Source: an optimization exercise on an open RTL-to-GDS flow (aim: small area and a short achievable clock period). Production flows keep margins and buffers that such runs may drop. At most, simulation tests tie the RTL to the original design; equivalence was not proved. Some runs may be left out. An edit can pass the tests and still lose a function that they never use. For runs 2 and 6, only the layout was checked, not whether the RTL still works. No activity file was given, so power comes from the tool's default toggle rates.

Fig. 1: run 1, worst path highlighted
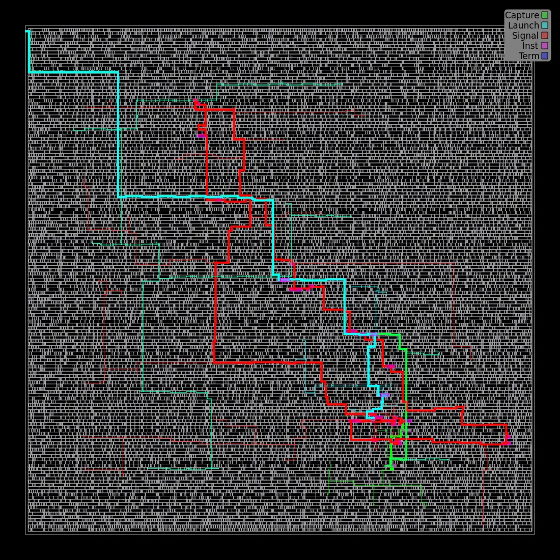
Fig. 2: run 1, layout detail
The bar under the picture is 10 um long. Region (204, 117) to (229, 142) um. Cells in grey, sequential cells in the stronger grey; small squares are vias.
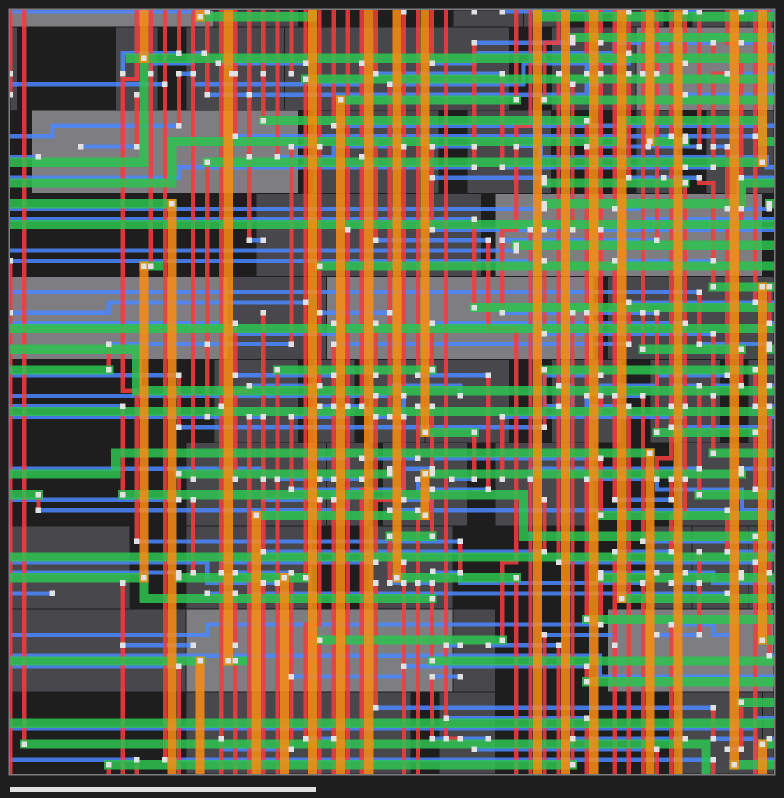
Fig. 3: run 1, nets reached from selected ports
The bar under the picture is 100 um long.
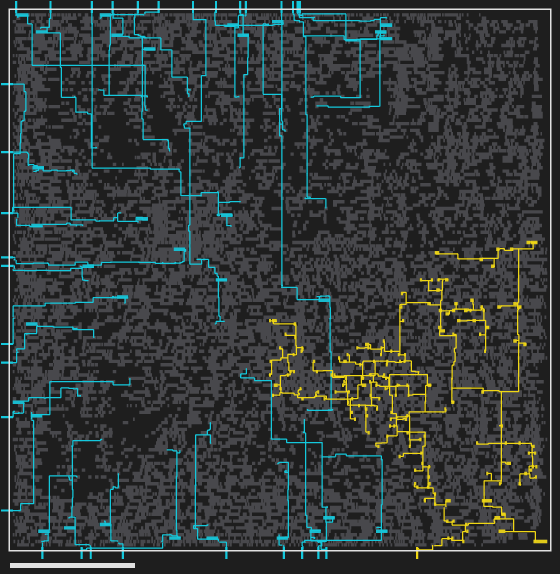
[design/flow/constraint.sdc]
create_clock -name core_clock -period 12.5 [get_ports {clk}]
set_input_delay 2.5000 -clock core_clock [delete_from_list [all_inputs] [get_ports {clk}]]
set_output_delay 2.5000 -clock core_clock [all_outputs]
set_load 0.01 [all_outputs]
[design/flow/config.mk]
export PLATFORM = sky130hd
export DESIGN_NAME = pipeline
export DESIGN_NICKNAME = pipeline
export VERILOG_FILES = /design/flow/design.v
export SDC_FILE = /design/flow/constraint.sdc
export NUM_CORES = 4
export LEC_CHECK = 0
export CAP_MARGIN = 20
export CORE_MARGIN = 2
export CORE_UTILIZATION = 40
export SLEW_MARGIN = 20
[design/flow/flow/run.sh]
#!/bin/bash
# Own flow: the standard layout (standard.sh, unchanged synthesis), with
#  - port buffers of the smallest buffer cell (buf_1) instead of the default pick,
#  - a larger setup-repair margin, so that repair_timing keeps improving the
#    critical paths beyond the 12.5 ns clock (the SDC is not changed).
# The make output goes to flow_make.log in the work folder; ORFS writes each
# tool's own log under orfs/logs/.
set -euo pipefail
export BUFFER_PORTS_ARGS="-buffer_cell sky130_fd_sc_hd__buf_1"
export SETUP_SLACK_MARGIN=8
bash standard.sh > flow_make.log 2>&1
[design/flow/design.v]
`timescale 1ns / 1ps
module pipeline
	#(
		parameter B=32,
		parameter W=5
	)
	(
		input wire clk,
		input wire reset,
		input wire ena,
		output wire [B-1:0] imem_addr,
		input wire [B-1:0] imem_data,
		output wire [B-1:0] dmem_addr,
		output wire [B-1:0] dmem_wdata,
		output wire dmem_we,
		input wire [B-1:0] dmem_rdata,
		output wire [B-1:0] reg_0,
		output wire [B-1:0] reg_1,
		output wire [B-1:0] reg_2,
		output wire [B-1:0] reg_3,
		output wire [B-1:0] reg_4,
		output wire [B-1:0] reg_5,
		output wire [B-1:0] reg_6,
		output wire [B-1:0] reg_7,
		output wire [B-1:0] reg_8,
		output wire [B-1:0] reg_9,
		output wire [B-1:0] reg_10,
		output wire [B-1:0] reg_11,
		output wire [B-1:0] reg_12,
		output wire [B-1:0] reg_13,
		output wire [B-1:0] reg_14,
		output wire [B-1:0] reg_15,
		output wire [B-1:0] reg_16,
		output wire [B-1:0] reg_17,
		output wire [B-1:0] reg_18,
		output wire [B-1:0] reg_19,
		output wire [B-1:0] reg_20,
		output wire [B-1:0] reg_21,
		output wire [B-1:0] reg_22,
		output wire [B-1:0] reg_23,
		output wire [B-1:0] reg_24,
		output wire [B-1:0] reg_25,
		output wire [B-1:0] reg_26,
		output wire [B-1:0] reg_27,
		output wire [B-1:0] reg_28,
		output wire [B-1:0] reg_29,
		output wire [B-1:0] reg_30,
		output wire [B-1:0] reg_31
	);
	reg  [31:0] pc_reg;
	reg  [31:0] instr_D;
	reg  [31:0] rs_oh, rt_oh;     
	reg  [31:0] r1_E, r2_E;
	reg  [15:0] imm_E;
	reg  [4:0]  rt_E, dest_E;
	reg         fA_E, fB_E;       
	reg         RegWrite_E, MemtoReg_E, MemWrite_E, ALUSrc_E;
	reg  [3:0]  aluc_E;           
	reg  [2:0]  op_E;             
	reg  [31:0] alu_M, sd_M;
	reg  [4:0]  dest_M;
	reg         RegWrite_M, MemtoReg_M, MemWrite_M;
	reg  [31:0] wdec_M;           
	reg         ws_mid, ws_hi, ws_b7, ws_h15;   
	reg  [31:0] rf [0:31];
	wire [31:0] pc = pc_reg;
	assign imem_addr = pc;
	wire [31:0] pc4 = pc + 32'd4;
	wire [5:0] op = instr_D[31:26];
	wire [5:0] fn = instr_D[5:0];
	wire [4:0] rs = instr_D[25:21];
	wire [4:0] rt = instr_D[20:16];
	wire [4:0] rdf = instr_D[15:11];
	wire isR     = (op == 6'b000000);
	wire is_j    = (op == 6'b000010);
	wire is_jal  = (op == 6'b000011);
	wire is_beq  = (op == 6'b000100);
	wire is_bne  = (op == 6'b000101);
	wire jr_jalr = isR & ((fn == 6'b001000) | (fn == 6'b001001));
	wire jump    = jr_jalr | is_j | is_jal;
	wire branch  = is_beq | is_bne;
	reg listed, ALUSrc_D, RegWrite_D, MemtoReg_D, MemWrite_D;
	always @* begin
		listed = 1'b1; ALUSrc_D = 1'b1; RegWrite_D = 1'b0; MemtoReg_D = 1'b0; MemWrite_D = 1'b0;
		case (op)
			6'h04, 6'h05:                      ALUSrc_D = 1'b0;
			6'h08, 6'h0A, 6'h0C, 6'h0D, 6'h0E, 6'h0F: RegWrite_D = 1'b1;
			6'h20, 6'h21, 6'h23, 6'h24, 6'h25, 6'h27: begin RegWrite_D = 1'b1; MemtoReg_D = 1'b1; end
			6'h28, 6'h29, 6'h2B:               MemWrite_D = 1'b1;
			6'h02:                             ALUSrc_D = 1'b0;
			6'h03:                     begin ALUSrc_D = 1'b0; RegWrite_D = 1'b1; end
			default: begin
				listed = 1'b0;
				ALUSrc_D = (fn == 6'h00) | (fn == 6'h02) | (fn == 6'h03);
				RegWrite_D = isR & (fn != 6'h08);
			end
		endcase
	end
	wire RegDst_D = listed ? (is_j | is_jal) : 1'b1;
	reg [3:0] aluc_D;
	always @* begin
		case (op)
			6'h04, 6'h05: aluc_D = 4'd1;
			6'h08:        aluc_D = 4'd0;
			6'h0A:        aluc_D = 4'd6;
			6'h0C:        aluc_D = 4'd2;
			6'h0D:        aluc_D = 4'd3;
			6'h0E:        aluc_D = 4'd4;
			6'h0F:        aluc_D = 4'd13;
			6'h20, 6'h21, 6'h23, 6'h24, 6'h25, 6'h27,
			6'h28, 6'h29, 6'h2B, 6'h03: aluc_D = 4'd0;
			default:
				case (fn)
					6'h20: aluc_D = 4'd0;
					6'h22: aluc_D = 4'd1;
					6'h24: aluc_D = 4'd2;
					6'h25: aluc_D = 4'd3;
					6'h26: aluc_D = 4'd4;
					6'h27: aluc_D = 4'd5;
					6'h2A: aluc_D = 4'd6;
					6'h00: aluc_D = 4'd7;
					6'h02: aluc_D = 4'd8;
					6'h03: aluc_D = 4'd9;
					6'h04: aluc_D = 4'd10;
					6'h06: aluc_D = 4'd11;
					6'h07: aluc_D = 4'd12;
					6'h09: aluc_D = 4'd0;
					default: aluc_D = 4'd15;
				endcase
		endcase
	end
	reg [31:0] data1, data2;
	integer ri;
	always @* begin
		data1 = 32'd0;
		data2 = 32'd0;
		for (ri = 0; ri < 32; ri = ri + 1) begin
			data1 = data1 | (rf[ri] & {32{rs_oh[ri]}});
			data2 = data2 | (rf[ri] & {32{rt_oh[ri]}});
		end
	end
	wire FAD = (rs != 5'd0) & ((rs == dest_M) | dest_E[0]) & RegWrite_M;
	wire FBD = (rt != 5'd0) & ((rt == dest_M) | dest_E[0]) & RegWrite_M;
	wire eq_dd = (data1 == data2);
	wire eq_ad = (alu_M == data2);
	wire eq_da = (data1 == alu_M);
	wire eq = FAD ? (FBD | eq_ad) : (FBD ? eq_da : eq_dd);
	wire taken = (is_beq & eq) | (is_bne & ~eq);
	wire [31:0] se_D = {{16{instr_D[15]}}, instr_D[15:0]};
	wire [31:0] br_target = pc + {se_D[29:0], 2'b00};
	wire [31:0] pc_j = {pc[31:28], instr_D[25:0], 2'b00};
	wire lwstall = ((rt_E == rs) | (rt_E == rt)) & MemtoReg_E;
	wire branchstall = branch & ((RegWrite_E & ((dest_E == rs) | (dest_E == rt))) |
	                             (MemtoReg_M & ((dest_M == rs) | (dest_M == rt))));
	wire stall = lwstall | branchstall;
	wire flushIFID = ~stall & (jump | taken);
	wire [31:0] reg_data1 = jump ? pc : data1;
	wire [31:0] reg_data2 = jump ? 32'd4 : data2;
	wire [4:0]  rd_D = (jump & ~jr_jalr) ? 5'd31 : rdf;
	wire [4:0]  dest_D = RegDst_D ? rd_D : rt;
	wire [31:0] wd_M;
	wire pfA = (rs != 5'd0) & (rs == dest_M) & RegWrite_M;
	wire pfB = (rt != 5'd0) & (rt == dest_M) & RegWrite_M;
	wire fA_D = (rs != 5'd0) & (rs == dest_E) & RegWrite_E;
	wire fB_D = (rt != 5'd0) & (rt == dest_E) & RegWrite_E;
	wire [31:0] A = fA_E ? alu_M : r1_E;
	wire [31:0] Bv = fB_E ? alu_M : r2_E;
	wire [31:0] se_E = {{16{imm_E[15]}}, imm_E};
	wire [31:0] op2 = ALUSrc_E ? se_E : Bv;
	wire [3:0]  aluc = aluc_E ^ 4'b0111;
	wire do_sub = (aluc == 4'd1) | (aluc == 4'd6);
	wire [31:0] addb = do_sub ? ~op2 : op2;
	wire [31:0] sum = A + addb + {31'd0, do_sub};
	wire slt = (A[31] ^ op2[31]) ? A[31] : sum[31];
	wire sh_var   = (aluc == 4'd10) | (aluc == 4'd11) | (aluc == 4'd12);
	wire sh_left  = (aluc == 4'd7) | (aluc == 4'd10);
	wire sh_arith = (aluc == 4'd9) | (aluc == 4'd12);
	wire [31:0] sh_val = sh_var ? op2 : A;
	wire [4:0]  sh_amt = sh_var ? A[4:0] : op2[10:6];
	wire        sh_big = sh_var & (|A[31:5]);
	wire        sh_fill = sh_arith & sh_val[31];
	reg  [31:0] sh_in, sh_rev;
	integer k;
	always @* for (k = 0; k < 32; k = k + 1) sh_in[k] = sh_left ? sh_val[31-k] : sh_val[k];
	wire [63:0] sh_ext = {{32{sh_fill}}, sh_in};
	wire [31:0] sh_r0 = sh_ext[sh_amt +: 32];
	wire [31:0] sh_r = sh_big ? {32{sh_fill}} : sh_r0;
	always @* for (k = 0; k < 32; k = k + 1) sh_rev[k] = sh_left ? sh_r[31-k] : sh_r[k];
	reg [31:0] alu_E;
	always @* begin
		case (aluc)
			4'd0, 4'd1: alu_E = sum;
			4'd2:  alu_E = A & op2;
			4'd3:  alu_E = A | op2;
			4'd4:  alu_E = A ^ op2;
			4'd5:  alu_E = ~(A | op2);
			4'd6:  alu_E = {31'd0, slt};
			4'd7, 4'd8, 4'd9, 4'd10, 4'd11, 4'd12: alu_E = sh_rev;
			4'd13: alu_E = {op2[15:0], 16'd0};
			default: alu_E = 32'hFFFFFFFF;
		endcase
	end
	reg [31:0] sd_E;
	always @* begin
		case (op_E[1:0])
			2'b00: sd_E = {{24{Bv[7]}}, Bv[7:0]};
			2'b01: sd_E = {{16{Bv[15]}}, Bv[15:0]};
			2'b10: sd_E = 32'd0;
			default: sd_E = Bv;
		endcase
	end
	assign dmem_addr = alu_M;
	assign dmem_wdata = sd_M;
	assign dmem_we = MemWrite_M;
	wire ws_b7x  = ws_b7 & dmem_rdata[7];
	wire ws_h15x = ws_h15 & dmem_rdata[15];
	genvar gj;
	generate
		for (gj = 0; gj < 32; gj = gj + 1) begin : g_wd
			if (gj < 8)
				assign wd_M[gj] = MemtoReg_M ? dmem_rdata[gj] : alu_M[gj];
			else if (gj < 16)
				assign wd_M[gj] = (~MemtoReg_M & alu_M[gj]) | (ws_mid & dmem_rdata[gj]) | ws_b7x;
			else
				assign wd_M[gj] = (~MemtoReg_M & alu_M[gj]) | (ws_hi & dmem_rdata[gj]) | ws_b7x | ws_h15x;
		end
	endgenerate
	wire [31:0] pc_jump = jr_jalr ? ((FAD | FBD) ? alu_E : data1) : pc_j;
	always @(posedge clk) begin
		if (reset)
			pc_reg <= 32'd0;
		else if (ena & ~stall)
			pc_reg <= taken ? br_target : (jump ? pc_jump : pc4);
	end
	wire [31:0] instr_F = flushIFID ? 32'd0 : imem_data;
	always @(posedge clk) begin
		if (reset) begin
			instr_D <= 32'd0;
			rs_oh <= 32'd1;
			rt_oh <= 32'd1;
		end else if (ena & ~stall) begin
			instr_D <= instr_F;
			rs_oh <= 32'd1 << instr_F[25:21];
			rt_oh <= 32'd1 << instr_F[20:16];
		end
	end
	always @(posedge clk) begin
		if (reset | (ena & stall)) begin
			r1_E <= 32'd0; r2_E <= 32'd0; imm_E <= 16'd0;
			rt_E <= 5'd0; dest_E <= 5'd0; fA_E <= 1'b0; fB_E <= 1'b0;
			RegWrite_E <= 1'b0; MemtoReg_E <= 1'b0; MemWrite_E <= 1'b0; ALUSrc_E <= 1'b0;
			aluc_E <= 4'd0; op_E <= 3'd0;
		end else if (ena) begin
			r1_E <= pfA ? wd_M : reg_data1;
			r2_E <= pfB ? wd_M : reg_data2;
			imm_E <= instr_D[15:0];
			rt_E <= rt; dest_E <= dest_D; fA_E <= fA_D; fB_E <= fB_D;
			RegWrite_E <= RegWrite_D; MemtoReg_E <= MemtoReg_D; MemWrite_E <= MemWrite_D;
			ALUSrc_E <= ALUSrc_D; aluc_E <= aluc_D ^ 4'b0111; op_E <= op[2:0];
		end
	end
	always @(posedge clk) begin
		if (reset) begin
			alu_M <= 32'd0; dest_M <= 5'd0;
			RegWrite_M <= 1'b0; MemtoReg_M <= 1'b0; MemWrite_M <= 1'b0;
			wdec_M <= 32'd0; ws_mid <= 1'b0; ws_hi <= 1'b0; ws_b7 <= 1'b0; ws_h15 <= 1'b0;
		end else if (ena) begin
			alu_M <= alu_E; dest_M <= dest_E;
			RegWrite_M <= RegWrite_E; MemtoReg_M <= MemtoReg_E; MemWrite_M <= MemWrite_E;
			wdec_M <= {32{RegWrite_E}} & (32'd1 << dest_E);
			ws_mid <= MemtoReg_E & op_E[0];                       
			ws_hi  <= MemtoReg_E & op_E[1];                       
			ws_b7  <= MemtoReg_E & ~op_E[0] & ~op_E[2];           
			ws_h15 <= MemtoReg_E & op_E[0] & ~op_E[1] & ~op_E[2];  
		end
	end
	always @(posedge clk)
		if (ena) sd_M <= sd_E;
	genvar gi;
	generate
		for (gi = 0; gi < 32; gi = gi + 1) begin : g_rf
			always @(posedge clk or posedge reset) begin
				if (reset)
					rf[gi] <= 32'd0;
				else if (ena & wdec_M[gi])
					rf[gi] <= wd_M;
			end
		end
	endgenerate
	assign reg_0 = rf[0];
	assign reg_1 = rf[1];
	assign reg_2 = rf[2];
	assign reg_3 = rf[3];
	assign reg_4 = rf[4];
	assign reg_5 = rf[5];
	assign reg_6 = rf[6];
	assign reg_7 = rf[7];
	assign reg_8 = rf[8];
	assign reg_9 = rf[9];
	assign reg_10 = rf[10];
	assign reg_11 = rf[11];
	assign reg_12 = rf[12];
	assign reg_13 = rf[13];
	assign reg_14 = rf[14];
	assign reg_15 = rf[15];
	assign reg_16 = rf[16];
	assign reg_17 = rf[17];
	assign reg_18 = rf[18];
	assign reg_19 = rf[19];
	assign reg_20 = rf[20];
	assign reg_21 = rf[21];
	assign reg_22 = rf[22];
	assign reg_23 = rf[23];
	assign reg_24 = rf[24];
	assign reg_25 = rf[25];
	assign reg_26 = rf[26];
	assign reg_27 = rf[27];
	assign reg_28 = rf[28];
	assign reg_29 = rf[29];
	assign reg_30 = rf[30];
	assign reg_31 = rf[31];
endmodule
[design/flow/standard.sh]
#!/bin/bash
# synth_recipe.tcl (not shown) runs the flow's synth.tcl, then flattens the netlist and writes it again
# the make line also repeats each setting of config.mk as NAME=value (left out here)
make -C /OpenROAD-flow-scripts/flow DESIGN_CONFIG=/design/flow/config.mk WORK_HOME=/design/flow/orfs CLKGATE_MAP_FILE= SYNTH_SCRIPT=/design/flow/synth_recipe.tcl "${@:-finish}"
==> impl_metrics.env, run 1 <==
export IMPL_numCtsBuffers=156
export IMPL_clock_skew_ns=0.0543
export IMPL_critPathArrivalTime_ns=5.87
export IMPL_ant_nets=0
export IMPL_nets=9736
export IMPL_hold_path_class="flip-flop to flip-flop"
export IMPL_insertion_delay_ns=0.91
export IMPL_syn_nets=8548
export IMPL_clk_path_buf_depth=3
export IMPL_powerSeq_mw=5.51
export IMPL_drive_above_1_share_pct=15.9
export IMPL_gr_usage_met2_pct=80.7
export IMPL_grt_pass1_vias=80800
export IMPL_track_usage_pct=61.1
export IMPL_rsz0062_at_grt="yes"
export IMPL_fillers=17100
export IMPL_finalMaxSlewViolations=0
export IMPL_synth_top_cells_by_count="nor2_1 (1,420), a21oi_1 (1,254), a22oi_1 (1,042)"
export IMPL_finalSetupViolations=0
export IMPL_place_congestion=1.09
export IMPL_dieArea_mm2=0.187
export IMPL_yosysUniqueCellTypes=102
export IMPL_synth_top_area_share_pct=34.9
export IMPL_dp_cells=11400
export IMPL_overflow=0
export IMPL_yosysTopAreaCell="dfrtp_1"
export IMPL_ys_flop_type="dfrtp_1"
export IMPL_ys_seq_area_share_pct=44.7
export IMPL_p_switching_mw=6.02
export IMPL_status="complete, no violations"
export IMPL_final_common_cell="nor2_1"
export IMPL_largest_reg_flops=1024
export IMPL_synth_most_common_cell="nor2_1"
export IMPL_syn_avg_cell_area_um2=8.78
export IMPL_ys_async_sr_fraction_pct=74.9
export IMPL_worst_setup_path_start_kind="flip-flop"
export IMPL_netlist_instances=8353
export IMPL_worstPathMaxFanout=25
export IMPL_grt_max_degree=104
export IMPL_routed_via_count=91200
export IMPL_drc=0
export IMPL_h_tree_depth=4
## Picture notes: Fig. 1
Setup TNS: 0 ns
setup ws final: 7.34 ns

## Picture notes: Fig. 2
| colour | layer |
|---|---|
| orange | M4 |
| green | M3 |
| blue | M1 |
| red | M2 |
most frequent: buf_4 (7), nor2_1 (6), dfxtp_4 (6)
cells with their middle in the window: 40
netlist names of flops here include: `rt_oh` (6), `rf` (1)
sequential cells in the window: 7

## Picture notes: Fig. 3
| colour | port | bits | direction | edge | end cells | buffers | wire |
|---|---|---|---|---|---|---|---|
| yellow | `reset` | 1 | input | bottom | 173 | 3 | 2,330 um |
| cyan | `reg_11` | 32 | output | 14 top, 9 left, 9 bottom | 32 | 32 | 5,510 um |

## run 1: path summary, 6_finish.rpt
kind	slack, ns	startpoint	endpoint
worst max-delay path	7.34	rs_oh[11]	rs_oh[15]
worst min-delay path	0.49	fA_E	fA_E
worst max register to register	7.34	rs_oh[11]	rs_oh[15]
worst min register to register	0.49	fA_E	fA_E
max in group asynchronous	8.24	reset	rf[28][3]
min in group asynchronous	1.98	reset	rf[29][16]
## run 1: per-layer routing
layer  routed length, um  share of wire (%)  up-vias
li1                    -                  -    33300
met1              192000                 32    44300
met2              226000                 38    10000
met3               97500                 16     3494
met4               76700                 13       71
met5                2240               0.38        -
## run 1: area by class of cell
cell class | count | area (um2) | share of cell area [%]
Antenna cell | 60 | 150 | 0.160
Timing Repair Buffer | 1832 | 11800 | 12.6
Clock inverter | 71 | 1040 | 1.10
Sequential cell | 1367 | 33100 | 35.1
Tap cell | 2385 | 2980 | 3.17
Clock buffer | 219 | 4500 | 4.79
Inverter | 118 | 478 | 0.508
Multi-Input combinational cell | 6066 | 40000 | 42.6
## run 1: repair_timing
item                                    4_1_cts  5_1_grt
cloned                                       33        2
pin swaps                                   133      119
endpoints found under the hold margin         0        0
endpoints found under the setup margin     1311      719
setup buffers                               236       94
resized for setup                           633      209
## run 1: through the flow
stage	cell area (um2)	hold WS [ns]	setup slack [ns]	power, mW
floorplan	73400	0.439	6.33	7.06
global placement	80800	0.451	5.90	9.23
detailed placement	80900	0.453	6.05	9.24
CTS	92200	0.479	7.65	14.6
global route	93900	0.506	7.43	15.3
finish	94000	0.487	7.34	15.2
## run 1: worst max-delay path: stages, from the launching register on
cell and delay, ns:
dfxtp_2 0.71, buf_6 0.59, a22oi_1 0.20, nand4_1 0.25, nor4_4 0.08, buf_6 0.18, xor2_1 0.20, a2111oi_4 0.34
nand4_1 0.15, buf_6 0.16, o311ai_4 0.24, nor3b_4 0.32, buf_12 0.18, nor2_4 0.05, buf_12 0.17, buf_6 0.12
buf_12 0.12, buf_8 0.12, buf_16 0.12, buf_4 0.13, nor4b_4 0.12, buf_6 0.16, nand4_1 0.09, a21oi_1 0.08
## run 1: cell families after synthesis
group                      count (synthesis)  synth area share, %
DFF                                     1367                 44.7
buffers and inverters                    923                 5.05
and+or+nand+nor                         2469                 15.2
adders and majority gates                128                 2.20
xor gates and xnor gates                 192                 2.29
AOI/OAI and AO/OA                       3020                 26.5
muxes                                    254                 4.10
--- run 2 (diff from run 1) ---
--- a/design/flow/design.v
+++ b/design/flow/design.v
@@ -49,6 +49,6 @@
 	);
 	reg  [31:0] pc_reg;
+	reg         pc_sel;           
 	reg  [31:0] instr_D;
-	reg  [31:0] rs_oh, rt_oh;     
 	reg  [31:0] r1_E, r2_E;
 	reg  [15:0] imm_E;
@@ -61,8 +61,7 @@
 	reg  [4:0]  dest_M;
 	reg         RegWrite_M, MemtoReg_M, MemWrite_M;
-	reg  [31:0] wdec_M;           
-	reg         ws_mid, ws_hi, ws_b7, ws_h15;   
+	reg  [2:0]  op_M;
 	reg  [31:0] rf [0:31];
-	wire [31:0] pc = pc_reg;
+	wire [31:0] pc = pc_sel ? alu_M : pc_reg;
 	assign imem_addr = pc;
 	wire [31:0] pc4 = pc + 32'd4;
@@ -130,20 +129,11 @@
 		endcase
 	end
-	reg [31:0] data1, data2;
-	integer ri;
-	always @* begin
-		data1 = 32'd0;
-		data2 = 32'd0;
-		for (ri = 0; ri < 32; ri = ri + 1) begin
-			data1 = data1 | (rf[ri] & {32{rs_oh[ri]}});
-			data2 = data2 | (rf[ri] & {32{rt_oh[ri]}});
-		end
-	end
+	wire [31:0] data1 = rf[rs];
+	wire [31:0] data2 = rf[rt];
 	wire FAD = (rs != 5'd0) & ((rs == dest_M) | dest_E[0]) & RegWrite_M;
 	wire FBD = (rt != 5'd0) & ((rt == dest_M) | dest_E[0]) & RegWrite_M;
-	wire eq_dd = (data1 == data2);
-	wire eq_ad = (alu_M == data2);
-	wire eq_da = (data1 == alu_M);
-	wire eq = FAD ? (FBD | eq_ad) : (FBD ? eq_da : eq_dd);
+	wire [31:0] cmpA = FAD ? alu_M : data1;
+	wire [31:0] cmpB = FBD ? alu_M : data2;
+	wire eq = (cmpA == cmpB);
 	wire taken = (is_beq & eq) | (is_bne & ~eq);
 	wire [31:0] se_D = {{16{instr_D[15]}}, instr_D[15:0]};
@@ -213,35 +203,39 @@
 	assign dmem_wdata = sd_M;
 	assign dmem_we = MemWrite_M;
-	wire ws_b7x  = ws_b7 & dmem_rdata[7];
-	wire ws_h15x = ws_h15 & dmem_rdata[15];
-	genvar gj;
-	generate
-		for (gj = 0; gj < 32; gj = gj + 1) begin : g_wd
-			if (gj < 8)
-				assign wd_M[gj] = MemtoReg_M ? dmem_rdata[gj] : alu_M[gj];
-			else if (gj < 16)
-				assign wd_M[gj] = (~MemtoReg_M & alu_M[gj]) | (ws_mid & dmem_rdata[gj]) | ws_b7x;
-			else
-				assign wd_M[gj] = (~MemtoReg_M & alu_M[gj]) | (ws_hi & dmem_rdata[gj]) | ws_b7x | ws_h15x;
-		end
-	endgenerate
-	wire [31:0] pc_jump = jr_jalr ? ((FAD | FBD) ? alu_E : data1) : pc_j;
+	reg [31:0] ld;
+	always @* begin
+		case (op_M[1:0])
+			2'b00: ld = {{24{dmem_rdata[7] & ~op_M[2]}}, dmem_rdata[7:0]};
+			2'b01: ld = {{16{dmem_rdata[15] & ~op_M[2]}}, dmem_rdata[15:0]};
+			2'b10: ld = 32'd0;
+			default: ld = dmem_rdata;
+		endcase
+	end
+	assign wd_M = MemtoReg_M ? ld : alu_M;
 	always @(posedge clk) begin
-		if (reset)
+		if (reset) begin
 			pc_reg <= 32'd0;
-		else if (ena & ~stall)
-			pc_reg <= taken ? br_target : (jump ? pc_jump : pc4);
+			pc_sel <= 1'b0;
+		end else if (ena) begin
+			if (stall) begin
+				pc_reg <= pc;
+				pc_sel <= 1'b0;
+			end else if (taken) begin
+				pc_reg <= br_target;
+				pc_sel <= 1'b0;
+			end else if (jump) begin
+				pc_reg <= jr_jalr ? data1 : pc_j;
+				pc_sel <= jr_jalr & (FAD | FBD);
+			end else begin
+				pc_reg <= pc4;
+				pc_sel <= 1'b0;
+			end
+		end
 	end
-	wire [31:0] instr_F = flushIFID ? 32'd0 : imem_data;
 	always @(posedge clk) begin
-		if (reset) begin
+		if (reset)
 			instr_D <= 32'd0;
-			rs_oh <= 32'd1;
-			rt_oh <= 32'd1;
-		end else if (ena & ~stall) begin
-			instr_D <= instr_F;
-			rs_oh <= 32'd1 << instr_F[25:21];
-			rt_oh <= 32'd1 << instr_F[20:16];
-		end
+		else if (ena & ~stall)
+			instr_D <= flushIFID ? 32'd0 : imem_data;
 	end
 	always @(posedge clk) begin
@@ -263,14 +257,8 @@
 		if (reset) begin
 			alu_M <= 32'd0; dest_M <= 5'd0;
-			RegWrite_M <= 1'b0; MemtoReg_M <= 1'b0; MemWrite_M <= 1'b0;
-			wdec_M <= 32'd0; ws_mid <= 1'b0; ws_hi <= 1'b0; ws_b7 <= 1'b0; ws_h15 <= 1'b0;
+			RegWrite_M <= 1'b0; MemtoReg_M <= 1'b0; MemWrite_M <= 1'b0; op_M <= 3'd0;
 		end else if (ena) begin
 			alu_M <= alu_E; dest_M <= dest_E;
-			RegWrite_M <= RegWrite_E; MemtoReg_M <= MemtoReg_E; MemWrite_M <= MemWrite_E;
-			wdec_M <= {32{RegWrite_E}} & (32'd1 << dest_E);
-			ws_mid <= MemtoReg_E & op_E[0];                       
-			ws_hi  <= MemtoReg_E & op_E[1];                       
-			ws_b7  <= MemtoReg_E & ~op_E[0] & ~op_E[2];           
-			ws_h15 <= MemtoReg_E & op_E[0] & ~op_E[1] & ~op_E[2];  
+			RegWrite_M <= RegWrite_E; MemtoReg_M <= MemtoReg_E; MemWrite_M <= MemWrite_E; op_M <= op_E;
 		end
 	end
@@ -283,5 +271,5 @@
 				if (reset)
 					rf[gi] <= 32'd0;
-				else if (ena & wdec_M[gi])
+				else if (ena & RegWrite_M & (dest_M == gi))
 					rf[gi] <= wd_M;
 			end
--- a/design/flow/config.mk
+++ b/design/flow/config.mk
@@ -8,4 +8,4 @@
 export CAP_MARGIN = 20
 export CORE_MARGIN = 2
-export CORE_UTILIZATION = 40
+export CORE_UTILIZATION = 50
 export SLEW_MARGIN = 20
==> impl_metrics.env, run 2 <==
export IMPL_status="aborted with a tool error"
export IMPL_lastStage="global routing (5_1_grt)"
export IMPL_firstError="[ERROR GRT-0232] Routing congestion too high. Check the congestion heatmap in the GUI."
export IMPL_numCtsBuffers=136
export IMPL_place_congestion=1.18
export IMPL_synth_edf_count=32
export IMPL_yosysTopAreaCell="dfrtp_1"
export IMPL_ys_flop_type="dfrtp_1"
export IMPL_track_usage_pct=79.1
export IMPL_synth_top_cells_by_count="nand2_1 (1,377), o21ai_0 (1,265), dfrtp_1 (1,024)"
export IMPL_syn_avg_cell_area_um2=8.19
export IMPL_ys_ff_latch=1271
export IMPL_overflow=3
export IMPL_portBuffers=1187
export IMPL_ys_async_sr_fraction_pct=80.6
export IMPL_syn_nets=9280
export IMPL_yosysUniqueCellTypes=95
export IMPL_yosysWarnings=2
export IMPL_clk_path_buf_depth=3
export IMPL_netlist_instances=9085
export IMPL_ioPinCount=1188
export IMPL_grt_max_degree=172
export IMPL_synth_top_area_share_pct=34.4
export IMPL_synth_most_common_cell="nand2_1"
export IMPL_h_tree_depth=4
export IMPL_dp_cells=11600
export IMPL_ys_seq_area_share_pct=41.5
export IMPL_die_h_um=390
-- run 2: kinds of logic after synthesis --
group / synth area share, %
multiplexers: 4.38
adder cells (fa/ha/maj): 2.17
AND/OR/NAND/NOR: 22.7
XOR/XNOR: 1.96
flip-flops: 41.5
AO/OA/AOI/OAI: 21.8
buffers and inverters: 5.48
-- run 2: stage by stage --
step | cell area [um2] | worst slack, ns
after floorplan | 74600 | 6.79
after global placement | 80900 | 4.46
after detailed placement | 81000 | 4.40
after CTS | 93600 | 7.08
-- run 2: how the worst min path moves through the flow --
stage	startpoint	end	slack, ns	cells after the start
after CTS	r2_E[0]	r2_E[0]	0.48	2
after detailed placement	pc_reg[30]	pc_reg[30]	0.45	2
after global placement	pc_reg[29]	pc_reg[29]	0.45	2
after floorplan	pc_reg[29]	pc_reg[29]	0.44	2
-- run 2: routing by layer --
metal	GRT usage (%)	overflow
met4	79.6	1
met2	90.9	1
met3	65.1	0
met5	34.4	0
met1	81.9	1
-- run 2: timing repair --
action	CTS
gates cloned	54
hold endpoints to repair	0
pin swaps	155
hold buffers	0
resized for setup	739
setup buffers	407
setup endpoints to repair	1018
-- run 2: power by group through the flow --
stage	combinational, mW	sequential, mW	clock (mW)
after detailed placement	2.72	4.56	0
after global placement	2.68	4.56	0
after floorplan	1.55	4.44	0
after CTS	3.13	4.49	4.23
## Run 3: files that changed since run 2, shown whole
==> design/flow/design.v <==
`timescale 1ns / 1ps
module pipeline
	#(
		parameter B=32,
		parameter W=5
	)
	(
		input wire clk,
		input wire reset,
		input wire ena,
		output wire [B-1:0] imem_addr,
		input wire [B-1:0] imem_data,
		output wire [B-1:0] dmem_addr,
		output wire [B-1:0] dmem_wdata,
		output wire dmem_we,
		input wire [B-1:0] dmem_rdata,
		output wire [B-1:0] reg_0,
		output wire [B-1:0] reg_1,
		output wire [B-1:0] reg_2,
		output wire [B-1:0] reg_3,
		output wire [B-1:0] reg_4,
		output wire [B-1:0] reg_5,
		output wire [B-1:0] reg_6,
		output wire [B-1:0] reg_7,
		output wire [B-1:0] reg_8,
		output wire [B-1:0] reg_9,
		output wire [B-1:0] reg_10,
		output wire [B-1:0] reg_11,
		output wire [B-1:0] reg_12,
		output wire [B-1:0] reg_13,
		output wire [B-1:0] reg_14,
		output wire [B-1:0] reg_15,
		output wire [B-1:0] reg_16,
		output wire [B-1:0] reg_17,
		output wire [B-1:0] reg_18,
		output wire [B-1:0] reg_19,
		output wire [B-1:0] reg_20,
		output wire [B-1:0] reg_21,
		output wire [B-1:0] reg_22,
		output wire [B-1:0] reg_23,
		output wire [B-1:0] reg_24,
		output wire [B-1:0] reg_25,
		output wire [B-1:0] reg_26,
		output wire [B-1:0] reg_27,
		output wire [B-1:0] reg_28,
		output wire [B-1:0] reg_29,
		output wire [B-1:0] reg_30,
		output wire [B-1:0] reg_31
	);
	reg  [31:0] pc_reg;
	reg         pc_sel;           
	reg  [31:0] instr_D;
	reg  [31:0] rs_oh, rt_oh;     
	reg         bubble;           
	reg  [31:0] r1_E, r2_E;
	reg  [15:0] imm_E;
	reg  [4:0]  rt_E, dest_E;
	reg         fA_E, fB_E;       
	reg         RegWrite_E, MemtoReg_E, MemWrite_E, ALUSrc_E;
	reg         do_sub_E, sh_var_E, sh_left_E, sh_arith_E;
	reg         r_sum_E, r_and_E, r_or_E, r_xor_E, r_nor_E, r_slt_E, r_sh_E, r_lui_E, r_ones_E;
	reg  [2:0]  op_E;             
	reg  [31:0] alu_M, sd_M;
	reg  [4:0]  dest_M;
	reg         RegWrite_M, MemtoReg_M, MemWrite_M;
	reg  [31:0] wdec_M;           
	reg         ws_mid, ws_hi, ws_b7, ws_h15;   
	reg  [31:0] rf [0:31];
	wire [31:0] pc = pc_sel ? alu_M : pc_reg;
	assign imem_addr = pc;
	wire [31:0] pc4 = pc + 32'd4;
	wire [5:0] op = instr_D[31:26];
	wire [5:0] fn = instr_D[5:0];
	wire [4:0] rs = instr_D[25:21];
	wire [4:0] rt = instr_D[20:16];
	wire [4:0] rdf = instr_D[15:11];
	wire isR     = (op == 6'b000000);
	wire is_j    = (op == 6'b000010);
	wire is_jal  = (op == 6'b000011);
	wire is_beq  = (op == 6'b000100);
	wire is_bne  = (op == 6'b000101);
	wire jr_jalr = isR & ((fn == 6'b001000) | (fn == 6'b001001));
	wire jump    = jr_jalr | is_j | is_jal;
	wire branch  = is_beq | is_bne;
	reg listed, ALUSrc_D, RegWrite_D, MemtoReg_D, MemWrite_D;
	always @* begin
		listed = 1'b1; ALUSrc_D = 1'b1; RegWrite_D = 1'b0; MemtoReg_D = 1'b0; MemWrite_D = 1'b0;
		case (op)
			6'h04, 6'h05:                      ALUSrc_D = 1'b0;
			6'h08, 6'h0A, 6'h0C, 6'h0D, 6'h0E, 6'h0F: RegWrite_D = 1'b1;
			6'h20, 6'h21, 6'h23, 6'h24, 6'h25, 6'h27: begin RegWrite_D = 1'b1; MemtoReg_D = 1'b1; end
			6'h28, 6'h29, 6'h2B:               MemWrite_D = 1'b1;
			6'h02:                             ALUSrc_D = 1'b0;
			6'h03:                     begin ALUSrc_D = 1'b0; RegWrite_D = 1'b1; end
			default: begin
				listed = 1'b0;
				ALUSrc_D = (fn == 6'h00) | (fn == 6'h02) | (fn == 6'h03);
				RegWrite_D = isR & (fn != 6'h08);
			end
		endcase
	end
	wire RegDst_D = listed ? (is_j | is_jal) : 1'b1;
	wire [3:0] aluc_fn =
		(fn == 6'h20) ? 4'd0 :
		(fn == 6'h22) ? 4'd1 :
		(fn == 6'h24) ? 4'd2 :
		(fn == 6'h25) ? 4'd3 :
		(fn == 6'h26) ? 4'd4 :
		(fn == 6'h27) ? 4'd5 :
		(fn == 6'h2A) ? 4'd6 :
		(fn == 6'h00) ? 4'd7 :
		(fn == 6'h02) ? 4'd8 :
		(fn == 6'h03) ? 4'd9 :
		(fn == 6'h04) ? 4'd10 :
		(fn == 6'h06) ? 4'd11 :
		(fn == 6'h07) ? 4'd12 :
		(fn == 6'h09) ? 4'd0 : 4'd15;
	wire [3:0] aluc_D =
		(is_beq | is_bne) ? 4'd1 :
		(op == 6'h0A) ? 4'd6 :
		(op == 6'h0C) ? 4'd2 :
		(op == 6'h0D) ? 4'd3 :
		(op == 6'h0E) ? 4'd4 :
		(op == 6'h0F) ? 4'd13 :
		((op == 6'h08) | MemtoReg_D | MemWrite_D | is_jal) ? 4'd0 : aluc_fn;
	reg [31:0] data1, data2;
	integer ri;
	always @* begin
		data1 = 32'd0;
		data2 = 32'd0;
		for (ri = 0; ri < 32; ri = ri + 1) begin
			data1 = data1 | (rf[ri] & {32{rs_oh[ri]}});
			data2 = data2 | (rf[ri] & {32{rt_oh[ri]}});
		end
	end
	wire FAD = (rs != 5'd0) & ((rs == dest_M) | dest_E[0]) & RegWrite_M;
	wire FBD = (rt != 5'd0) & ((rt == dest_M) | dest_E[0]) & RegWrite_M;
	wire eq_dd = (data1 == data2);
	wire eq_ad = (alu_M == data2);
	wire eq_da = (data1 == alu_M);
	wire eq = FAD ? (FBD | eq_ad) : (FBD ? eq_da : eq_dd);
	wire taken = (is_beq & eq) | (is_bne & ~eq);
	wire [31:0] se_D = {{16{instr_D[15]}}, instr_D[15:0]};
	wire [31:0] br_target = pc + {se_D[29:0], 2'b00};
	wire [31:0] pc_j = {pc[31:28], instr_D[25:0], 2'b00};
	wire lwstall = ((rt_E == rs) | (rt_E == rt)) & MemtoReg_E;
	wire branchstall = branch & ((RegWrite_E & ((dest_E == rs) | (dest_E == rt))) |
	                             (MemtoReg_M & ((dest_M == rs) | (dest_M == rt))));
	wire stall = lwstall | branchstall;
	wire flushIFID = ~stall & (jump | taken);
	wire [31:0] rd1 = bubble ? rf[0] : data1;
	wire [31:0] rd2 = bubble ? rf[0] : data2;
	wire [31:0] reg_data1 = jump ? pc : rd1;
	wire [31:0] reg_data2 = jump ? 32'd4 : rd2;
	wire [4:0]  rd_D = (jump & ~jr_jalr) ? 5'd31 : rdf;
	wire [4:0]  dest_D = RegDst_D ? rd_D : rt;
	wire [31:0] wd_M;
	wire pfA = (rs != 5'd0) & (rs == dest_M) & RegWrite_M;
	wire pfB = (rt != 5'd0) & (rt == dest_M) & RegWrite_M;
	wire fA_D = (rs != 5'd0) & (rs == dest_E) & RegWrite_E;
	wire fB_D = (rt != 5'd0) & (rt == dest_E) & RegWrite_E;
	wire [31:0] A = fA_E ? alu_M : r1_E;
	wire [31:0] Bv = fB_E ? alu_M : r2_E;
	wire [31:0] se_E = {{16{imm_E[15]}}, imm_E};
	wire [31:0] op2 = ALUSrc_E ? se_E : Bv;
	wire do_sub = do_sub_E;
	wire [31:0] addb = do_sub ? ~op2 : op2;
	wire [31:0] sum = A + addb + {31'd0, do_sub};
	wire slt = (A[31] ^ op2[31]) ? A[31] : sum[31];
	wire sh_var   = sh_var_E;
	wire sh_left  = sh_left_E;
	wire sh_arith = sh_arith_E;
	wire [31:0] sh_val = sh_var ? op2 : A;
	wire [4:0]  sh_amt = sh_var ? A[4:0] : op2[10:6];
	wire        sh_big = sh_var & (|A[31:5]);
	wire        sh_fill = sh_arith & sh_val[31];
	reg  [31:0] sh_in, sh_rev;
	integer k;
	always @* for (k = 0; k < 32; k = k + 1) sh_in[k] = sh_left ? sh_val[31-k] : sh_val[k];
	wire [63:0] sh_ext = {{32{sh_fill}}, sh_in};
	wire [31:0] sh_r0 = sh_ext[sh_amt +: 32];
	wire [31:0] sh_r = sh_big ? {32{sh_fill}} : sh_r0;
	always @* for (k = 0; k < 32; k = k + 1) sh_rev[k] = sh_left ? sh_r[31-k] : sh_r[k];
	wire [31:0] alu_E =
		({32{r_sum_E}} & sum) |
		({32{r_and_E}} & (A & op2)) |
		({32{r_or_E}}  & (A | op2)) |
		({32{r_xor_E}} & (A ^ op2)) |
		({32{r_nor_E}} & ~(A | op2)) |
		({32{r_slt_E}} & {31'd0, slt}) |
		({32{r_sh_E}}  & sh_rev) |
		({32{r_lui_E}} & {op2[15:0], 16'd0}) |
		{32{r_ones_E}};
	reg [31:0] sd_E;
	always @* begin
		case (op_E[1:0])
			2'b00: sd_E = {{24{Bv[7]}}, Bv[7:0]};
			2'b01: sd_E = {{16{Bv[15]}}, Bv[15:0]};
			2'b10: sd_E = 32'd0;
			default: sd_E = Bv;
		endcase
	end
	assign dmem_addr = alu_M;
	assign dmem_wdata = sd_M;
	assign dmem_we = MemWrite_M;
	wire ws_b7x  = ws_b7 & dmem_rdata[7];
	wire ws_h15x = ws_h15 & dmem_rdata[15];
	genvar gj;
	generate
		for (gj = 0; gj < 32; gj = gj + 1) begin : g_wd
			if (gj < 8)
				assign wd_M[gj] = MemtoReg_M ? dmem_rdata[gj] : alu_M[gj];
			else if (gj < 16)
				assign wd_M[gj] = (~MemtoReg_M & alu_M[gj]) | (ws_mid & dmem_rdata[gj]) | ws_b7x;
			else
				assign wd_M[gj] = (~MemtoReg_M & alu_M[gj]) | (ws_hi & dmem_rdata[gj]) | ws_b7x | ws_h15x;
		end
	endgenerate
	always @(posedge clk) begin
		if (reset) begin
			pc_reg <= 32'd0;
			pc_sel <= 1'b0;
		end else if (ena) begin
			if (stall) begin
				pc_reg <= pc;
				pc_sel <= 1'b0;
			end else begin
				pc_reg <= taken ? br_target : (jump ? (jr_jalr ? data1 : pc_j) : pc4);
				pc_sel <= jr_jalr & (FAD | FBD);
			end
		end
	end
	always @(posedge clk) begin
		if (reset) begin
			instr_D <= 32'd0;
			bubble <= 1'b1;
		end else if (ena & ~stall) begin
			instr_D <= flushIFID ? 32'd0 : imem_data;
			bubble <= flushIFID;
		end
	end
	always @(posedge clk)
		if (ena & ~stall) begin
			rs_oh <= 32'd1 << imem_data[25:21];
			rt_oh <= 32'd1 << imem_data[20:16];
		end
	always @(posedge clk) begin
		if (reset | (ena & stall)) begin
			r1_E <= 32'd0; r2_E <= 32'd0; imm_E <= 16'd0;
			rt_E <= 5'd0; dest_E <= 5'd0; fA_E <= 1'b0; fB_E <= 1'b0;
			RegWrite_E <= 1'b0; MemtoReg_E <= 1'b0; MemWrite_E <= 1'b0; ALUSrc_E <= 1'b0;
			op_E <= 3'd0;
			do_sub_E <= 1'b0; sh_var_E <= 1'b0; sh_left_E <= 1'b1; sh_arith_E <= 1'b0;
			r_sum_E <= 1'b0; r_and_E <= 1'b0; r_or_E <= 1'b0; r_xor_E <= 1'b0; r_nor_E <= 1'b0;
			r_slt_E <= 1'b0; r_sh_E <= 1'b1; r_lui_E <= 1'b0; r_ones_E <= 1'b0;
		end else if (ena) begin
			r1_E <= pfA ? wd_M : reg_data1;
			r2_E <= pfB ? wd_M : reg_data2;
			imm_E <= instr_D[15:0];
			rt_E <= rt; dest_E <= dest_D; fA_E <= fA_D; fB_E <= fB_D;
			RegWrite_E <= RegWrite_D; MemtoReg_E <= MemtoReg_D; MemWrite_E <= MemWrite_D;
			ALUSrc_E <= ALUSrc_D; op_E <= op[2:0];
			do_sub_E   <= (aluc_D == 4'd1) | (aluc_D == 4'd6);
			sh_var_E   <= (aluc_D == 4'd10) | (aluc_D == 4'd11) | (aluc_D == 4'd12);
			sh_left_E  <= (aluc_D == 4'd7) | (aluc_D == 4'd10);
			sh_arith_E <= (aluc_D == 4'd9) | (aluc_D == 4'd12);
			r_sum_E  <= (aluc_D == 4'd0) | (aluc_D == 4'd1);
			r_and_E  <= (aluc_D == 4'd2);
			r_or_E   <= (aluc_D == 4'd3);
			r_xor_E  <= (aluc_D == 4'd4);
			r_nor_E  <= (aluc_D == 4'd5);
			r_slt_E  <= (aluc_D == 4'd6);
			r_sh_E   <= (aluc_D >= 4'd7) & (aluc_D <= 4'd12);
			r_lui_E  <= (aluc_D == 4'd13);
			r_ones_E <= (aluc_D == 4'd14) | (aluc_D == 4'd15);
		end
	end
	always @(posedge clk) begin
		if (reset) begin
			alu_M <= 32'd0; dest_M <= 5'd0;
			RegWrite_M <= 1'b0; MemtoReg_M <= 1'b0; MemWrite_M <= 1'b0;
			wdec_M <= 32'd0; ws_mid <= 1'b0; ws_hi <= 1'b0; ws_b7 <= 1'b0; ws_h15 <= 1'b0;
		end else if (ena) begin
			alu_M <= alu_E; dest_M <= dest_E;
			RegWrite_M <= RegWrite_E; MemtoReg_M <= MemtoReg_E; MemWrite_M <= MemWrite_E;
			wdec_M <= {32{RegWrite_E}} & (32'd1 << dest_E);
			ws_mid <= MemtoReg_E & op_E[0];                       
			ws_hi  <= MemtoReg_E & op_E[1];                       
			ws_b7  <= MemtoReg_E & ~op_E[0] & ~op_E[2];           
			ws_h15 <= MemtoReg_E & op_E[0] & ~op_E[1] & ~op_E[2];  
		end
	end
	always @(posedge clk)
		if (ena) sd_M <= sd_E;
	genvar gi;
	generate
		for (gi = 0; gi < 32; gi = gi + 1) begin : g_rf
			always @(posedge clk or posedge reset) begin
				if (reset)
					rf[gi] <= 32'd0;
				else if (ena & wdec_M[gi])
					rf[gi] <= wd_M;
			end
		end
	endgenerate
	assign reg_0 = rf[0];
	assign reg_1 = rf[1];
	assign reg_2 = rf[2];
	assign reg_3 = rf[3];
	assign reg_4 = rf[4];
	assign reg_5 = rf[5];
	assign reg_6 = rf[6];
	assign reg_7 = rf[7];
	assign reg_8 = rf[8];
	assign reg_9 = rf[9];
	assign reg_10 = rf[10];
	assign reg_11 = rf[11];
	assign reg_12 = rf[12];
	assign reg_13 = rf[13];
	assign reg_14 = rf[14];
	assign reg_15 = rf[15];
	assign reg_16 = rf[16];
	assign reg_17 = rf[17];
	assign reg_18 = rf[18];
	assign reg_19 = rf[19];
	assign reg_20 = rf[20];
	assign reg_21 = rf[21];
	assign reg_22 = rf[22];
	assign reg_23 = rf[23];
	assign reg_24 = rf[24];
	assign reg_25 = rf[25];
	assign reg_26 = rf[26];
	assign reg_27 = rf[27];
	assign reg_28 = rf[28];
	assign reg_29 = rf[29];
	assign reg_30 = rf[30];
	assign reg_31 = rf[31];
endmodule
==> design/flow/config.mk <==
export PLATFORM = sky130hd
export DESIGN_NAME = pipeline
export DESIGN_NICKNAME = pipeline
export VERILOG_FILES = /design/flow/design.v
export SDC_FILE = /design/flow/constraint.sdc
export NUM_CORES = 4
export LEC_CHECK = 0
export CAP_MARGIN = 20
export CORE_MARGIN = 2
export CORE_UTILIZATION = 40
export SLEW_MARGIN = 20
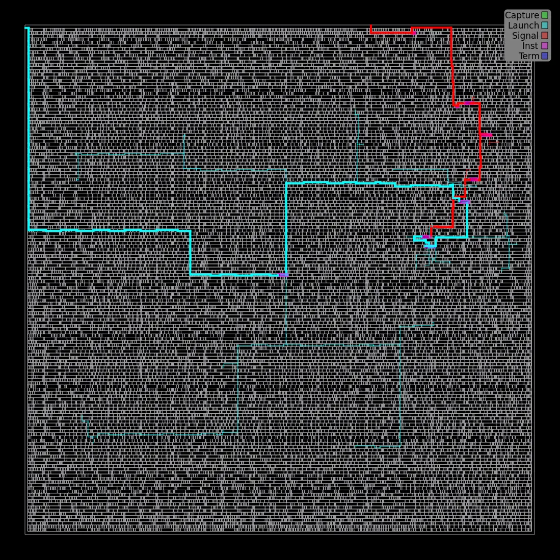
Fig. 4. Worst path highlighted (run 3).
min Tclk post-route: 4.74 ns
setup ws final: 7.76 ns
Core Util, Final: 49.4%

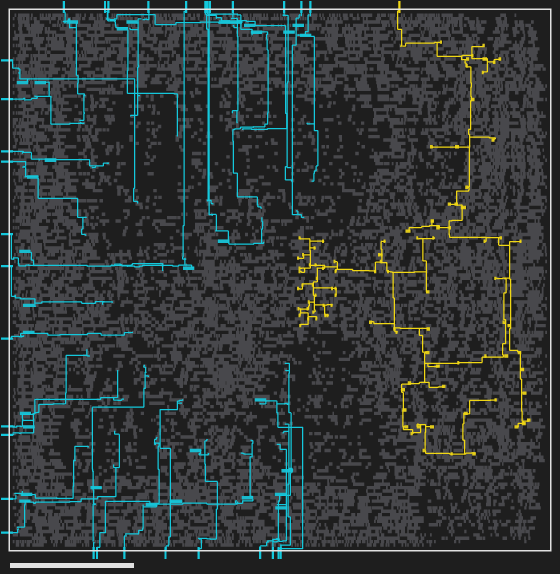
Fig. 5. Nets reached from selected ports (run 3).
The bar under the picture is 100 um long.
| colour | port | bits | direction | edge | end cells | buffers | wire |
|---|---|---|---|---|---|---|---|
| yellow | `reset` | 1 | input | top | 96 | 2 | 1,740 um |
| cyan | `reg_11` | 32 | output | 12 top, 11 left, 9 bottom | 32 | 32 | 5,380 um |
I/O pins: 1,188
IO Port Bufs: 1,187

==> impl_metrics.env, run 3 <==
export IMPL_status="complete, no violations"
export IMPL_ctsHoldBuffers=0
export IMPL_gr_usage_met2_pct=81.3
export IMPL_syn_nets=8568
export IMPL_synth_top_cells_by_count="nor2_1 (1,435), a21oi_1 (1,187), a22oi_1 (1,037)"
export IMPL_grtUsageMet3_pct=28.1
export IMPL_grt_use_met1_pct=65.8
export IMPL_ys_ff_latch=1374
export IMPL_yosysUniqueCellTypes=84
export IMPL_vias_per_cell=7.45
export IMPL_drc=0
export IMPL_ys_seq_area_share_pct=45.1
export IMPL_syn_avg_cell_area_um2=8.88
export IMPL_ys_flop_type="dfrtp_1"
export IMPL_yosysWarnings=2
export IMPL_numCtsBuffers=153
export IMPL_synth_top_area_share_pct=34.4
export IMPL_place_congestion=1.09
export IMPL_overflow=0
export IMPL_tightest_slew_ns=1.27
export IMPL_post_drt_wl_per_cell_um=48.5
export IMPL_yosysTopAreaCell="dfrtp_1"
export IMPL_placed_area_mm2=0.0823
export IMPL_clk_path_buf_depth=3
export IMPL_h_tree_depth=4
export IMPL_synth_most_common_cell="nor2_1"
export IMPL_track_usage_pct=59.1
export IMPL_ys_async_sr_fraction_pct=74.5
export IMPL_worst_setup_path_start_kind="flip-flop"
export IMPL_grt_busiest_layer="met2"
export IMPL_grt_max_degree=141
export IMPL_netlist_instances=8375
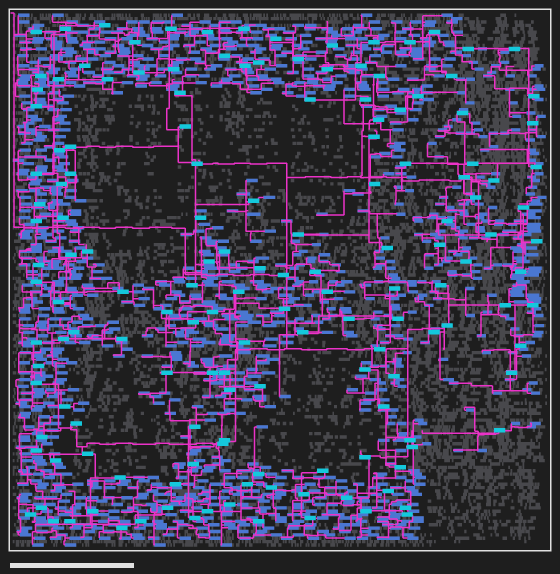
Fig. 6. Routed clock nets over the placement (run 3).
The bar under the picture is 100 um long.
[cyan] clock-net drivers | count: 153
[magenta] clock wires | length: 18,900 um
[blue] flip-flops | count: 1,374
routed clock nets: 154
clk latency of the worst-skew pair: 0.87 ns
clock group power: 4.98 mW
Final Skew: 0.0466 ns
Clock Power Share: 30.8%

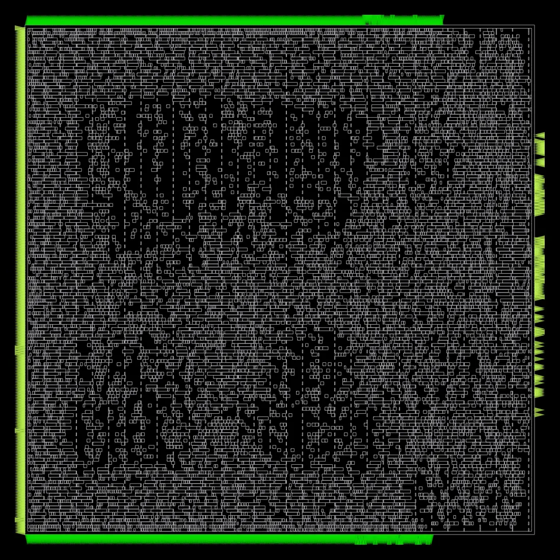
Fig. 7. Cell placement (run 3).
Rows: 158
Tap Cells: 2,480
FILL cells: 17,700
Seq cells: 1,374
Cell Count, Final, Fillers Out: 12,000

[run 3: metrics by stage]
stage                     instances  setup TNS, ns  setup slack, ns
after floorplan                8375       -5082.88            -8.04
final                         12000              0             7.76
after CTS                     11900              0             7.76
after detailed placement      11600              0             5.93
after global placement        11600              0             5.99
after global routing          12000              0             7.75
[run 3: what timing repair did]
item,4_1_cts,5_1_grt
buffers inserted,101,53
cloned,13,3
endpoints found under the hold margin,0,0
endpoints found under the setup margin,658,375
gates resized for setup,334,162
pin swaps,14,34
[run 3: area by class of cell]
class	instances	area (um2)
Multi-Input combinational cell	6058	39100
Timing Repair inverter	1	5.00
Fill cell	17700	93700
Antenna cell	39	97.6
Clock buffer	217	4470
Clock inverter	61	928
Inverter	146	602
Sequential cell	1374	33700
Timing Repair Buffer	1672	9410
Tap cell	2480	3100
[run 3: power by group]
part           internal [mW]  leakage, nW  switching, mW
combinational           1.66         18.9           3.63
sequential              4.83         17.2           1.09
clock                   2.88         2.63           2.10
total                   9.37         38.7           6.82
[run 3: path summary, 6_finish.rpt]
path,from,to,slack [ns],cells past startpoint
worst max-delay path,pc_sel,imem_addr[23],7.76,5
max in group asynchronous,reset,rf[9][5],8.19,5
worst min-delay path,r_ones_E,r_ones_E,0.48,2
worst min register to register,r_ones_E,r_ones_E,0.48,2
worst max register to register,fB_E,alu_M[27],7.79,13
min in group asynchronous,reset,rf[9][21],2.15,2
[run 3: routing by layer]
metal / part of all wire [%] / up-vias
li1: - / 33000
met1: 33 / 44100
met2: 39 / 9338
met3: 15 / 3279
met4: 13 / 50
met5: 0.15 / -
[run 3: worst max-delay path, stage by stage, from the launching register on]
cell and delay, ns:
dfxtp_4 0.47, buf_12 0.15, buf_16 0.13, mux2i_4 0.26, clkinvlp_4 0.20, buf_6 0.17
[run 3: logic make-up after synthesis]
group                    after synthesis  synth area share, %
AO/OA/AOI/OAI                       2933                 25.5
adder cells (fa/ha/maj)              127                 2.15
XOR/XNOR                             174                 2.05
multiplexers                         368                 5.61
AND/OR/NAND/NOR                     2453                 14.6
flip-flops                          1374                 45.1
buffers and inverters                946                 4.87
Fig. 8: run 3, the metal 2 layer
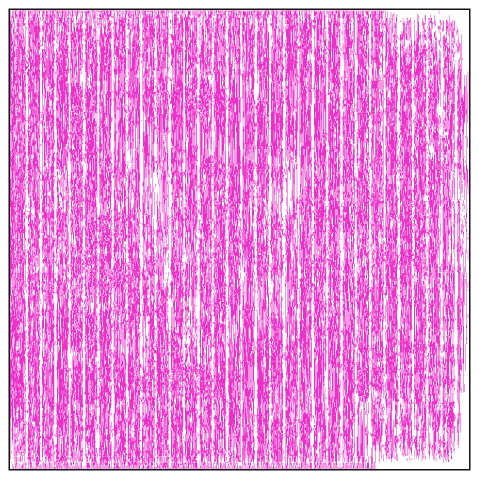

--- run 4 (diff from run 3) ---
--- a/design/flow/design.v
+++ b/design/flow/design.v
@@ -49,13 +49,13 @@
 	);
 	reg  [31:0] pc_reg;
-	reg         pc_sel;           
 	reg  [31:0] instr_D;
 	reg  [31:0] rs_oh, rt_oh;     
 	reg         bubble;           
 	reg  [31:0] r1_E, r2_E;
-	reg  [15:0] imm_E;
+	reg  [31:0] addb_E;           
 	reg  [4:0]  rt_E, dest_E;
 	reg         fA_E, fB_E;       
-	reg         RegWrite_E, MemtoReg_E, MemWrite_E, ALUSrc_E;
+	reg         fBo_E;            
+	reg         RegWrite_E, MemtoReg_E, MemWrite_E;
 	reg         do_sub_E, sh_var_E, sh_left_E, sh_arith_E;
 	reg         r_sum_E, r_and_E, r_or_E, r_xor_E, r_nor_E, r_slt_E, r_sh_E, r_lui_E, r_ones_E;
@@ -67,5 +67,5 @@
 	reg         ws_mid, ws_hi, ws_b7, ws_h15;   
 	reg  [31:0] rf [0:31];
-	wire [31:0] pc = pc_sel ? alu_M : pc_reg;
+	wire [31:0] pc = pc_reg;
 	assign imem_addr = pc;
 	wire [31:0] pc4 = pc + 32'd4;
@@ -159,13 +159,15 @@
 	wire pfB = (rt != 5'd0) & (rt == dest_M) & RegWrite_M;
 	wire fA_D = (rs != 5'd0) & (rs == dest_E) & RegWrite_E;
+	wire [31:0] r2pf = pfB ? wd_M : reg_data2;
+	wire sub_D = (aluc_D == 4'd1) | (aluc_D == 4'd6);
 	wire fB_D = (rt != 5'd0) & (rt == dest_E) & RegWrite_E;
 	wire [31:0] A = fA_E ? alu_M : r1_E;
 	wire [31:0] Bv = fB_E ? alu_M : r2_E;
-	wire [31:0] se_E = {{16{imm_E[15]}}, imm_E};
-	wire [31:0] op2 = ALUSrc_E ? se_E : Bv;
 	wire do_sub = do_sub_E;
-	wire [31:0] addb = do_sub ? ~op2 : op2;
+	wire [31:0] addb = fBo_E ? (alu_M ^ {32{do_sub}}) : addb_E;
+	wire [31:0] op2 = addb;
+	wire op2_31 = addb[31] ^ do_sub;
 	wire [31:0] sum = A + addb + {31'd0, do_sub};
-	wire slt = (A[31] ^ op2[31]) ? A[31] : sum[31];
+	wire slt = (A[31] ^ op2_31) ? A[31] : sum[31];
 	wire sh_var   = sh_var_E;
 	wire sh_left  = sh_left_E;
@@ -217,17 +219,10 @@
 		end
 	endgenerate
+	wire [31:0] pc_jump = jr_jalr ? ((FAD | FBD) ? alu_E : data1) : pc_j;
 	always @(posedge clk) begin
-		if (reset) begin
+		if (reset)
 			pc_reg <= 32'd0;
-			pc_sel <= 1'b0;
-		end else if (ena) begin
-			if (stall) begin
-				pc_reg <= pc;
-				pc_sel <= 1'b0;
-			end else begin
-				pc_reg <= taken ? br_target : (jump ? (jr_jalr ? data1 : pc_j) : pc4);
-				pc_sel <= jr_jalr & (FAD | FBD);
-			end
-		end
+		else if (ena & ~stall)
+			pc_reg <= taken ? br_target : (jump ? pc_jump : pc4);
 	end
 	always @(posedge clk) begin
@@ -247,7 +242,7 @@
 	always @(posedge clk) begin
 		if (reset | (ena & stall)) begin
-			r1_E <= 32'd0; r2_E <= 32'd0; imm_E <= 16'd0;
+			r1_E <= 32'd0; r2_E <= 32'd0; addb_E <= 32'd0; fBo_E <= 1'b0;
 			rt_E <= 5'd0; dest_E <= 5'd0; fA_E <= 1'b0; fB_E <= 1'b0;
-			RegWrite_E <= 1'b0; MemtoReg_E <= 1'b0; MemWrite_E <= 1'b0; ALUSrc_E <= 1'b0;
+			RegWrite_E <= 1'b0; MemtoReg_E <= 1'b0; MemWrite_E <= 1'b0;
 			op_E <= 3'd0;
 			do_sub_E <= 1'b0; sh_var_E <= 1'b0; sh_left_E <= 1'b1; sh_arith_E <= 1'b0;
@@ -256,10 +251,11 @@
 		end else if (ena) begin
 			r1_E <= pfA ? wd_M : reg_data1;
-			r2_E <= pfB ? wd_M : reg_data2;
-			imm_E <= instr_D[15:0];
+			r2_E <= r2pf;
+			addb_E <= (ALUSrc_D ? se_D : r2pf) ^ {32{sub_D}};
+			fBo_E <= fB_D & ~ALUSrc_D;
 			rt_E <= rt; dest_E <= dest_D; fA_E <= fA_D; fB_E <= fB_D;
 			RegWrite_E <= RegWrite_D; MemtoReg_E <= MemtoReg_D; MemWrite_E <= MemWrite_D;
-			ALUSrc_E <= ALUSrc_D; op_E <= op[2:0];
-			do_sub_E   <= (aluc_D == 4'd1) | (aluc_D == 4'd6);
+			op_E <= op[2:0];
+			do_sub_E   <= sub_D;
 			sh_var_E   <= (aluc_D == 4'd10) | (aluc_D == 4'd11) | (aluc_D == 4'd12);
 			sh_left_E  <= (aluc_D == 4'd7) | (aluc_D == 4'd10);
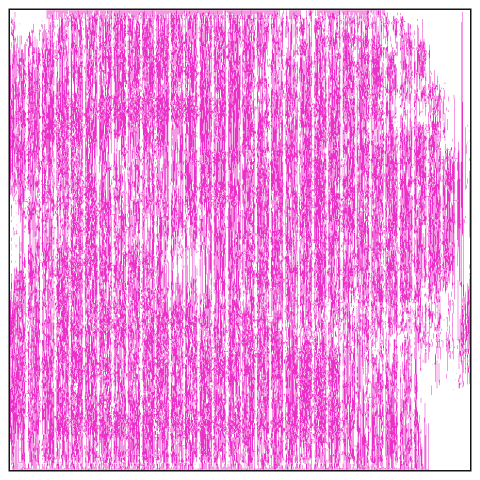
Fig. 9. The metal 2 layer (run 4).
wire length on this layer: 213 mm
share of all routed wire: 38%
main direction: vertical
longest straight run: 251 um
nets with wire on the layer: 7,874

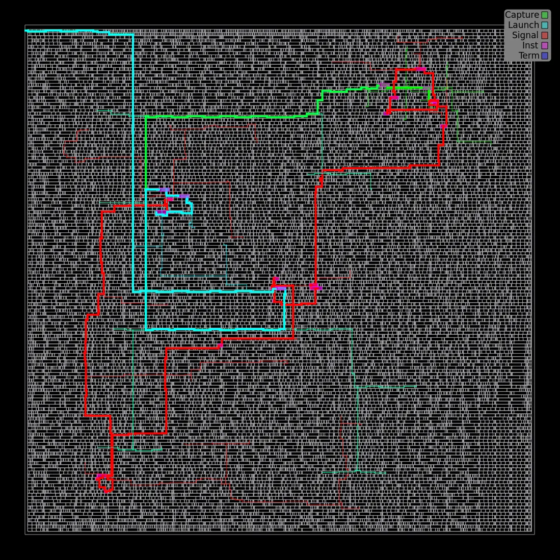
Fig. 10. Worst path highlighted (run 4).
min Tclk post-route: 4.66 ns
setup ws final: 7.84 ns
Cell Count, Final, Fillers Out: 12,000
Core Util, Final: 48.9%

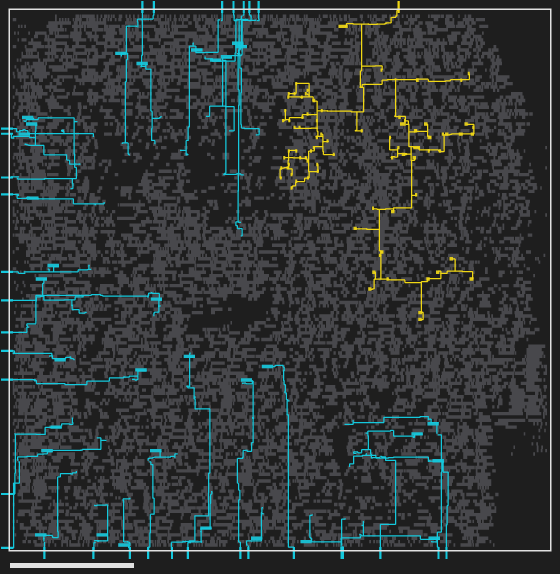
Fig. 11. Nets reached from selected ports (run 4).
The bar under the picture is 100 um long.
| colour | port | bits | direction | edge | end cells | buffers | wire |
|---|---|---|---|---|---|---|---|
| cyan | `reg_11` | 32 | output | 14 bottom, 11 left, 7 top | 32 | 32 | 4,230 um |
| yellow | `reset` | 1 | input | top | 81 | 3 | 1,220 um |

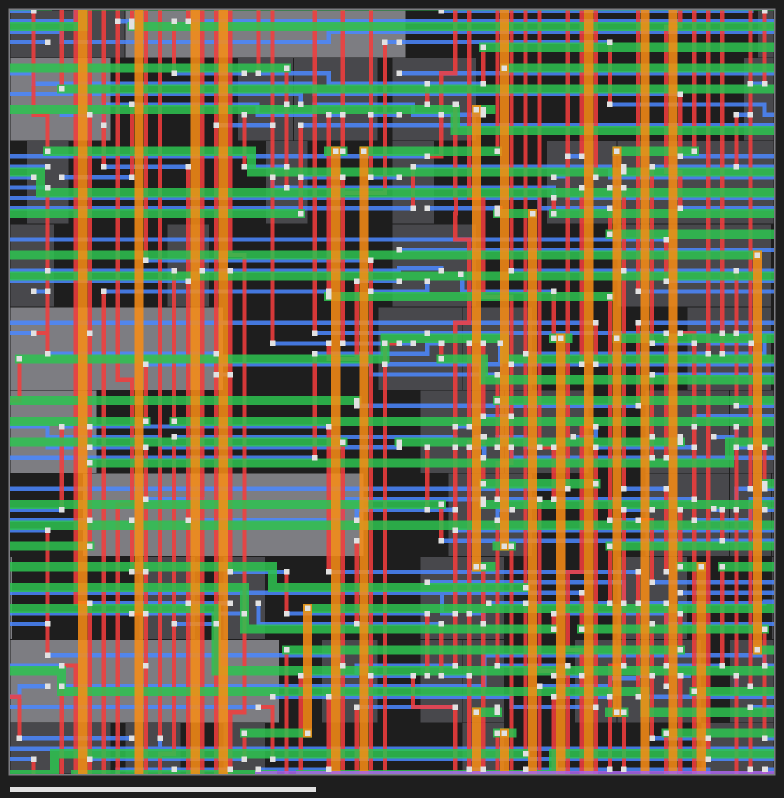
Fig. 12. Layout detail (run 4).
The bar under the picture is 10 um long. Region (206, 118) to (231, 143) um. Cells in grey, sequential cells in the stronger grey; small squares are vias.
| colour | layer |
|---|---|
| purple | M5 |
| blue | M1 |
| green | M3 |
| orange | M4 |
| red | M2 |
cells with their middle in the window: 41
netlist names of flops here include: `rf` (4)
sequential cells in the window: 4
most frequent: a22oi_1 (14), buf_1 (6), nor2_1 (5)

==> impl_metrics.env, run 4 <==
export IMPL_slowest_stage="nor4_4"
export IMPL_ys_seq_area_share_pct=45.4
export IMPL_portBuffers=1187
export IMPL_fillers=17900
export IMPL_h_tree_depth=4
export IMPL_overflow=0
export IMPL_place_congestion=1.12
export IMPL_seqPwrFrac_pct=35.9
export IMPL_yosysUniqueCellTypes=90
export IMPL_yosysTopAreaCell="dfrtp_1"
export IMPL_numCtsBuffers=157
export IMPL_cp_depth=15
export IMPL_yosysWarnings=2
export IMPL_clock_skew_ns=0.0366
export IMPL_post_drt_wl_per_cell_um=47.2
export IMPL_synth_top_cells_by_count="nor2_1 (1,482), a21oi_1 (1,260), a22oi_1 (1,027)"
export IMPL_placed_area_mm2=0.0821
export IMPL_max_stage_delay_ns=0.63
export IMPL_ioPinCount=1188
export IMPL_share_comb_of_total_power_pct=34.1
export IMPL_insertion_delay_ns=0.86
export IMPL_clkPwrFrac_pct=30.0
export IMPL_synth_top_area_share_pct=34.3
export IMPL_worst_r2r_setup_slack_ns=7.84
export IMPL_min_path_cells=2
export IMPL_multi_input_area_mm2=0.0392
export IMPL_status="complete, no violations"
export IMPL_ys_ff_latch=1389
export IMPL_preCtsSetupSlack_ns=5.99
export IMPL_grt_max_degree=164
export IMPL_internal_power_mw=9.45
export IMPL_drc=0
export IMPL_dp_cells=11500
export IMPL_syn_avg_cell_area_um2=8.90
export IMPL_rr_worst_depth=15
export IMPL_clk_path_buf_depth=3
export IMPL_p_switching_mw=6.97
export IMPL_worst_setup_path_start_kind="flip-flop"
run 4: cells by family (layout without fill, tap and decap cells):
kind of cell | count (synthesis) | in the layout | share of synthesized area, %
multiplexers | 333 | 333 | 5.08
XOR/XNOR | 229 | 229 | 2.68
adder cells (fa/ha/maj) | 98 | 98 | 1.67
AO/OA/AOI/OAI | 3011 | 3012 | 26.1
other | 0 | 31 | 0
flip-flops | 1389 | 1389 | 45.4
buffers and inverters | 932 | 1998 | 4.84
AND/OR/NAND/NOR | 2404 | 2418 | 14.3
run 4: power by group through the flow:
stage / Combinational [mW] / Sequential, mW / Clock [mW]
4_1_cts: 5.04 / 5.76 / 4.89
3_3_place_gp: 4.78 / 5.87 / 0
6_report: 5.59 / 5.90 / 4.93
3_5_place_dp: 4.82 / 5.87 / 0
5_1_grt: 5.62 / 5.83 / 5.07
2_1_floorplan: 2.52 / 5.44 / 0
run 4: routing by layer:
| metal | up-vias | wire [um] | track usage, % |
|---|---|---|---|
| met2 | 9734 | 213000 | 74.0 |
| li1 | 33000 | - | - |
| met1 | 43500 | 183000 | 63.4 |
| met4 | 36 | 74000 | 53.8 |
| met3 | 3494 | 94500 | 30.6 |
| met5 | - | 1530 | 5.57 |
run 4: final cells by class:
class / count / area share (%)
Antenna cell: 31 / 0.0856
Clock buffer: 220 / 5.04
Clock inverter: 70 / 0.885
Inverter: 98 / 0.425
Multi-Input combinational cell: 6090 / 43.2
Sequential cell: 1389 / 37.5
Tap cell: 2480 / 3.42
Timing Repair Buffer: 1610 / 9.45
run 4: worst paths after layout:
check                                from    endpoint
worst max-delay path            rs_oh[11]   pc_reg[6]
worst min-delay path              r2_E[8]     r2_E[8]
worst max register to register  rs_oh[11]   pc_reg[6]
worst min register to register    r2_E[8]     r2_E[8]
max in group asynchronous           reset  rf[13][23]
min in group asynchronous           reset   rf[0][20]
run 4: repair_timing:
item	4_1_cts	5_1_grt
pin swaps	29	32
resized for setup	228	134
setup endpoints to repair	1263	332
buffers inserted	60	67
gates cloned	9	20
endpoints found under the hold margin	0	0
hold buffers	0	0
Fig. 13: run 4, cell placement
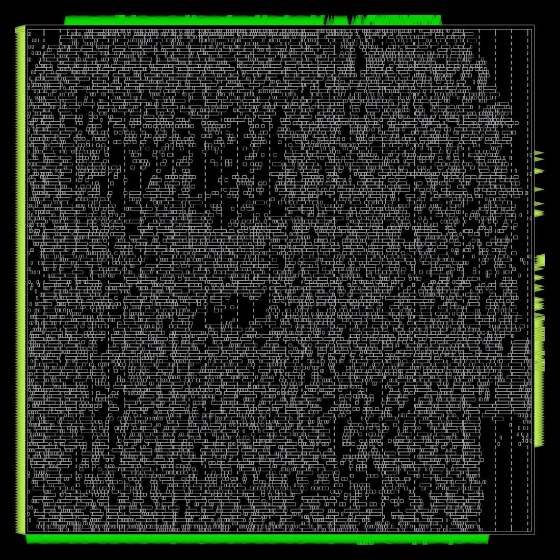

--- run 5 (diff from run 4) ---
==> design/flow/flow/run.sh (replaced) <==
#!/bin/bash
# Own flow: the standard layout (standard.sh, unchanged synthesis), with
#  - port buffers of the smallest buffer cell (buf_1) instead of the default pick,
#  - a larger setup-repair margin, so that repair_timing keeps improving the
#    critical paths beyond the 12.5 ns clock (the SDC is not changed),
#  - clock tree synthesis without dummy loads (ORFS's default arguments
#    otherwise).
# The make output goes to flow_make.log in the work folder; ORFS writes each
# tool's own log under orfs/logs/.
set -euo pipefail
export BUFFER_PORTS_ARGS="-buffer_cell sky130_fd_sc_hd__buf_1"
export SETUP_SLACK_MARGIN=8
export CTS_ARGS="-sink_clustering_enable -repair_clock_nets -dont_use_dummy_load"
bash standard.sh > flow_make.log 2>&1
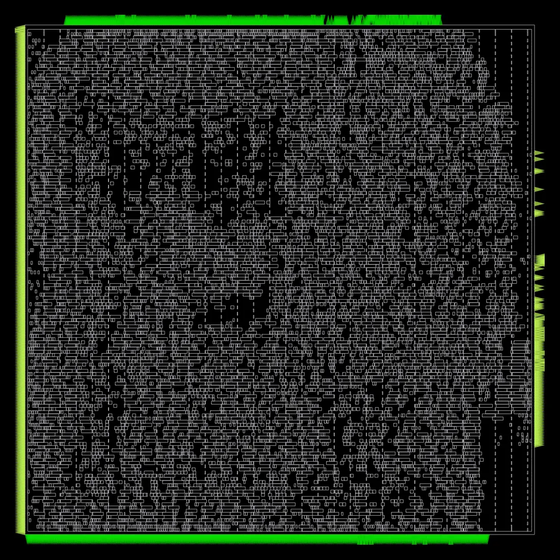
Fig. 14. Cell placement (run 5).
Seq cells: 1,389
FILL cells: 18,000
Cell Count, Final, Fillers Out: 11,900
core area: 0.185 mm2

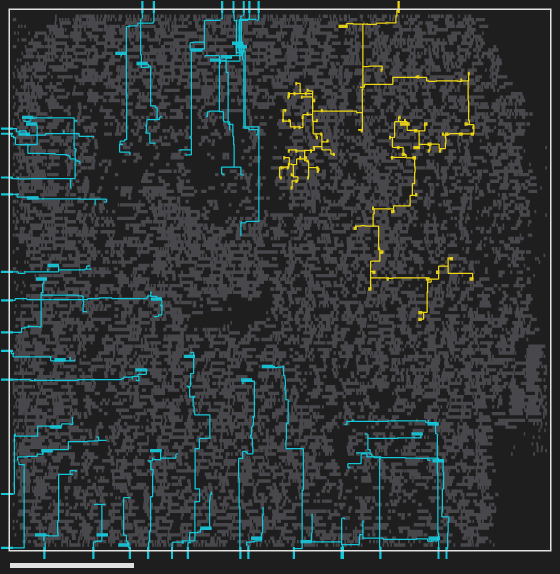
Fig. 15. Nets reached from selected ports (run 5).
The bar under the picture is 100 um long.
| colour | port | bits | direction | edge | end cells | buffers | wire |
|---|---|---|---|---|---|---|---|
| yellow | `reset` | 1 | input | top | 81 | 3 | 1,240 um |
| cyan | `reg_11` | 32 | output | 14 bottom, 11 left, 7 top | 32 | 32 | 4,230 um |

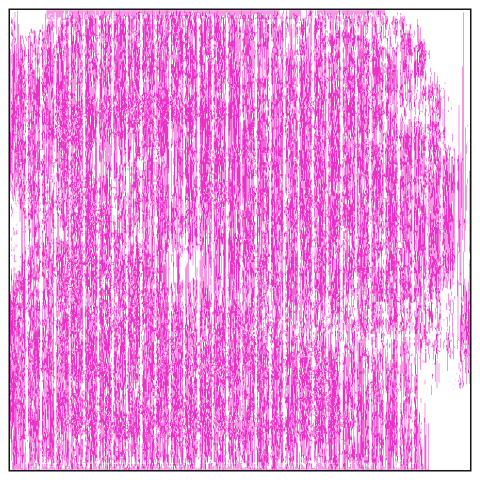
Fig. 16. The metal 2 layer (run 5).
longest straight run: 202 um
nets with wire on the layer: 7,886

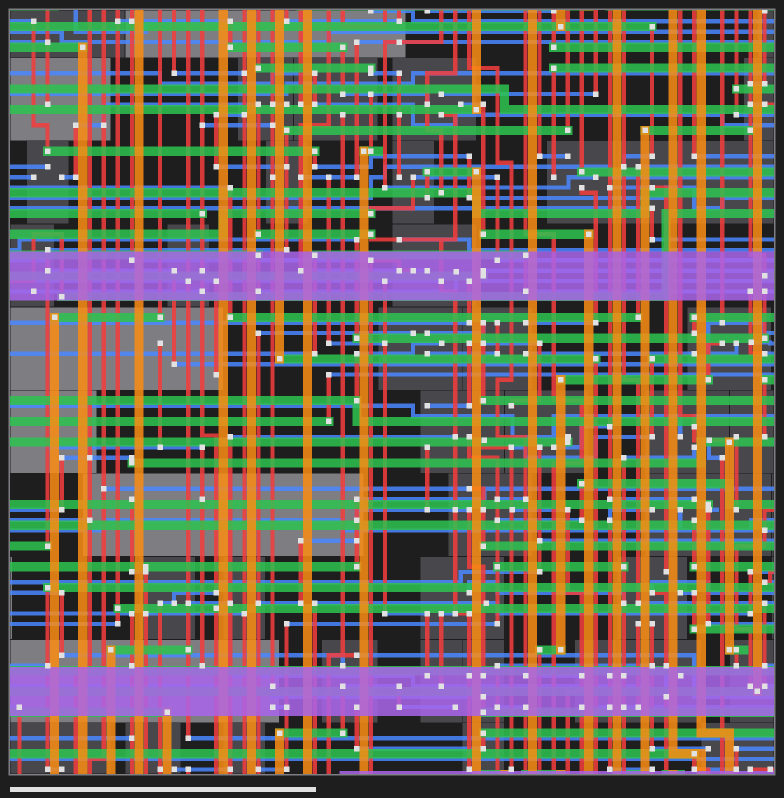
Fig. 17. Layout detail (run 5).
The bar under the picture is 10 um long. Region (206, 118) to (231, 143) um. Cells in grey, sequential cells in the stronger grey; small squares are vias.
| colour | layer |
|---|---|
| green | M3 |
| blue | M1 |
| red | M2 |
| orange | M4 |
| purple | M5 |
sequential cells in the window: 4
most frequent: a22oi_1 (14), buf_1 (6), nor2_1 (5)
netlist names of flops here include: `rf` (4)
cells with their middle in the window: 40

==> impl_metrics.env, run 5 <==
export IMPL_status="complete, no violations"
export IMPL_clk_path_buf_depth=3
export IMPL_rr_worst_depth=14
export IMPL_synth_top_cells_by_count="nor2_1 (1,482), a21oi_1 (1,260), a22oi_1 (1,027)"
export IMPL_clock_skew_ns=0.0629
export IMPL_synth_most_common_cell="nor2_1"
export IMPL_hold_end="addb_E[10]"
export IMPL_regToRegEndpoint="pc_reg[6]"
export IMPL_period_minus_slack_ns=4.64
export IMPL_yosysUniqueCellTypes=90
export IMPL_overflow=0
export IMPL_yosysWarnings=2
export IMPL_insertion_delay_ns=0.89
export IMPL_synth_top_area_share_pct=34.3
export IMPL_numCtsBuffers=157
export IMPL_min_delay_start="addb_E[10]"
export IMPL_worst_setup_path_start_kind="flip-flop"
export IMPL_post_drt_wl_per_cell_um=47.5
export IMPL_hold_path_class="flip-flop to flip-flop"
export IMPL_yosysTopAreaCell="dfrtp_1"
export IMPL_fin_util_pct=48.2
export IMPL_multi_input_area_mm2=0.0393
export IMPL_syn_avg_cell_area_um2=8.90
export IMPL_ioPinCount=1188
export IMPL_preCtsSetupSlack_ns=5.99
export IMPL_portBuffers=1187
export IMPL_fin_crit_sh_pct=37.1
export IMPL_placed_area_mm2=0.0821
export IMPL_worst_slack_ns=7.86
export IMPL_ys_seq_area_share_pct=45.4
export IMPL_drc=0
export IMPL_h_tree_depth=4
export IMPL_grt_max_degree=164
export IMPL_ys_ff_latch=1389
export IMPL_dp_cells=11500
==> run 5: routing by layer <==
metal	up-vias	wire, um	track usage (%)
met3	3407	94100	31.4
li1	32900	-	-
met5	-	1540	4.33
met1	43100	183000	63.0
met2	9819	212000	73.9
met4	38	73500	53.4
==> run 5: layout make-up <==
class / instances / share of cell area (%)
multi-input combinational: 6088 / 43.9
sequential: 1389 / 38.0
timing repair buffer: 1613 / 9.65
clock buffer: 157 / 4.39
tap: 2480 / 3.47
inverter: 98 / 0.431
antenna: 47 / 0.132
==> run 5: critical path, cell delays in order, from the launching register on <==
cell	delay (ns)
edfxtp_1	0.56
buf_6	0.32
a22oi_1	0.28
nand4_1	0.17
nor4_4	1.11
xor2_1	0.15
nor2_1	0.13
nand4_1	0.19
o32ai_4	0.29
buf_12	0.18
mux2_4	0.38
nor2_4	0.15
buf_12	0.17
buf_12	0.16
a311oi_1	0.09
==> run 5: kinds of logic (layout without fill, tap and decap cells) <==
kind of cell | count (synthesis) | in the layout | share of synthesized area, %
compound gates | 3011 | 3012 | 26.1
xor+xnor | 229 | 229 | 2.68
fa+ha+maj | 98 | 98 | 1.67
buf+inv | 932 | 1868 | 4.84
flops | 1389 | 1389 | 45.4
mux | 333 | 333 | 5.08
other cells | 0 | 47 | 0
simple gates | 2404 | 2416 | 14.3
==> run 5: worst max-delay path by stage <==
stage	to	startpoint	cells past startpoint
floorplan	pc_reg[21]	reset	6
global placement	rf[20][27]	ena	7
detailed placement	rf[20][27]	ena	7
CTS	pc_reg[23]	fA_E	15
global route	pc_reg[29]	instr_D[19]	13
finish	pc_reg[6]	rs_oh[21]	14
==> run 5: power by group <==
group	total (mW)	switching [mW]	internal (mW)
Sequential	5.90	0.991	4.91
Combinational	5.60	3.85	1.75
Clock	4.07	1.88	2.19
Total	15.6	6.72	8.85
==> run 5: repair_timing <==
action | in CTS | in global routing
resized for setup | 227 | 179
buffers inserted | 55 | 74
endpoints found under the setup margin | 1264 | 337
cloned | 9 | 19
pin swaps | 28 | 57
hold endpoints to repair | 0 | 0
hold buffers | 0 | 0
Fig. 18: run 5, routed clock nets over the placement
The bar under the picture is 100 um long.
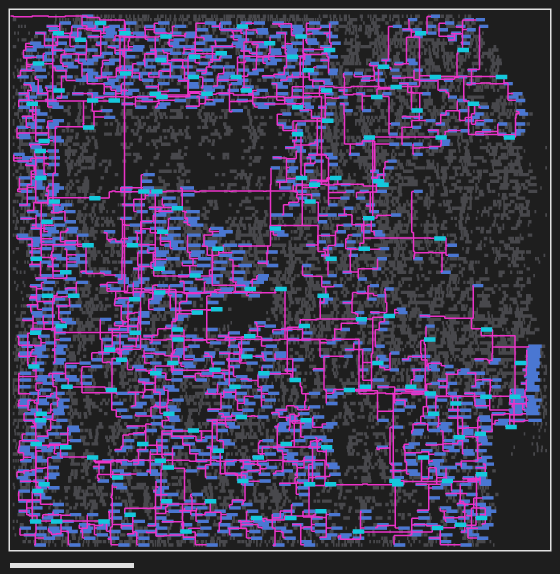

## Run 6: large edit since run 5, in outline
design/flow/design.v: 334 -> 1464 lines; modules unchanged: 0
  mux: new, 12 lines
  mux4: new, 18 lines
  adder: new, 11 lines
  sig_extend: new, 10 lines
  shift_left: new, 10 lines
  alu: new, 25 lines
  alu_control: new, 39 lines
  control_unit: new, 106 lines
  registers_memory: new, 94 lines
  instruction_decode: new, 214 lines
  Hazard_unit: new, 77 lines
  PC_counter: new, 39 lines
  latch_IF_ID: new, 45 lines
  latch_ID_EX: new, 123 lines
  latch_EX_MEM: new, 62 lines
  latch_MEM_WB: new, 50 lines
  third_step: new, 66 lines
  data_access: new, 93 lines
  write_back: new, 17 lines
  pipeline: edited, 333 -> 333 lines
==> module latch_ID_EX as of run 6 <==
module latch_ID_EX
	#(
	parameter B=32,W=5
   )
	(
	input wire clk,
	input wire reset,
	input wire ena,
	input wire flush,
	input wire [B-1:0] pc_next_in,
	input wire [B-1:0] r_data1_in,
	input wire [B-1:0] r_data2_in,
	input wire [B-1:0] sign_ext_in,
	input wire [W-1:0] inst_25_21_in, 
	input wire [W-1:0] inst_20_16_in,
	input wire [W-1:0] inst_15_11_in,
	output wire [B-1:0] pc_next_out,
	output wire [B-1:0] r_data1_out,
	output wire [B-1:0] r_data2_out,
	output wire [B-1:0] sign_ext_out,
	output wire [W-1:0] inst_25_21_out, 
	output wire [W-1:0] inst_20_16_out,
	output wire [W-1:0] inst_15_11_out,
	input wire wb_RegWrite_in,
	input wire wb_MemtoReg_in,
	input wire m_MemWrite_in,
	input wire ex_RegDst_in,
	input wire [5:0] ex_ALUOp_in,
	input wire ex_ALUSrc_in,
	input wire [5:0] opcode_in,
	output wire wb_RegWrite_out,
	output wire wb_MemtoReg_out,
	output wire m_MemWrite_out,
	output wire ex_RegDst_out,
	output wire [5:0] ex_ALUOp_out,
	output wire ex_ALUSrc_out,
	output wire [5:0] opcode_out
	);
	reg [B-1:0] pc_next_reg;
	reg signed [B-1:0] r_data1_reg;
	reg signed [B-1:0] r_data2_reg;
	reg [B-1:0] sign_ext_reg;
	reg [W-1:0] inst_25_21_reg; 
	reg [W-1:0] inst_20_16_reg;
	reg [W-1:0] inst_15_11_reg;
	reg wb_RegWrite_reg;
	reg wb_MemtoReg_reg;
	reg m_MemWrite_reg;
	reg ex_RegDst_reg;
	reg [5:0] ex_ALUOp_reg;
	reg ex_ALUSrc_reg;
	reg [5:0] opcode_reg;
	always @(posedge clk)
	begin
		if (reset)
			begin
				pc_next_reg <= 0;
				r_data1_reg <= 0;
				r_data2_reg <= 0;
				sign_ext_reg <= 0;
				inst_25_21_reg <= 5'b00000; 
				inst_20_16_reg <= 5'b00000;
				inst_15_11_reg <= 5'b00000;
				wb_RegWrite_reg <= 0;
				wb_MemtoReg_reg <= 0;
				m_MemWrite_reg <= 0;
				ex_RegDst_reg <= 0;
				ex_ALUOp_reg <= 0;
				ex_ALUSrc_reg <= 0;
				opcode_reg <= 0;
			end
		else
			if(ena==1'b1)
				if (flush)
					begin
					pc_next_reg <= 0;
					r_data1_reg <= 0;
					r_data2_reg <= 0;
					sign_ext_reg <= 0;
					inst_25_21_reg <= 5'b00000; 
					inst_20_16_reg <= 5'b00000;
					inst_15_11_reg <= 5'b00000;
					wb_RegWrite_reg <= 0;
					wb_MemtoReg_reg <= 0;
					m_MemWrite_reg <= 0;
					ex_RegDst_reg <= 0;
					ex_ALUOp_reg <= 0;
					ex_ALUSrc_reg <= 0;
					opcode_reg <= 0;
					end
				else
					begin
					pc_next_reg <= pc_next_in;
					r_data1_reg <= r_data1_in;
					r_data2_reg <= r_data2_in;
					sign_ext_reg <= sign_ext_in;
					inst_25_21_reg <= inst_25_21_in; 
					inst_20_16_reg <= inst_20_16_in;
					inst_15_11_reg <= inst_15_11_in;
					wb_RegWrite_reg <= wb_RegWrite_in;
					wb_MemtoReg_reg <= wb_MemtoReg_in;
					m_MemWrite_reg <= m_MemWrite_in;
					ex_RegDst_reg <= ex_RegDst_in;
					ex_ALUOp_reg <= ex_ALUOp_in;
					ex_ALUSrc_reg <= ex_ALUSrc_in;
					opcode_reg <= opcode_in;
					end
	end
	assign pc_next_out = pc_next_reg;
	assign r_data1_out = r_data1_reg;
	assign r_data2_out = r_data2_reg;
	assign sign_ext_out = sign_ext_reg;
	assign inst_25_21_out = inst_25_21_reg; 
	assign inst_20_16_out = inst_20_16_reg;
	assign inst_15_11_out = inst_15_11_reg;
	assign wb_RegWrite_out = wb_RegWrite_reg;
	assign wb_MemtoReg_out = wb_MemtoReg_reg;
	assign m_MemWrite_out = m_MemWrite_reg;
	assign ex_RegDst_out = ex_RegDst_reg;
	assign ex_ALUOp_out = ex_ALUOp_reg;
	assign ex_ALUSrc_out = ex_ALUSrc_reg;
	assign opcode_out = opcode_reg;
endmodule
==> module Hazard_unit as of run 6 <==
module Hazard_unit(
	input wire [4:0] RsE,			 
	input wire [4:0] RtE,			 
	input wire [4:0] WriteRegM,		
	input wire [4:0] WriteRegWB,
	input wire RegWriteM,	
	input wire RegWriteWB,
	output reg [1:0] ForwardAE,
	output reg [1:0] ForwardBE,
	input wire [4:0] RsD,	 
	input wire [4:0] RtD,	 
	input wire MemtoRegEX,	 
	output reg stallF,
	output reg stallD,
	output reg flushIDEX,
	input wire [5:0] Opcode,
	input wire [5:0] Func,
	output reg flushIFID,
	input wire [4:0] WriteRegEX,
	input wire MemtoRegM,
	input wire RegWriteE,
	input wire branch_ID,		
	input wire branch_taken_ID,
	output reg ForwardAD,
	output reg ForwardBD
   );
	reg lwstall;
	reg branchstall;
	always@(*)
	begin
	lwstall = ((RtE == RsD) | (RtE == RtD)) & MemtoRegEX;
	branchstall = (branch_ID & RegWriteE & (WriteRegEX == RsD | WriteRegEX == RtD)) | 
					  (branch_ID & MemtoRegM & (WriteRegM == RsD | WriteRegM == RtD));
	stallF = (lwstall | branchstall);
	stallD = (lwstall | branchstall);
	flushIDEX = (lwstall | branchstall);
	end
	always@(*)
	begin
		if ((RsE != 5'b00000) & (RsE == WriteRegM) & RegWriteM)
			ForwardAE = 2'b10;
		else if ((RsE != 5'b00000) & (RsE == WriteRegWB) & RegWriteWB)
			ForwardAE = 2'b01;
		else 
			ForwardAE = 2'b00;
		if ((RtE != 5'b00000) & (RtE == WriteRegM) & RegWriteM)
			ForwardBE = 2'b10;
		else if ((RtE != 5'b00000) & (RtE == WriteRegWB) & RegWriteWB)
			ForwardBE = 2'b01;
		else 
			ForwardBE = 2'b00;
	end
	always@(*)
	begin
		if ((Opcode == 6'b000010) |  
			(Opcode == 6'b000011) |  
			(((Opcode == 6'b000100) |(Opcode == 6'b000101)) & branch_taken_ID)|  
			(Opcode == 6'b000000 & Func == 6'b001000)  | 
			(Opcode == 6'b000000 & Func == 6'b001001) ) 
			flushIFID = 1'b1;
		else
			flushIFID = 1'b0;
		if (stallD == 1'b1)		 
			flushIFID = 1'b0;
	end
	always@(*)
	begin
		if ((RsD != 0) & (RsD == WriteRegM | WriteRegEX) & RegWriteM)
			ForwardAD = 1'b1;
		else 
			ForwardAD = 1'b0;
		if ((RtD != 0) & (RtD == WriteRegM | WriteRegEX) & RegWriteM)
			ForwardBD = 1'b1;
		else 
			ForwardBD = 1'b0;
	end
endmodule
==> module adder as of run 6 <==
module adder
	#(
		parameter B=32  
	)
	(
		input wire [B-1:0] value1,
		input wire [B-1:0] value2,
		output wire [B-1:0] result
   );
	assign result = value1 + value2;
endmodule
==> module mux as of run 6 <==
module mux
	#(
		parameter B=32  
	)
	(
		input wire select,
		input wire [B-1:0] item_a,
		input wire [B-1:0] item_b,
		output wire [B-1:0] signal
   );
	assign signal = ( select == 0 )? item_a : item_b;
endmodule
==> module shift_left as of run 6 <==
module shift_left
	#(
		parameter B=32
	)
	(
    	input [B-1:0] shift_in,
		output [B-1:0] shift_out
    );
	assign shift_out = (shift_in << 2);
endmodule
==> module mux4 as of run 6 <==
module mux4
	#(
		parameter B=32
	)
	(
		input wire [1:0] sel,
		input wire [B-1:0] item_a,
		input wire [B-1:0] item_b,
		input wire [B-1:0] item_c,
		input wire [B-1:0] item_d,
		output wire [B-1:0] signal
    );
	assign signal = 	(sel == 2'b00) ? item_a :
							(sel == 2'b01) ? item_b :
							(sel == 2'b10) ? item_c :
							(sel == 2'b11) ? item_d :
							32'b11111111_11111111_11111111_11111111;
endmodule
==> module alu_control as of run 6 <==
module alu_control(
	input [5:0] ALUOp,
	input [5:0] funct,
	output wire [3:0] ALUcontrolOut
	);
	assign ALUcontrolOut = 	(ALUOp == 6'b000100) ? 4'b0001 :  
									(ALUOp == 6'b000101) ? 4'b0001 :  
									(ALUOp == 6'b001000) ? 4'b0000 :  
									(ALUOp == 6'b001010) ? 4'b0110 :  
									(ALUOp == 6'b001100) ? 4'b0010 :  
									(ALUOp == 6'b001101) ? 4'b0011 :  
									(ALUOp == 6'b001110) ? 4'b0100 :  
									(ALUOp == 6'b001111) ? 4'b1101 :  
									(ALUOp == 6'b100000) ? 4'b0000 :  
									(ALUOp == 6'b100001) ? 4'b0000 :  
									(ALUOp == 6'b100011) ? 4'b0000 :  
									(ALUOp == 6'b100100) ? 4'b0000 :  
									(ALUOp == 6'b100101) ? 4'b0000 :  
									(ALUOp == 6'b100111) ? 4'b0000 :  
									(ALUOp == 6'b101000) ? 4'b0000 :  
									(ALUOp == 6'b101001) ? 4'b0000 :  
									(ALUOp == 6'b101011) ? 4'b0000 :  
									(ALUOp == 6'b000011) ? 4'b0000 :  
									(	(funct == 6'b100000) ? 4'b0000 :  
										(funct == 6'b100010) ? 4'b0001 :  
										(funct == 6'b100100) ? 4'b0010 :  
										(funct == 6'b100101) ? 4'b0011 :  
										(funct == 6'b100110) ? 4'b0100 :  
										(funct == 6'b100111) ? 4'b0101 :  
										(funct == 6'b101010) ? 4'b0110 :  
										(funct == 6'b000000) ? 4'b0111 :  
										(funct == 6'b000010) ? 4'b1000 :  
										(funct == 6'b000011) ? 4'b1001 :  
										(funct == 6'b000100) ? 4'b1010 :  
										(funct == 6'b000110) ? 4'b1011 :  
										(funct == 6'b000111) ? 4'b1100 :  
										(funct == 6'b001001) ? 4'b0000 :  
										4'b1111);  
endmodule
==> module data_access as of run 6 <==
module data_access
	#(
		parameter B=32,  
		parameter W=5	 
	)
	(
		input wire clk,
		input wire [B-1:0] addr_in,
		input wire [B-1:0] write_data,
		input wire [5:0] opcode,
		input wire mem_write,
		output wire [B-1:0] data_out,
		output wire [B-1:0] dmem_addr,
		output wire [B-1:0] dmem_wdata,
		output wire dmem_we,
		input wire [B-1:0] dmem_rdata
    );
		wire [3:0] we;
		assign we[3]=mem_write;
		assign we[2]=mem_write;
		assign we[1]=mem_write;
		assign we[0]=mem_write;
		wire [B-1:0] sb;
		wire [B-1:0] sh;
		sig_extend #(8) sb_sign
		(
			.reg_in(write_data[7:0]),
			.reg_out(sb)
		);
		sig_extend sh_sign
		(
			.reg_in(write_data[15:0]),
			.reg_out(sh)
		);
		wire [B-1:0] write_data_mem;
		mux4 mux_store 
		(
			.sel(opcode[1:0]),
			.item_a(sb),
			.item_b(sh),
			.item_c({B{1'b0}}),
			.item_d(write_data),
			.signal(write_data_mem)
		);
		wire [B-1:0] data_mem;
		assign dmem_addr = addr_in;
		assign dmem_wdata = write_data_mem;
		assign dmem_we = mem_write;
		assign data_mem = dmem_rdata;
		wire [B-1:0] lb;
		wire [B-1:0] lh;
		wire [B-1:0] lbu;
		wire [B-1:0] lhu;
		wire [B-1:0] l;
		wire [B-1:0] lu;
		sig_extend #(8) lb_sign
		(
			.reg_in(data_mem[7:0]),
			.reg_out(lb)
		);
		sig_extend lh_sign
		(
			.reg_in(data_mem[15:0]),
			.reg_out(lh)
		);
		assign lbu = {{(24){1'b0}}, data_mem[7:0]};
		assign lhu = {{(16){1'b0}}, data_mem[15:0]};
		mux4 mux_l
		(
			.sel(opcode[1:0]),
			.item_a(lb),
			.item_b(lh),
			.item_c({B{1'b0}}),
			.item_d(data_mem),
			.signal(l)
		);
		mux4 mux_lu
		(
			.sel(opcode[1:0]),
			.item_a(lbu),
			.item_b(lhu),
			.item_c({B{1'b0}}),
			.item_d(data_mem),
			.signal(lu)
		);
		mux mux_data_out
		(
			.select(opcode[2]),
			.item_a(l),
			.item_b(lu),
			.signal(data_out)
		);
endmodule
==> module write_back as of run 6 <==
module write_back
	#(
	parameter B=32, D=5
	)
	(
	input wire[B-1:0]mem_data,
	input wire[B-1:0]ALU_data,
	input wire MemtoReg,
	output wire [B-1:0] data_out
   );
	mux wb_mux (
	.select(MemtoReg),
	.item_a(ALU_data),
	.item_b(mem_data),
	.signal(data_out)
	);
endmodule
==> module sig_extend as of run 6 <==
module sig_extend
	#(
		parameter B=16
	)
	(
		input [B-1:0] reg_in,
		output [31:0] reg_out
    );
	assign reg_out = {{(32-B){reg_in[B-1]}}, reg_in};
endmodule
==> design/flow/run.sh (new file) <==
#!/bin/bash
# synth_recipe.tcl (not shown) runs the flow's synth.tcl, then flattens the netlist and writes it again
# the make line also repeats each setting of config.mk as NAME=value (left out here)
make -C /OpenROAD-flow-scripts/flow DESIGN_CONFIG=/design/flow/config.mk WORK_HOME=/design/flow/orfs CLKGATE_MAP_FILE= SYNTH_SCRIPT=/design/flow/synth_recipe.tcl finish
--- a/design/flow/config.mk
+++ b/design/flow/config.mk
@@ -8,4 +8,4 @@
 export CAP_MARGIN = 20
 export CORE_MARGIN = 2
-export CORE_UTILIZATION = 40
+export CORE_UTILIZATION = 35
 export SLEW_MARGIN = 20
removed: design/flow/flow/run.sh
removed: design/flow/standard.sh
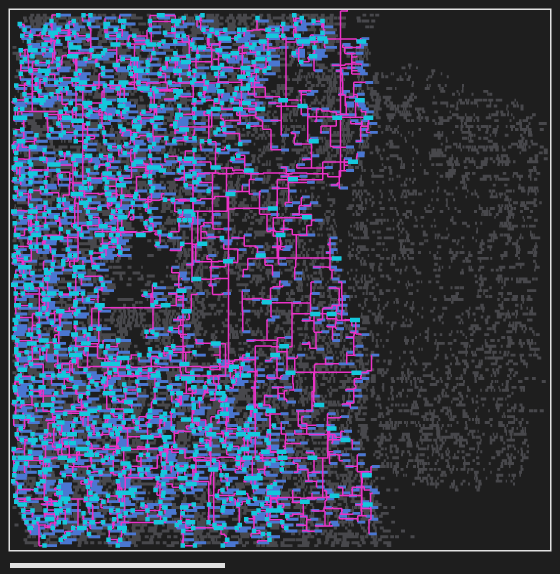
Fig. 19. Routed clock nets over the placement (run 6).
The bar under the picture is 200 um long.
[magenta] clock wires | length: 24.9 mm
[cyan] clock-net drivers | count: 1,177
[blue] flip-flops | count: 1,374
routed clock nets: 1,178

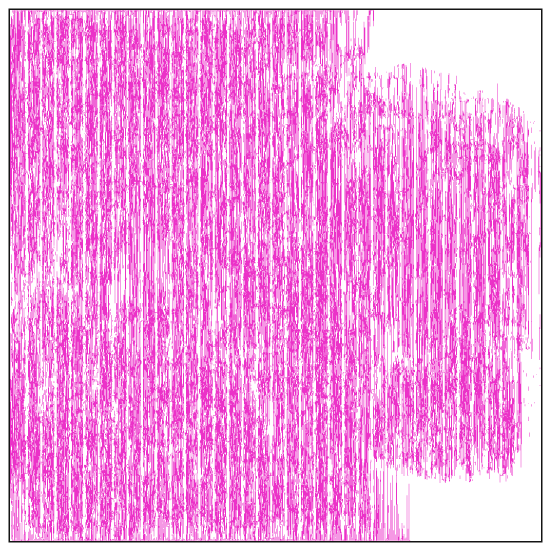
Fig. 20. The metal 2 layer (run 6).
main direction: vertical
nets with wire on the layer: 9,258
met2 Use GR: 69.2%
total number of vias: 92,800
Total Wirelength: 615,000 um

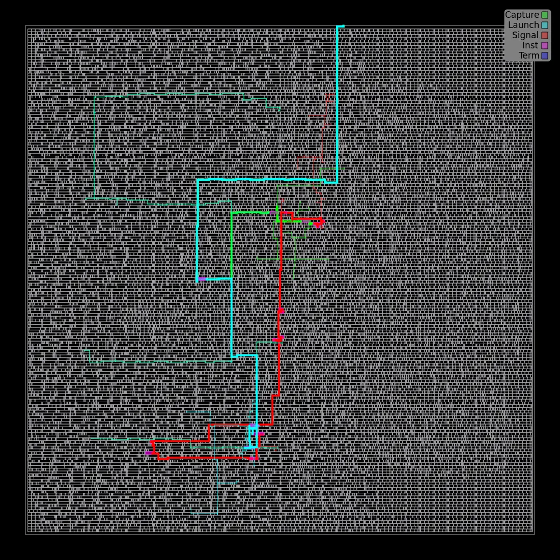
Fig. 21. Worst path highlighted (run 6).
setup ws final: 0.883 ns
Core Util, Final: 45.7%
Cell Count, Final, Fillers Out: 13,800

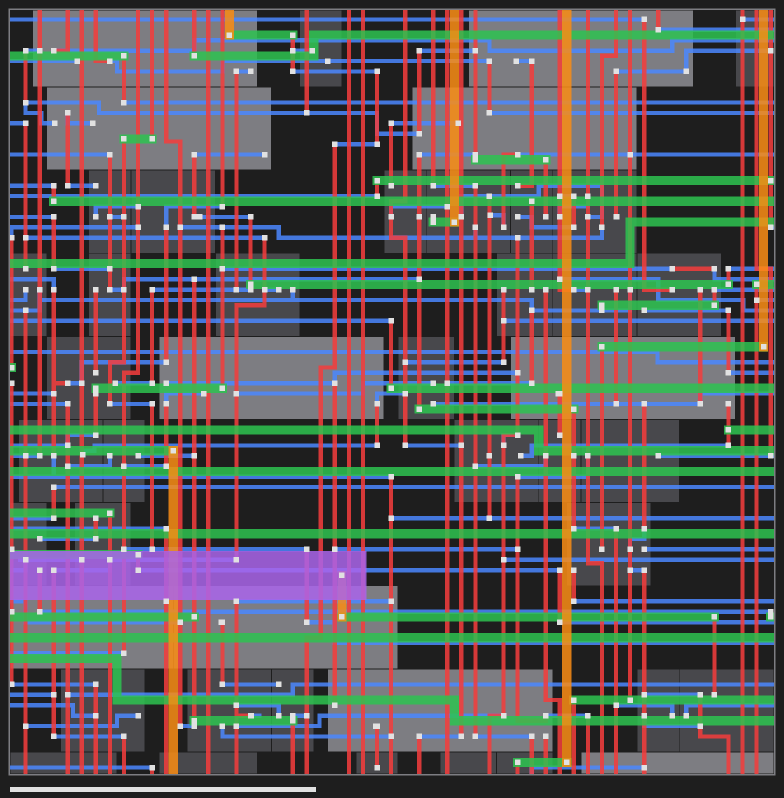
Fig. 22. Layout detail (run 6).
The bar under the picture is 10 um long. Region (238, 138) to (263, 163) um. Cells in grey, sequential cells in the stronger grey; small squares are vias.
| colour | layer |
|---|---|
| blue | M1 |
| purple | M5 |
| orange | M4 |
| red | M2 |
| green | M3 |
cells with their middle in the window: 36
sequential cells in the window: 9
netlist names of flops here include: `ID_EX.r_data2_reg` (9)
most frequent: dfxtp_1 (9), nor2_1 (8), a22oi_1 (7)

==> impl_metrics.env, run 6 <==
export IMPL_status="complete, no violations"
export IMPL_portBuffers=1187
export IMPL_synth_edf_count=1024
export IMPL_numCtsBuffers=153
export IMPL_h_tree_depth=4
export IMPL_ys_seq_area_share_pct=43.6
export IMPL_placed_area_mm2=0.103
export IMPL_crit_chain="mux4_2 > mux4_2 > mux2i_1 > o21ai_0 > o22a_1 > a21oi_1 > a2bb2oi_1 > nand3_1 > a22o_1 > a311o_2 > buf_4 > o21ai_0 > nor3_1 > a2111oi_0"
export IMPL_cts_setup_buffers=0
export IMPL_synth_top_cells_by_count="nor2_1 (1,673), edfxtp_1 (1,024), clkbuf_1 (587)"
export IMPL_path_buf_inv=1
export IMPL_drc=0
export IMPL_slowest_stage="mux2i_1"
export IMPL_ctsResizeCount=0
export IMPL_overflow=0
export IMPL_max_slew_margin_pct=10.0
export IMPL_track_usage_pct=47.3
export IMPL_min_path_cells=2
export IMPL_core_area_mm2=0.246
export IMPL_ys_ff_latch=1374
export IMPL_largest_reg_flops=1024
export IMPL_tightest_slew_ns=1.34
export IMPL_drive_above_1_share_pct=14.5
export IMPL_drt_initial_drc_count=15200
export IMPL_yosysUniqueCellTypes=104
export IMPL_cp_depth=14
export IMPL_fin_area_mm2=0.112
export IMPL_ctsHoldBuffers=0
export IMPL_syn_area_mm2=0.0865
export IMPL_area_delta_synth_final_pct=29.9
export IMPL_grt_max_degree=91
export IMPL_worst_setup_path_start_kind="flip-flop"
export IMPL_dp_cells=12400
export IMPL_cellLeakagePower_nw=42.9
export IMPL_grt_pass1_wl_um=802000
export IMPL_clk_path_buf_depth=3
export IMPL_synth_most_common_cell="nor2_1"
export IMPL_insertion_delay_ns=0.85
export IMPL_synth_top_area_share_pct=35.5
export IMPL_syn_avg_cell_area_um2=10.2
export IMPL_final_common_cell="nor2_1"
export IMPL_cp_top_family="compound AO/OA/AOI/OAI gates"
export IMPL_holdWs_ns=0.474
export IMPL_rr_worst_depth=14
export IMPL_dr_pass1_iters=9
export IMPL_maxCapViolCount=0
export IMPL_ioPinCount=1188
export IMPL_yosysWarnings=7
export IMPL_hold_path_class="flip-flop to flip-flop"
export IMPL_post_drt_wl_per_cell_um=44.7
export IMPL_preCtsSetupSlack_ns=1.08
export IMPL_clock_skew_ns=0.0650
export IMPL_yosysTopAreaCell="edfxtp_1"
export IMPL_total_power_mw=17.6
export IMPL_irDropWorstVdd_mv=0.143
export IMPL_ys_top_cells_by_area="edfxtp_1 (36%), mux4_2 (15%), dfxtp_1 (8.1%)"
export IMPL_max_stage_delay_ns=0.81
run 6: cell types whose count changed after synthesis, sizes merged, moves of 81 or more:
| cell | previous run | this run |
|---|---|---|
| a21oi | 1264 | 462 |
| a22oi | 1027 | 123 |
| dfrtp | 1024 | 0 |
| dfxtp | 269 | 350 |
| edfxtp | 96 | 1024 |
| mux4 | 34 | 559 |
| nand2 | 226 | 449 |
| nand3 | 82 | 335 |
| nand4 | 271 | 39 |
| nor2 | 1484 | 1674 |
| nor3 | 75 | 193 |
| o21ai | 157 | 341 |
| o22ai | 13 | 152 |
run 6: worst paths after layout:
kind / slack (ns) / end / from
worst max register to register: 0.88 / PC.pc[2] / ID.rb.array_reg[8][0]
worst max-delay path: 0.88 / PC.pc[2] / ID.rb.array_reg[8][0]
worst min register to register: 0.47 / ID_EX.inst_15_11_reg[3] / ID_EX.inst_15_11_reg[3]
worst min-delay path: 0.47 / ID_EX.inst_15_11_reg[3] / ID_EX.inst_15_11_reg[3]
run 6: per-layer routing:
layer / global-route usage (%) / routed length (um) / vias up
li1: - / - / 36000
met1: 51.8 / 199000 / 46100
met2: 69.2 / 260000 / 8384
met3: 19.3 / 84300 / 2283
met4: 44.3 / 72100 / 22
met5: 0 / 145 / -
run 6: final cells by class:
cell class / count / area [um2]
clock inverters: 1139 / 5060
diodes: 20 / 50.0
well taps: 3220 / 4030
flip-flops and latches: 1374 / 37800
multi-input cells: 6128 / 45800
fillers: 23500 / 134000
repair buffers: 1584 / 15200
clock buffers: 165 / 3930
inverters: 142 / 537
run 6: logic make-up (layout without fill, tap and decap cells):
kind of cell / count (synthesis) / after routing / synth area share, %
AND/OR/NAND/NOR: 3034 / 3034 / 15.2
AO/OA/AOI/OAI: 2002 / 2002 / 15.6
flip-flops: 1374 / 1374 / 43.6
buffers and inverters: 976 / 3030 / 4.60
multiplexers: 801 / 801 / 17.4
XOR/XNOR: 161 / 161 / 1.63
adder cells (fa/ha/maj): 130 / 130 / 1.90
other: 0 / 20 / 0
run 6: worst min-delay path, cell delays in order (launching register included):
cell,delay [ns]
dfxtp_1,0.31
nand2_1,0.06
a21oi_1,0.05
run 6: power by group:
group          total (mW)  switching [mW]  internal (mW)
registers            5.48           0.343           5.13
logic                5.99            4.20           1.79
clock network        6.17            3.04           3.13

-- afterwards: timing with drivers on the ports --
How much do the figures lean on ideal ports? The routed layouts below were timed once more, with nothing changed but the port constraints. Step 1 sets driving cells, clkbuf_16 on the clock port and buf_2 on the other inputs (assumed; they add their load-dependent delay and slew). Step 2 adds t to the input delays and takes it off the output delays; t is the mean of the earliest and latest rising clock arrival at the registers after step 1. Input paths then give back, and output paths get back, about the clock's delay inside the block. Three values: no drivers, after step 1, after step 2; two values: the first two.
| run | shift t [ns] | setup slack, ns | hold WS [ns] | worst setup path after step 2 |
|---|---|---|---|---|
| run 1 | 0.987 | 7.338 / 7.338 / 6.980 | 0.487 / 0.487 / 0.487 | input to register |
| run 3 | 0.954 | 7.762 / 7.654 / 7.083 | 0.476 / 0.476 / 0.476 | input to register |
| run 4 | 0.950 | 7.844 / 7.826 / 7.005 | 0.494 / 0.494 / 0.494 | input to register |
| run 5 | 0.962 | 7.857 / 7.779 / 7.001 | 0.487 / 0.487 / 0.487 | input to register |
After both steps setup and hold are still met in every run listed. For run 5, which loses most, drivers alone change the setup slack by -0.078 ns; drivers and shift together by -0.856 ns.
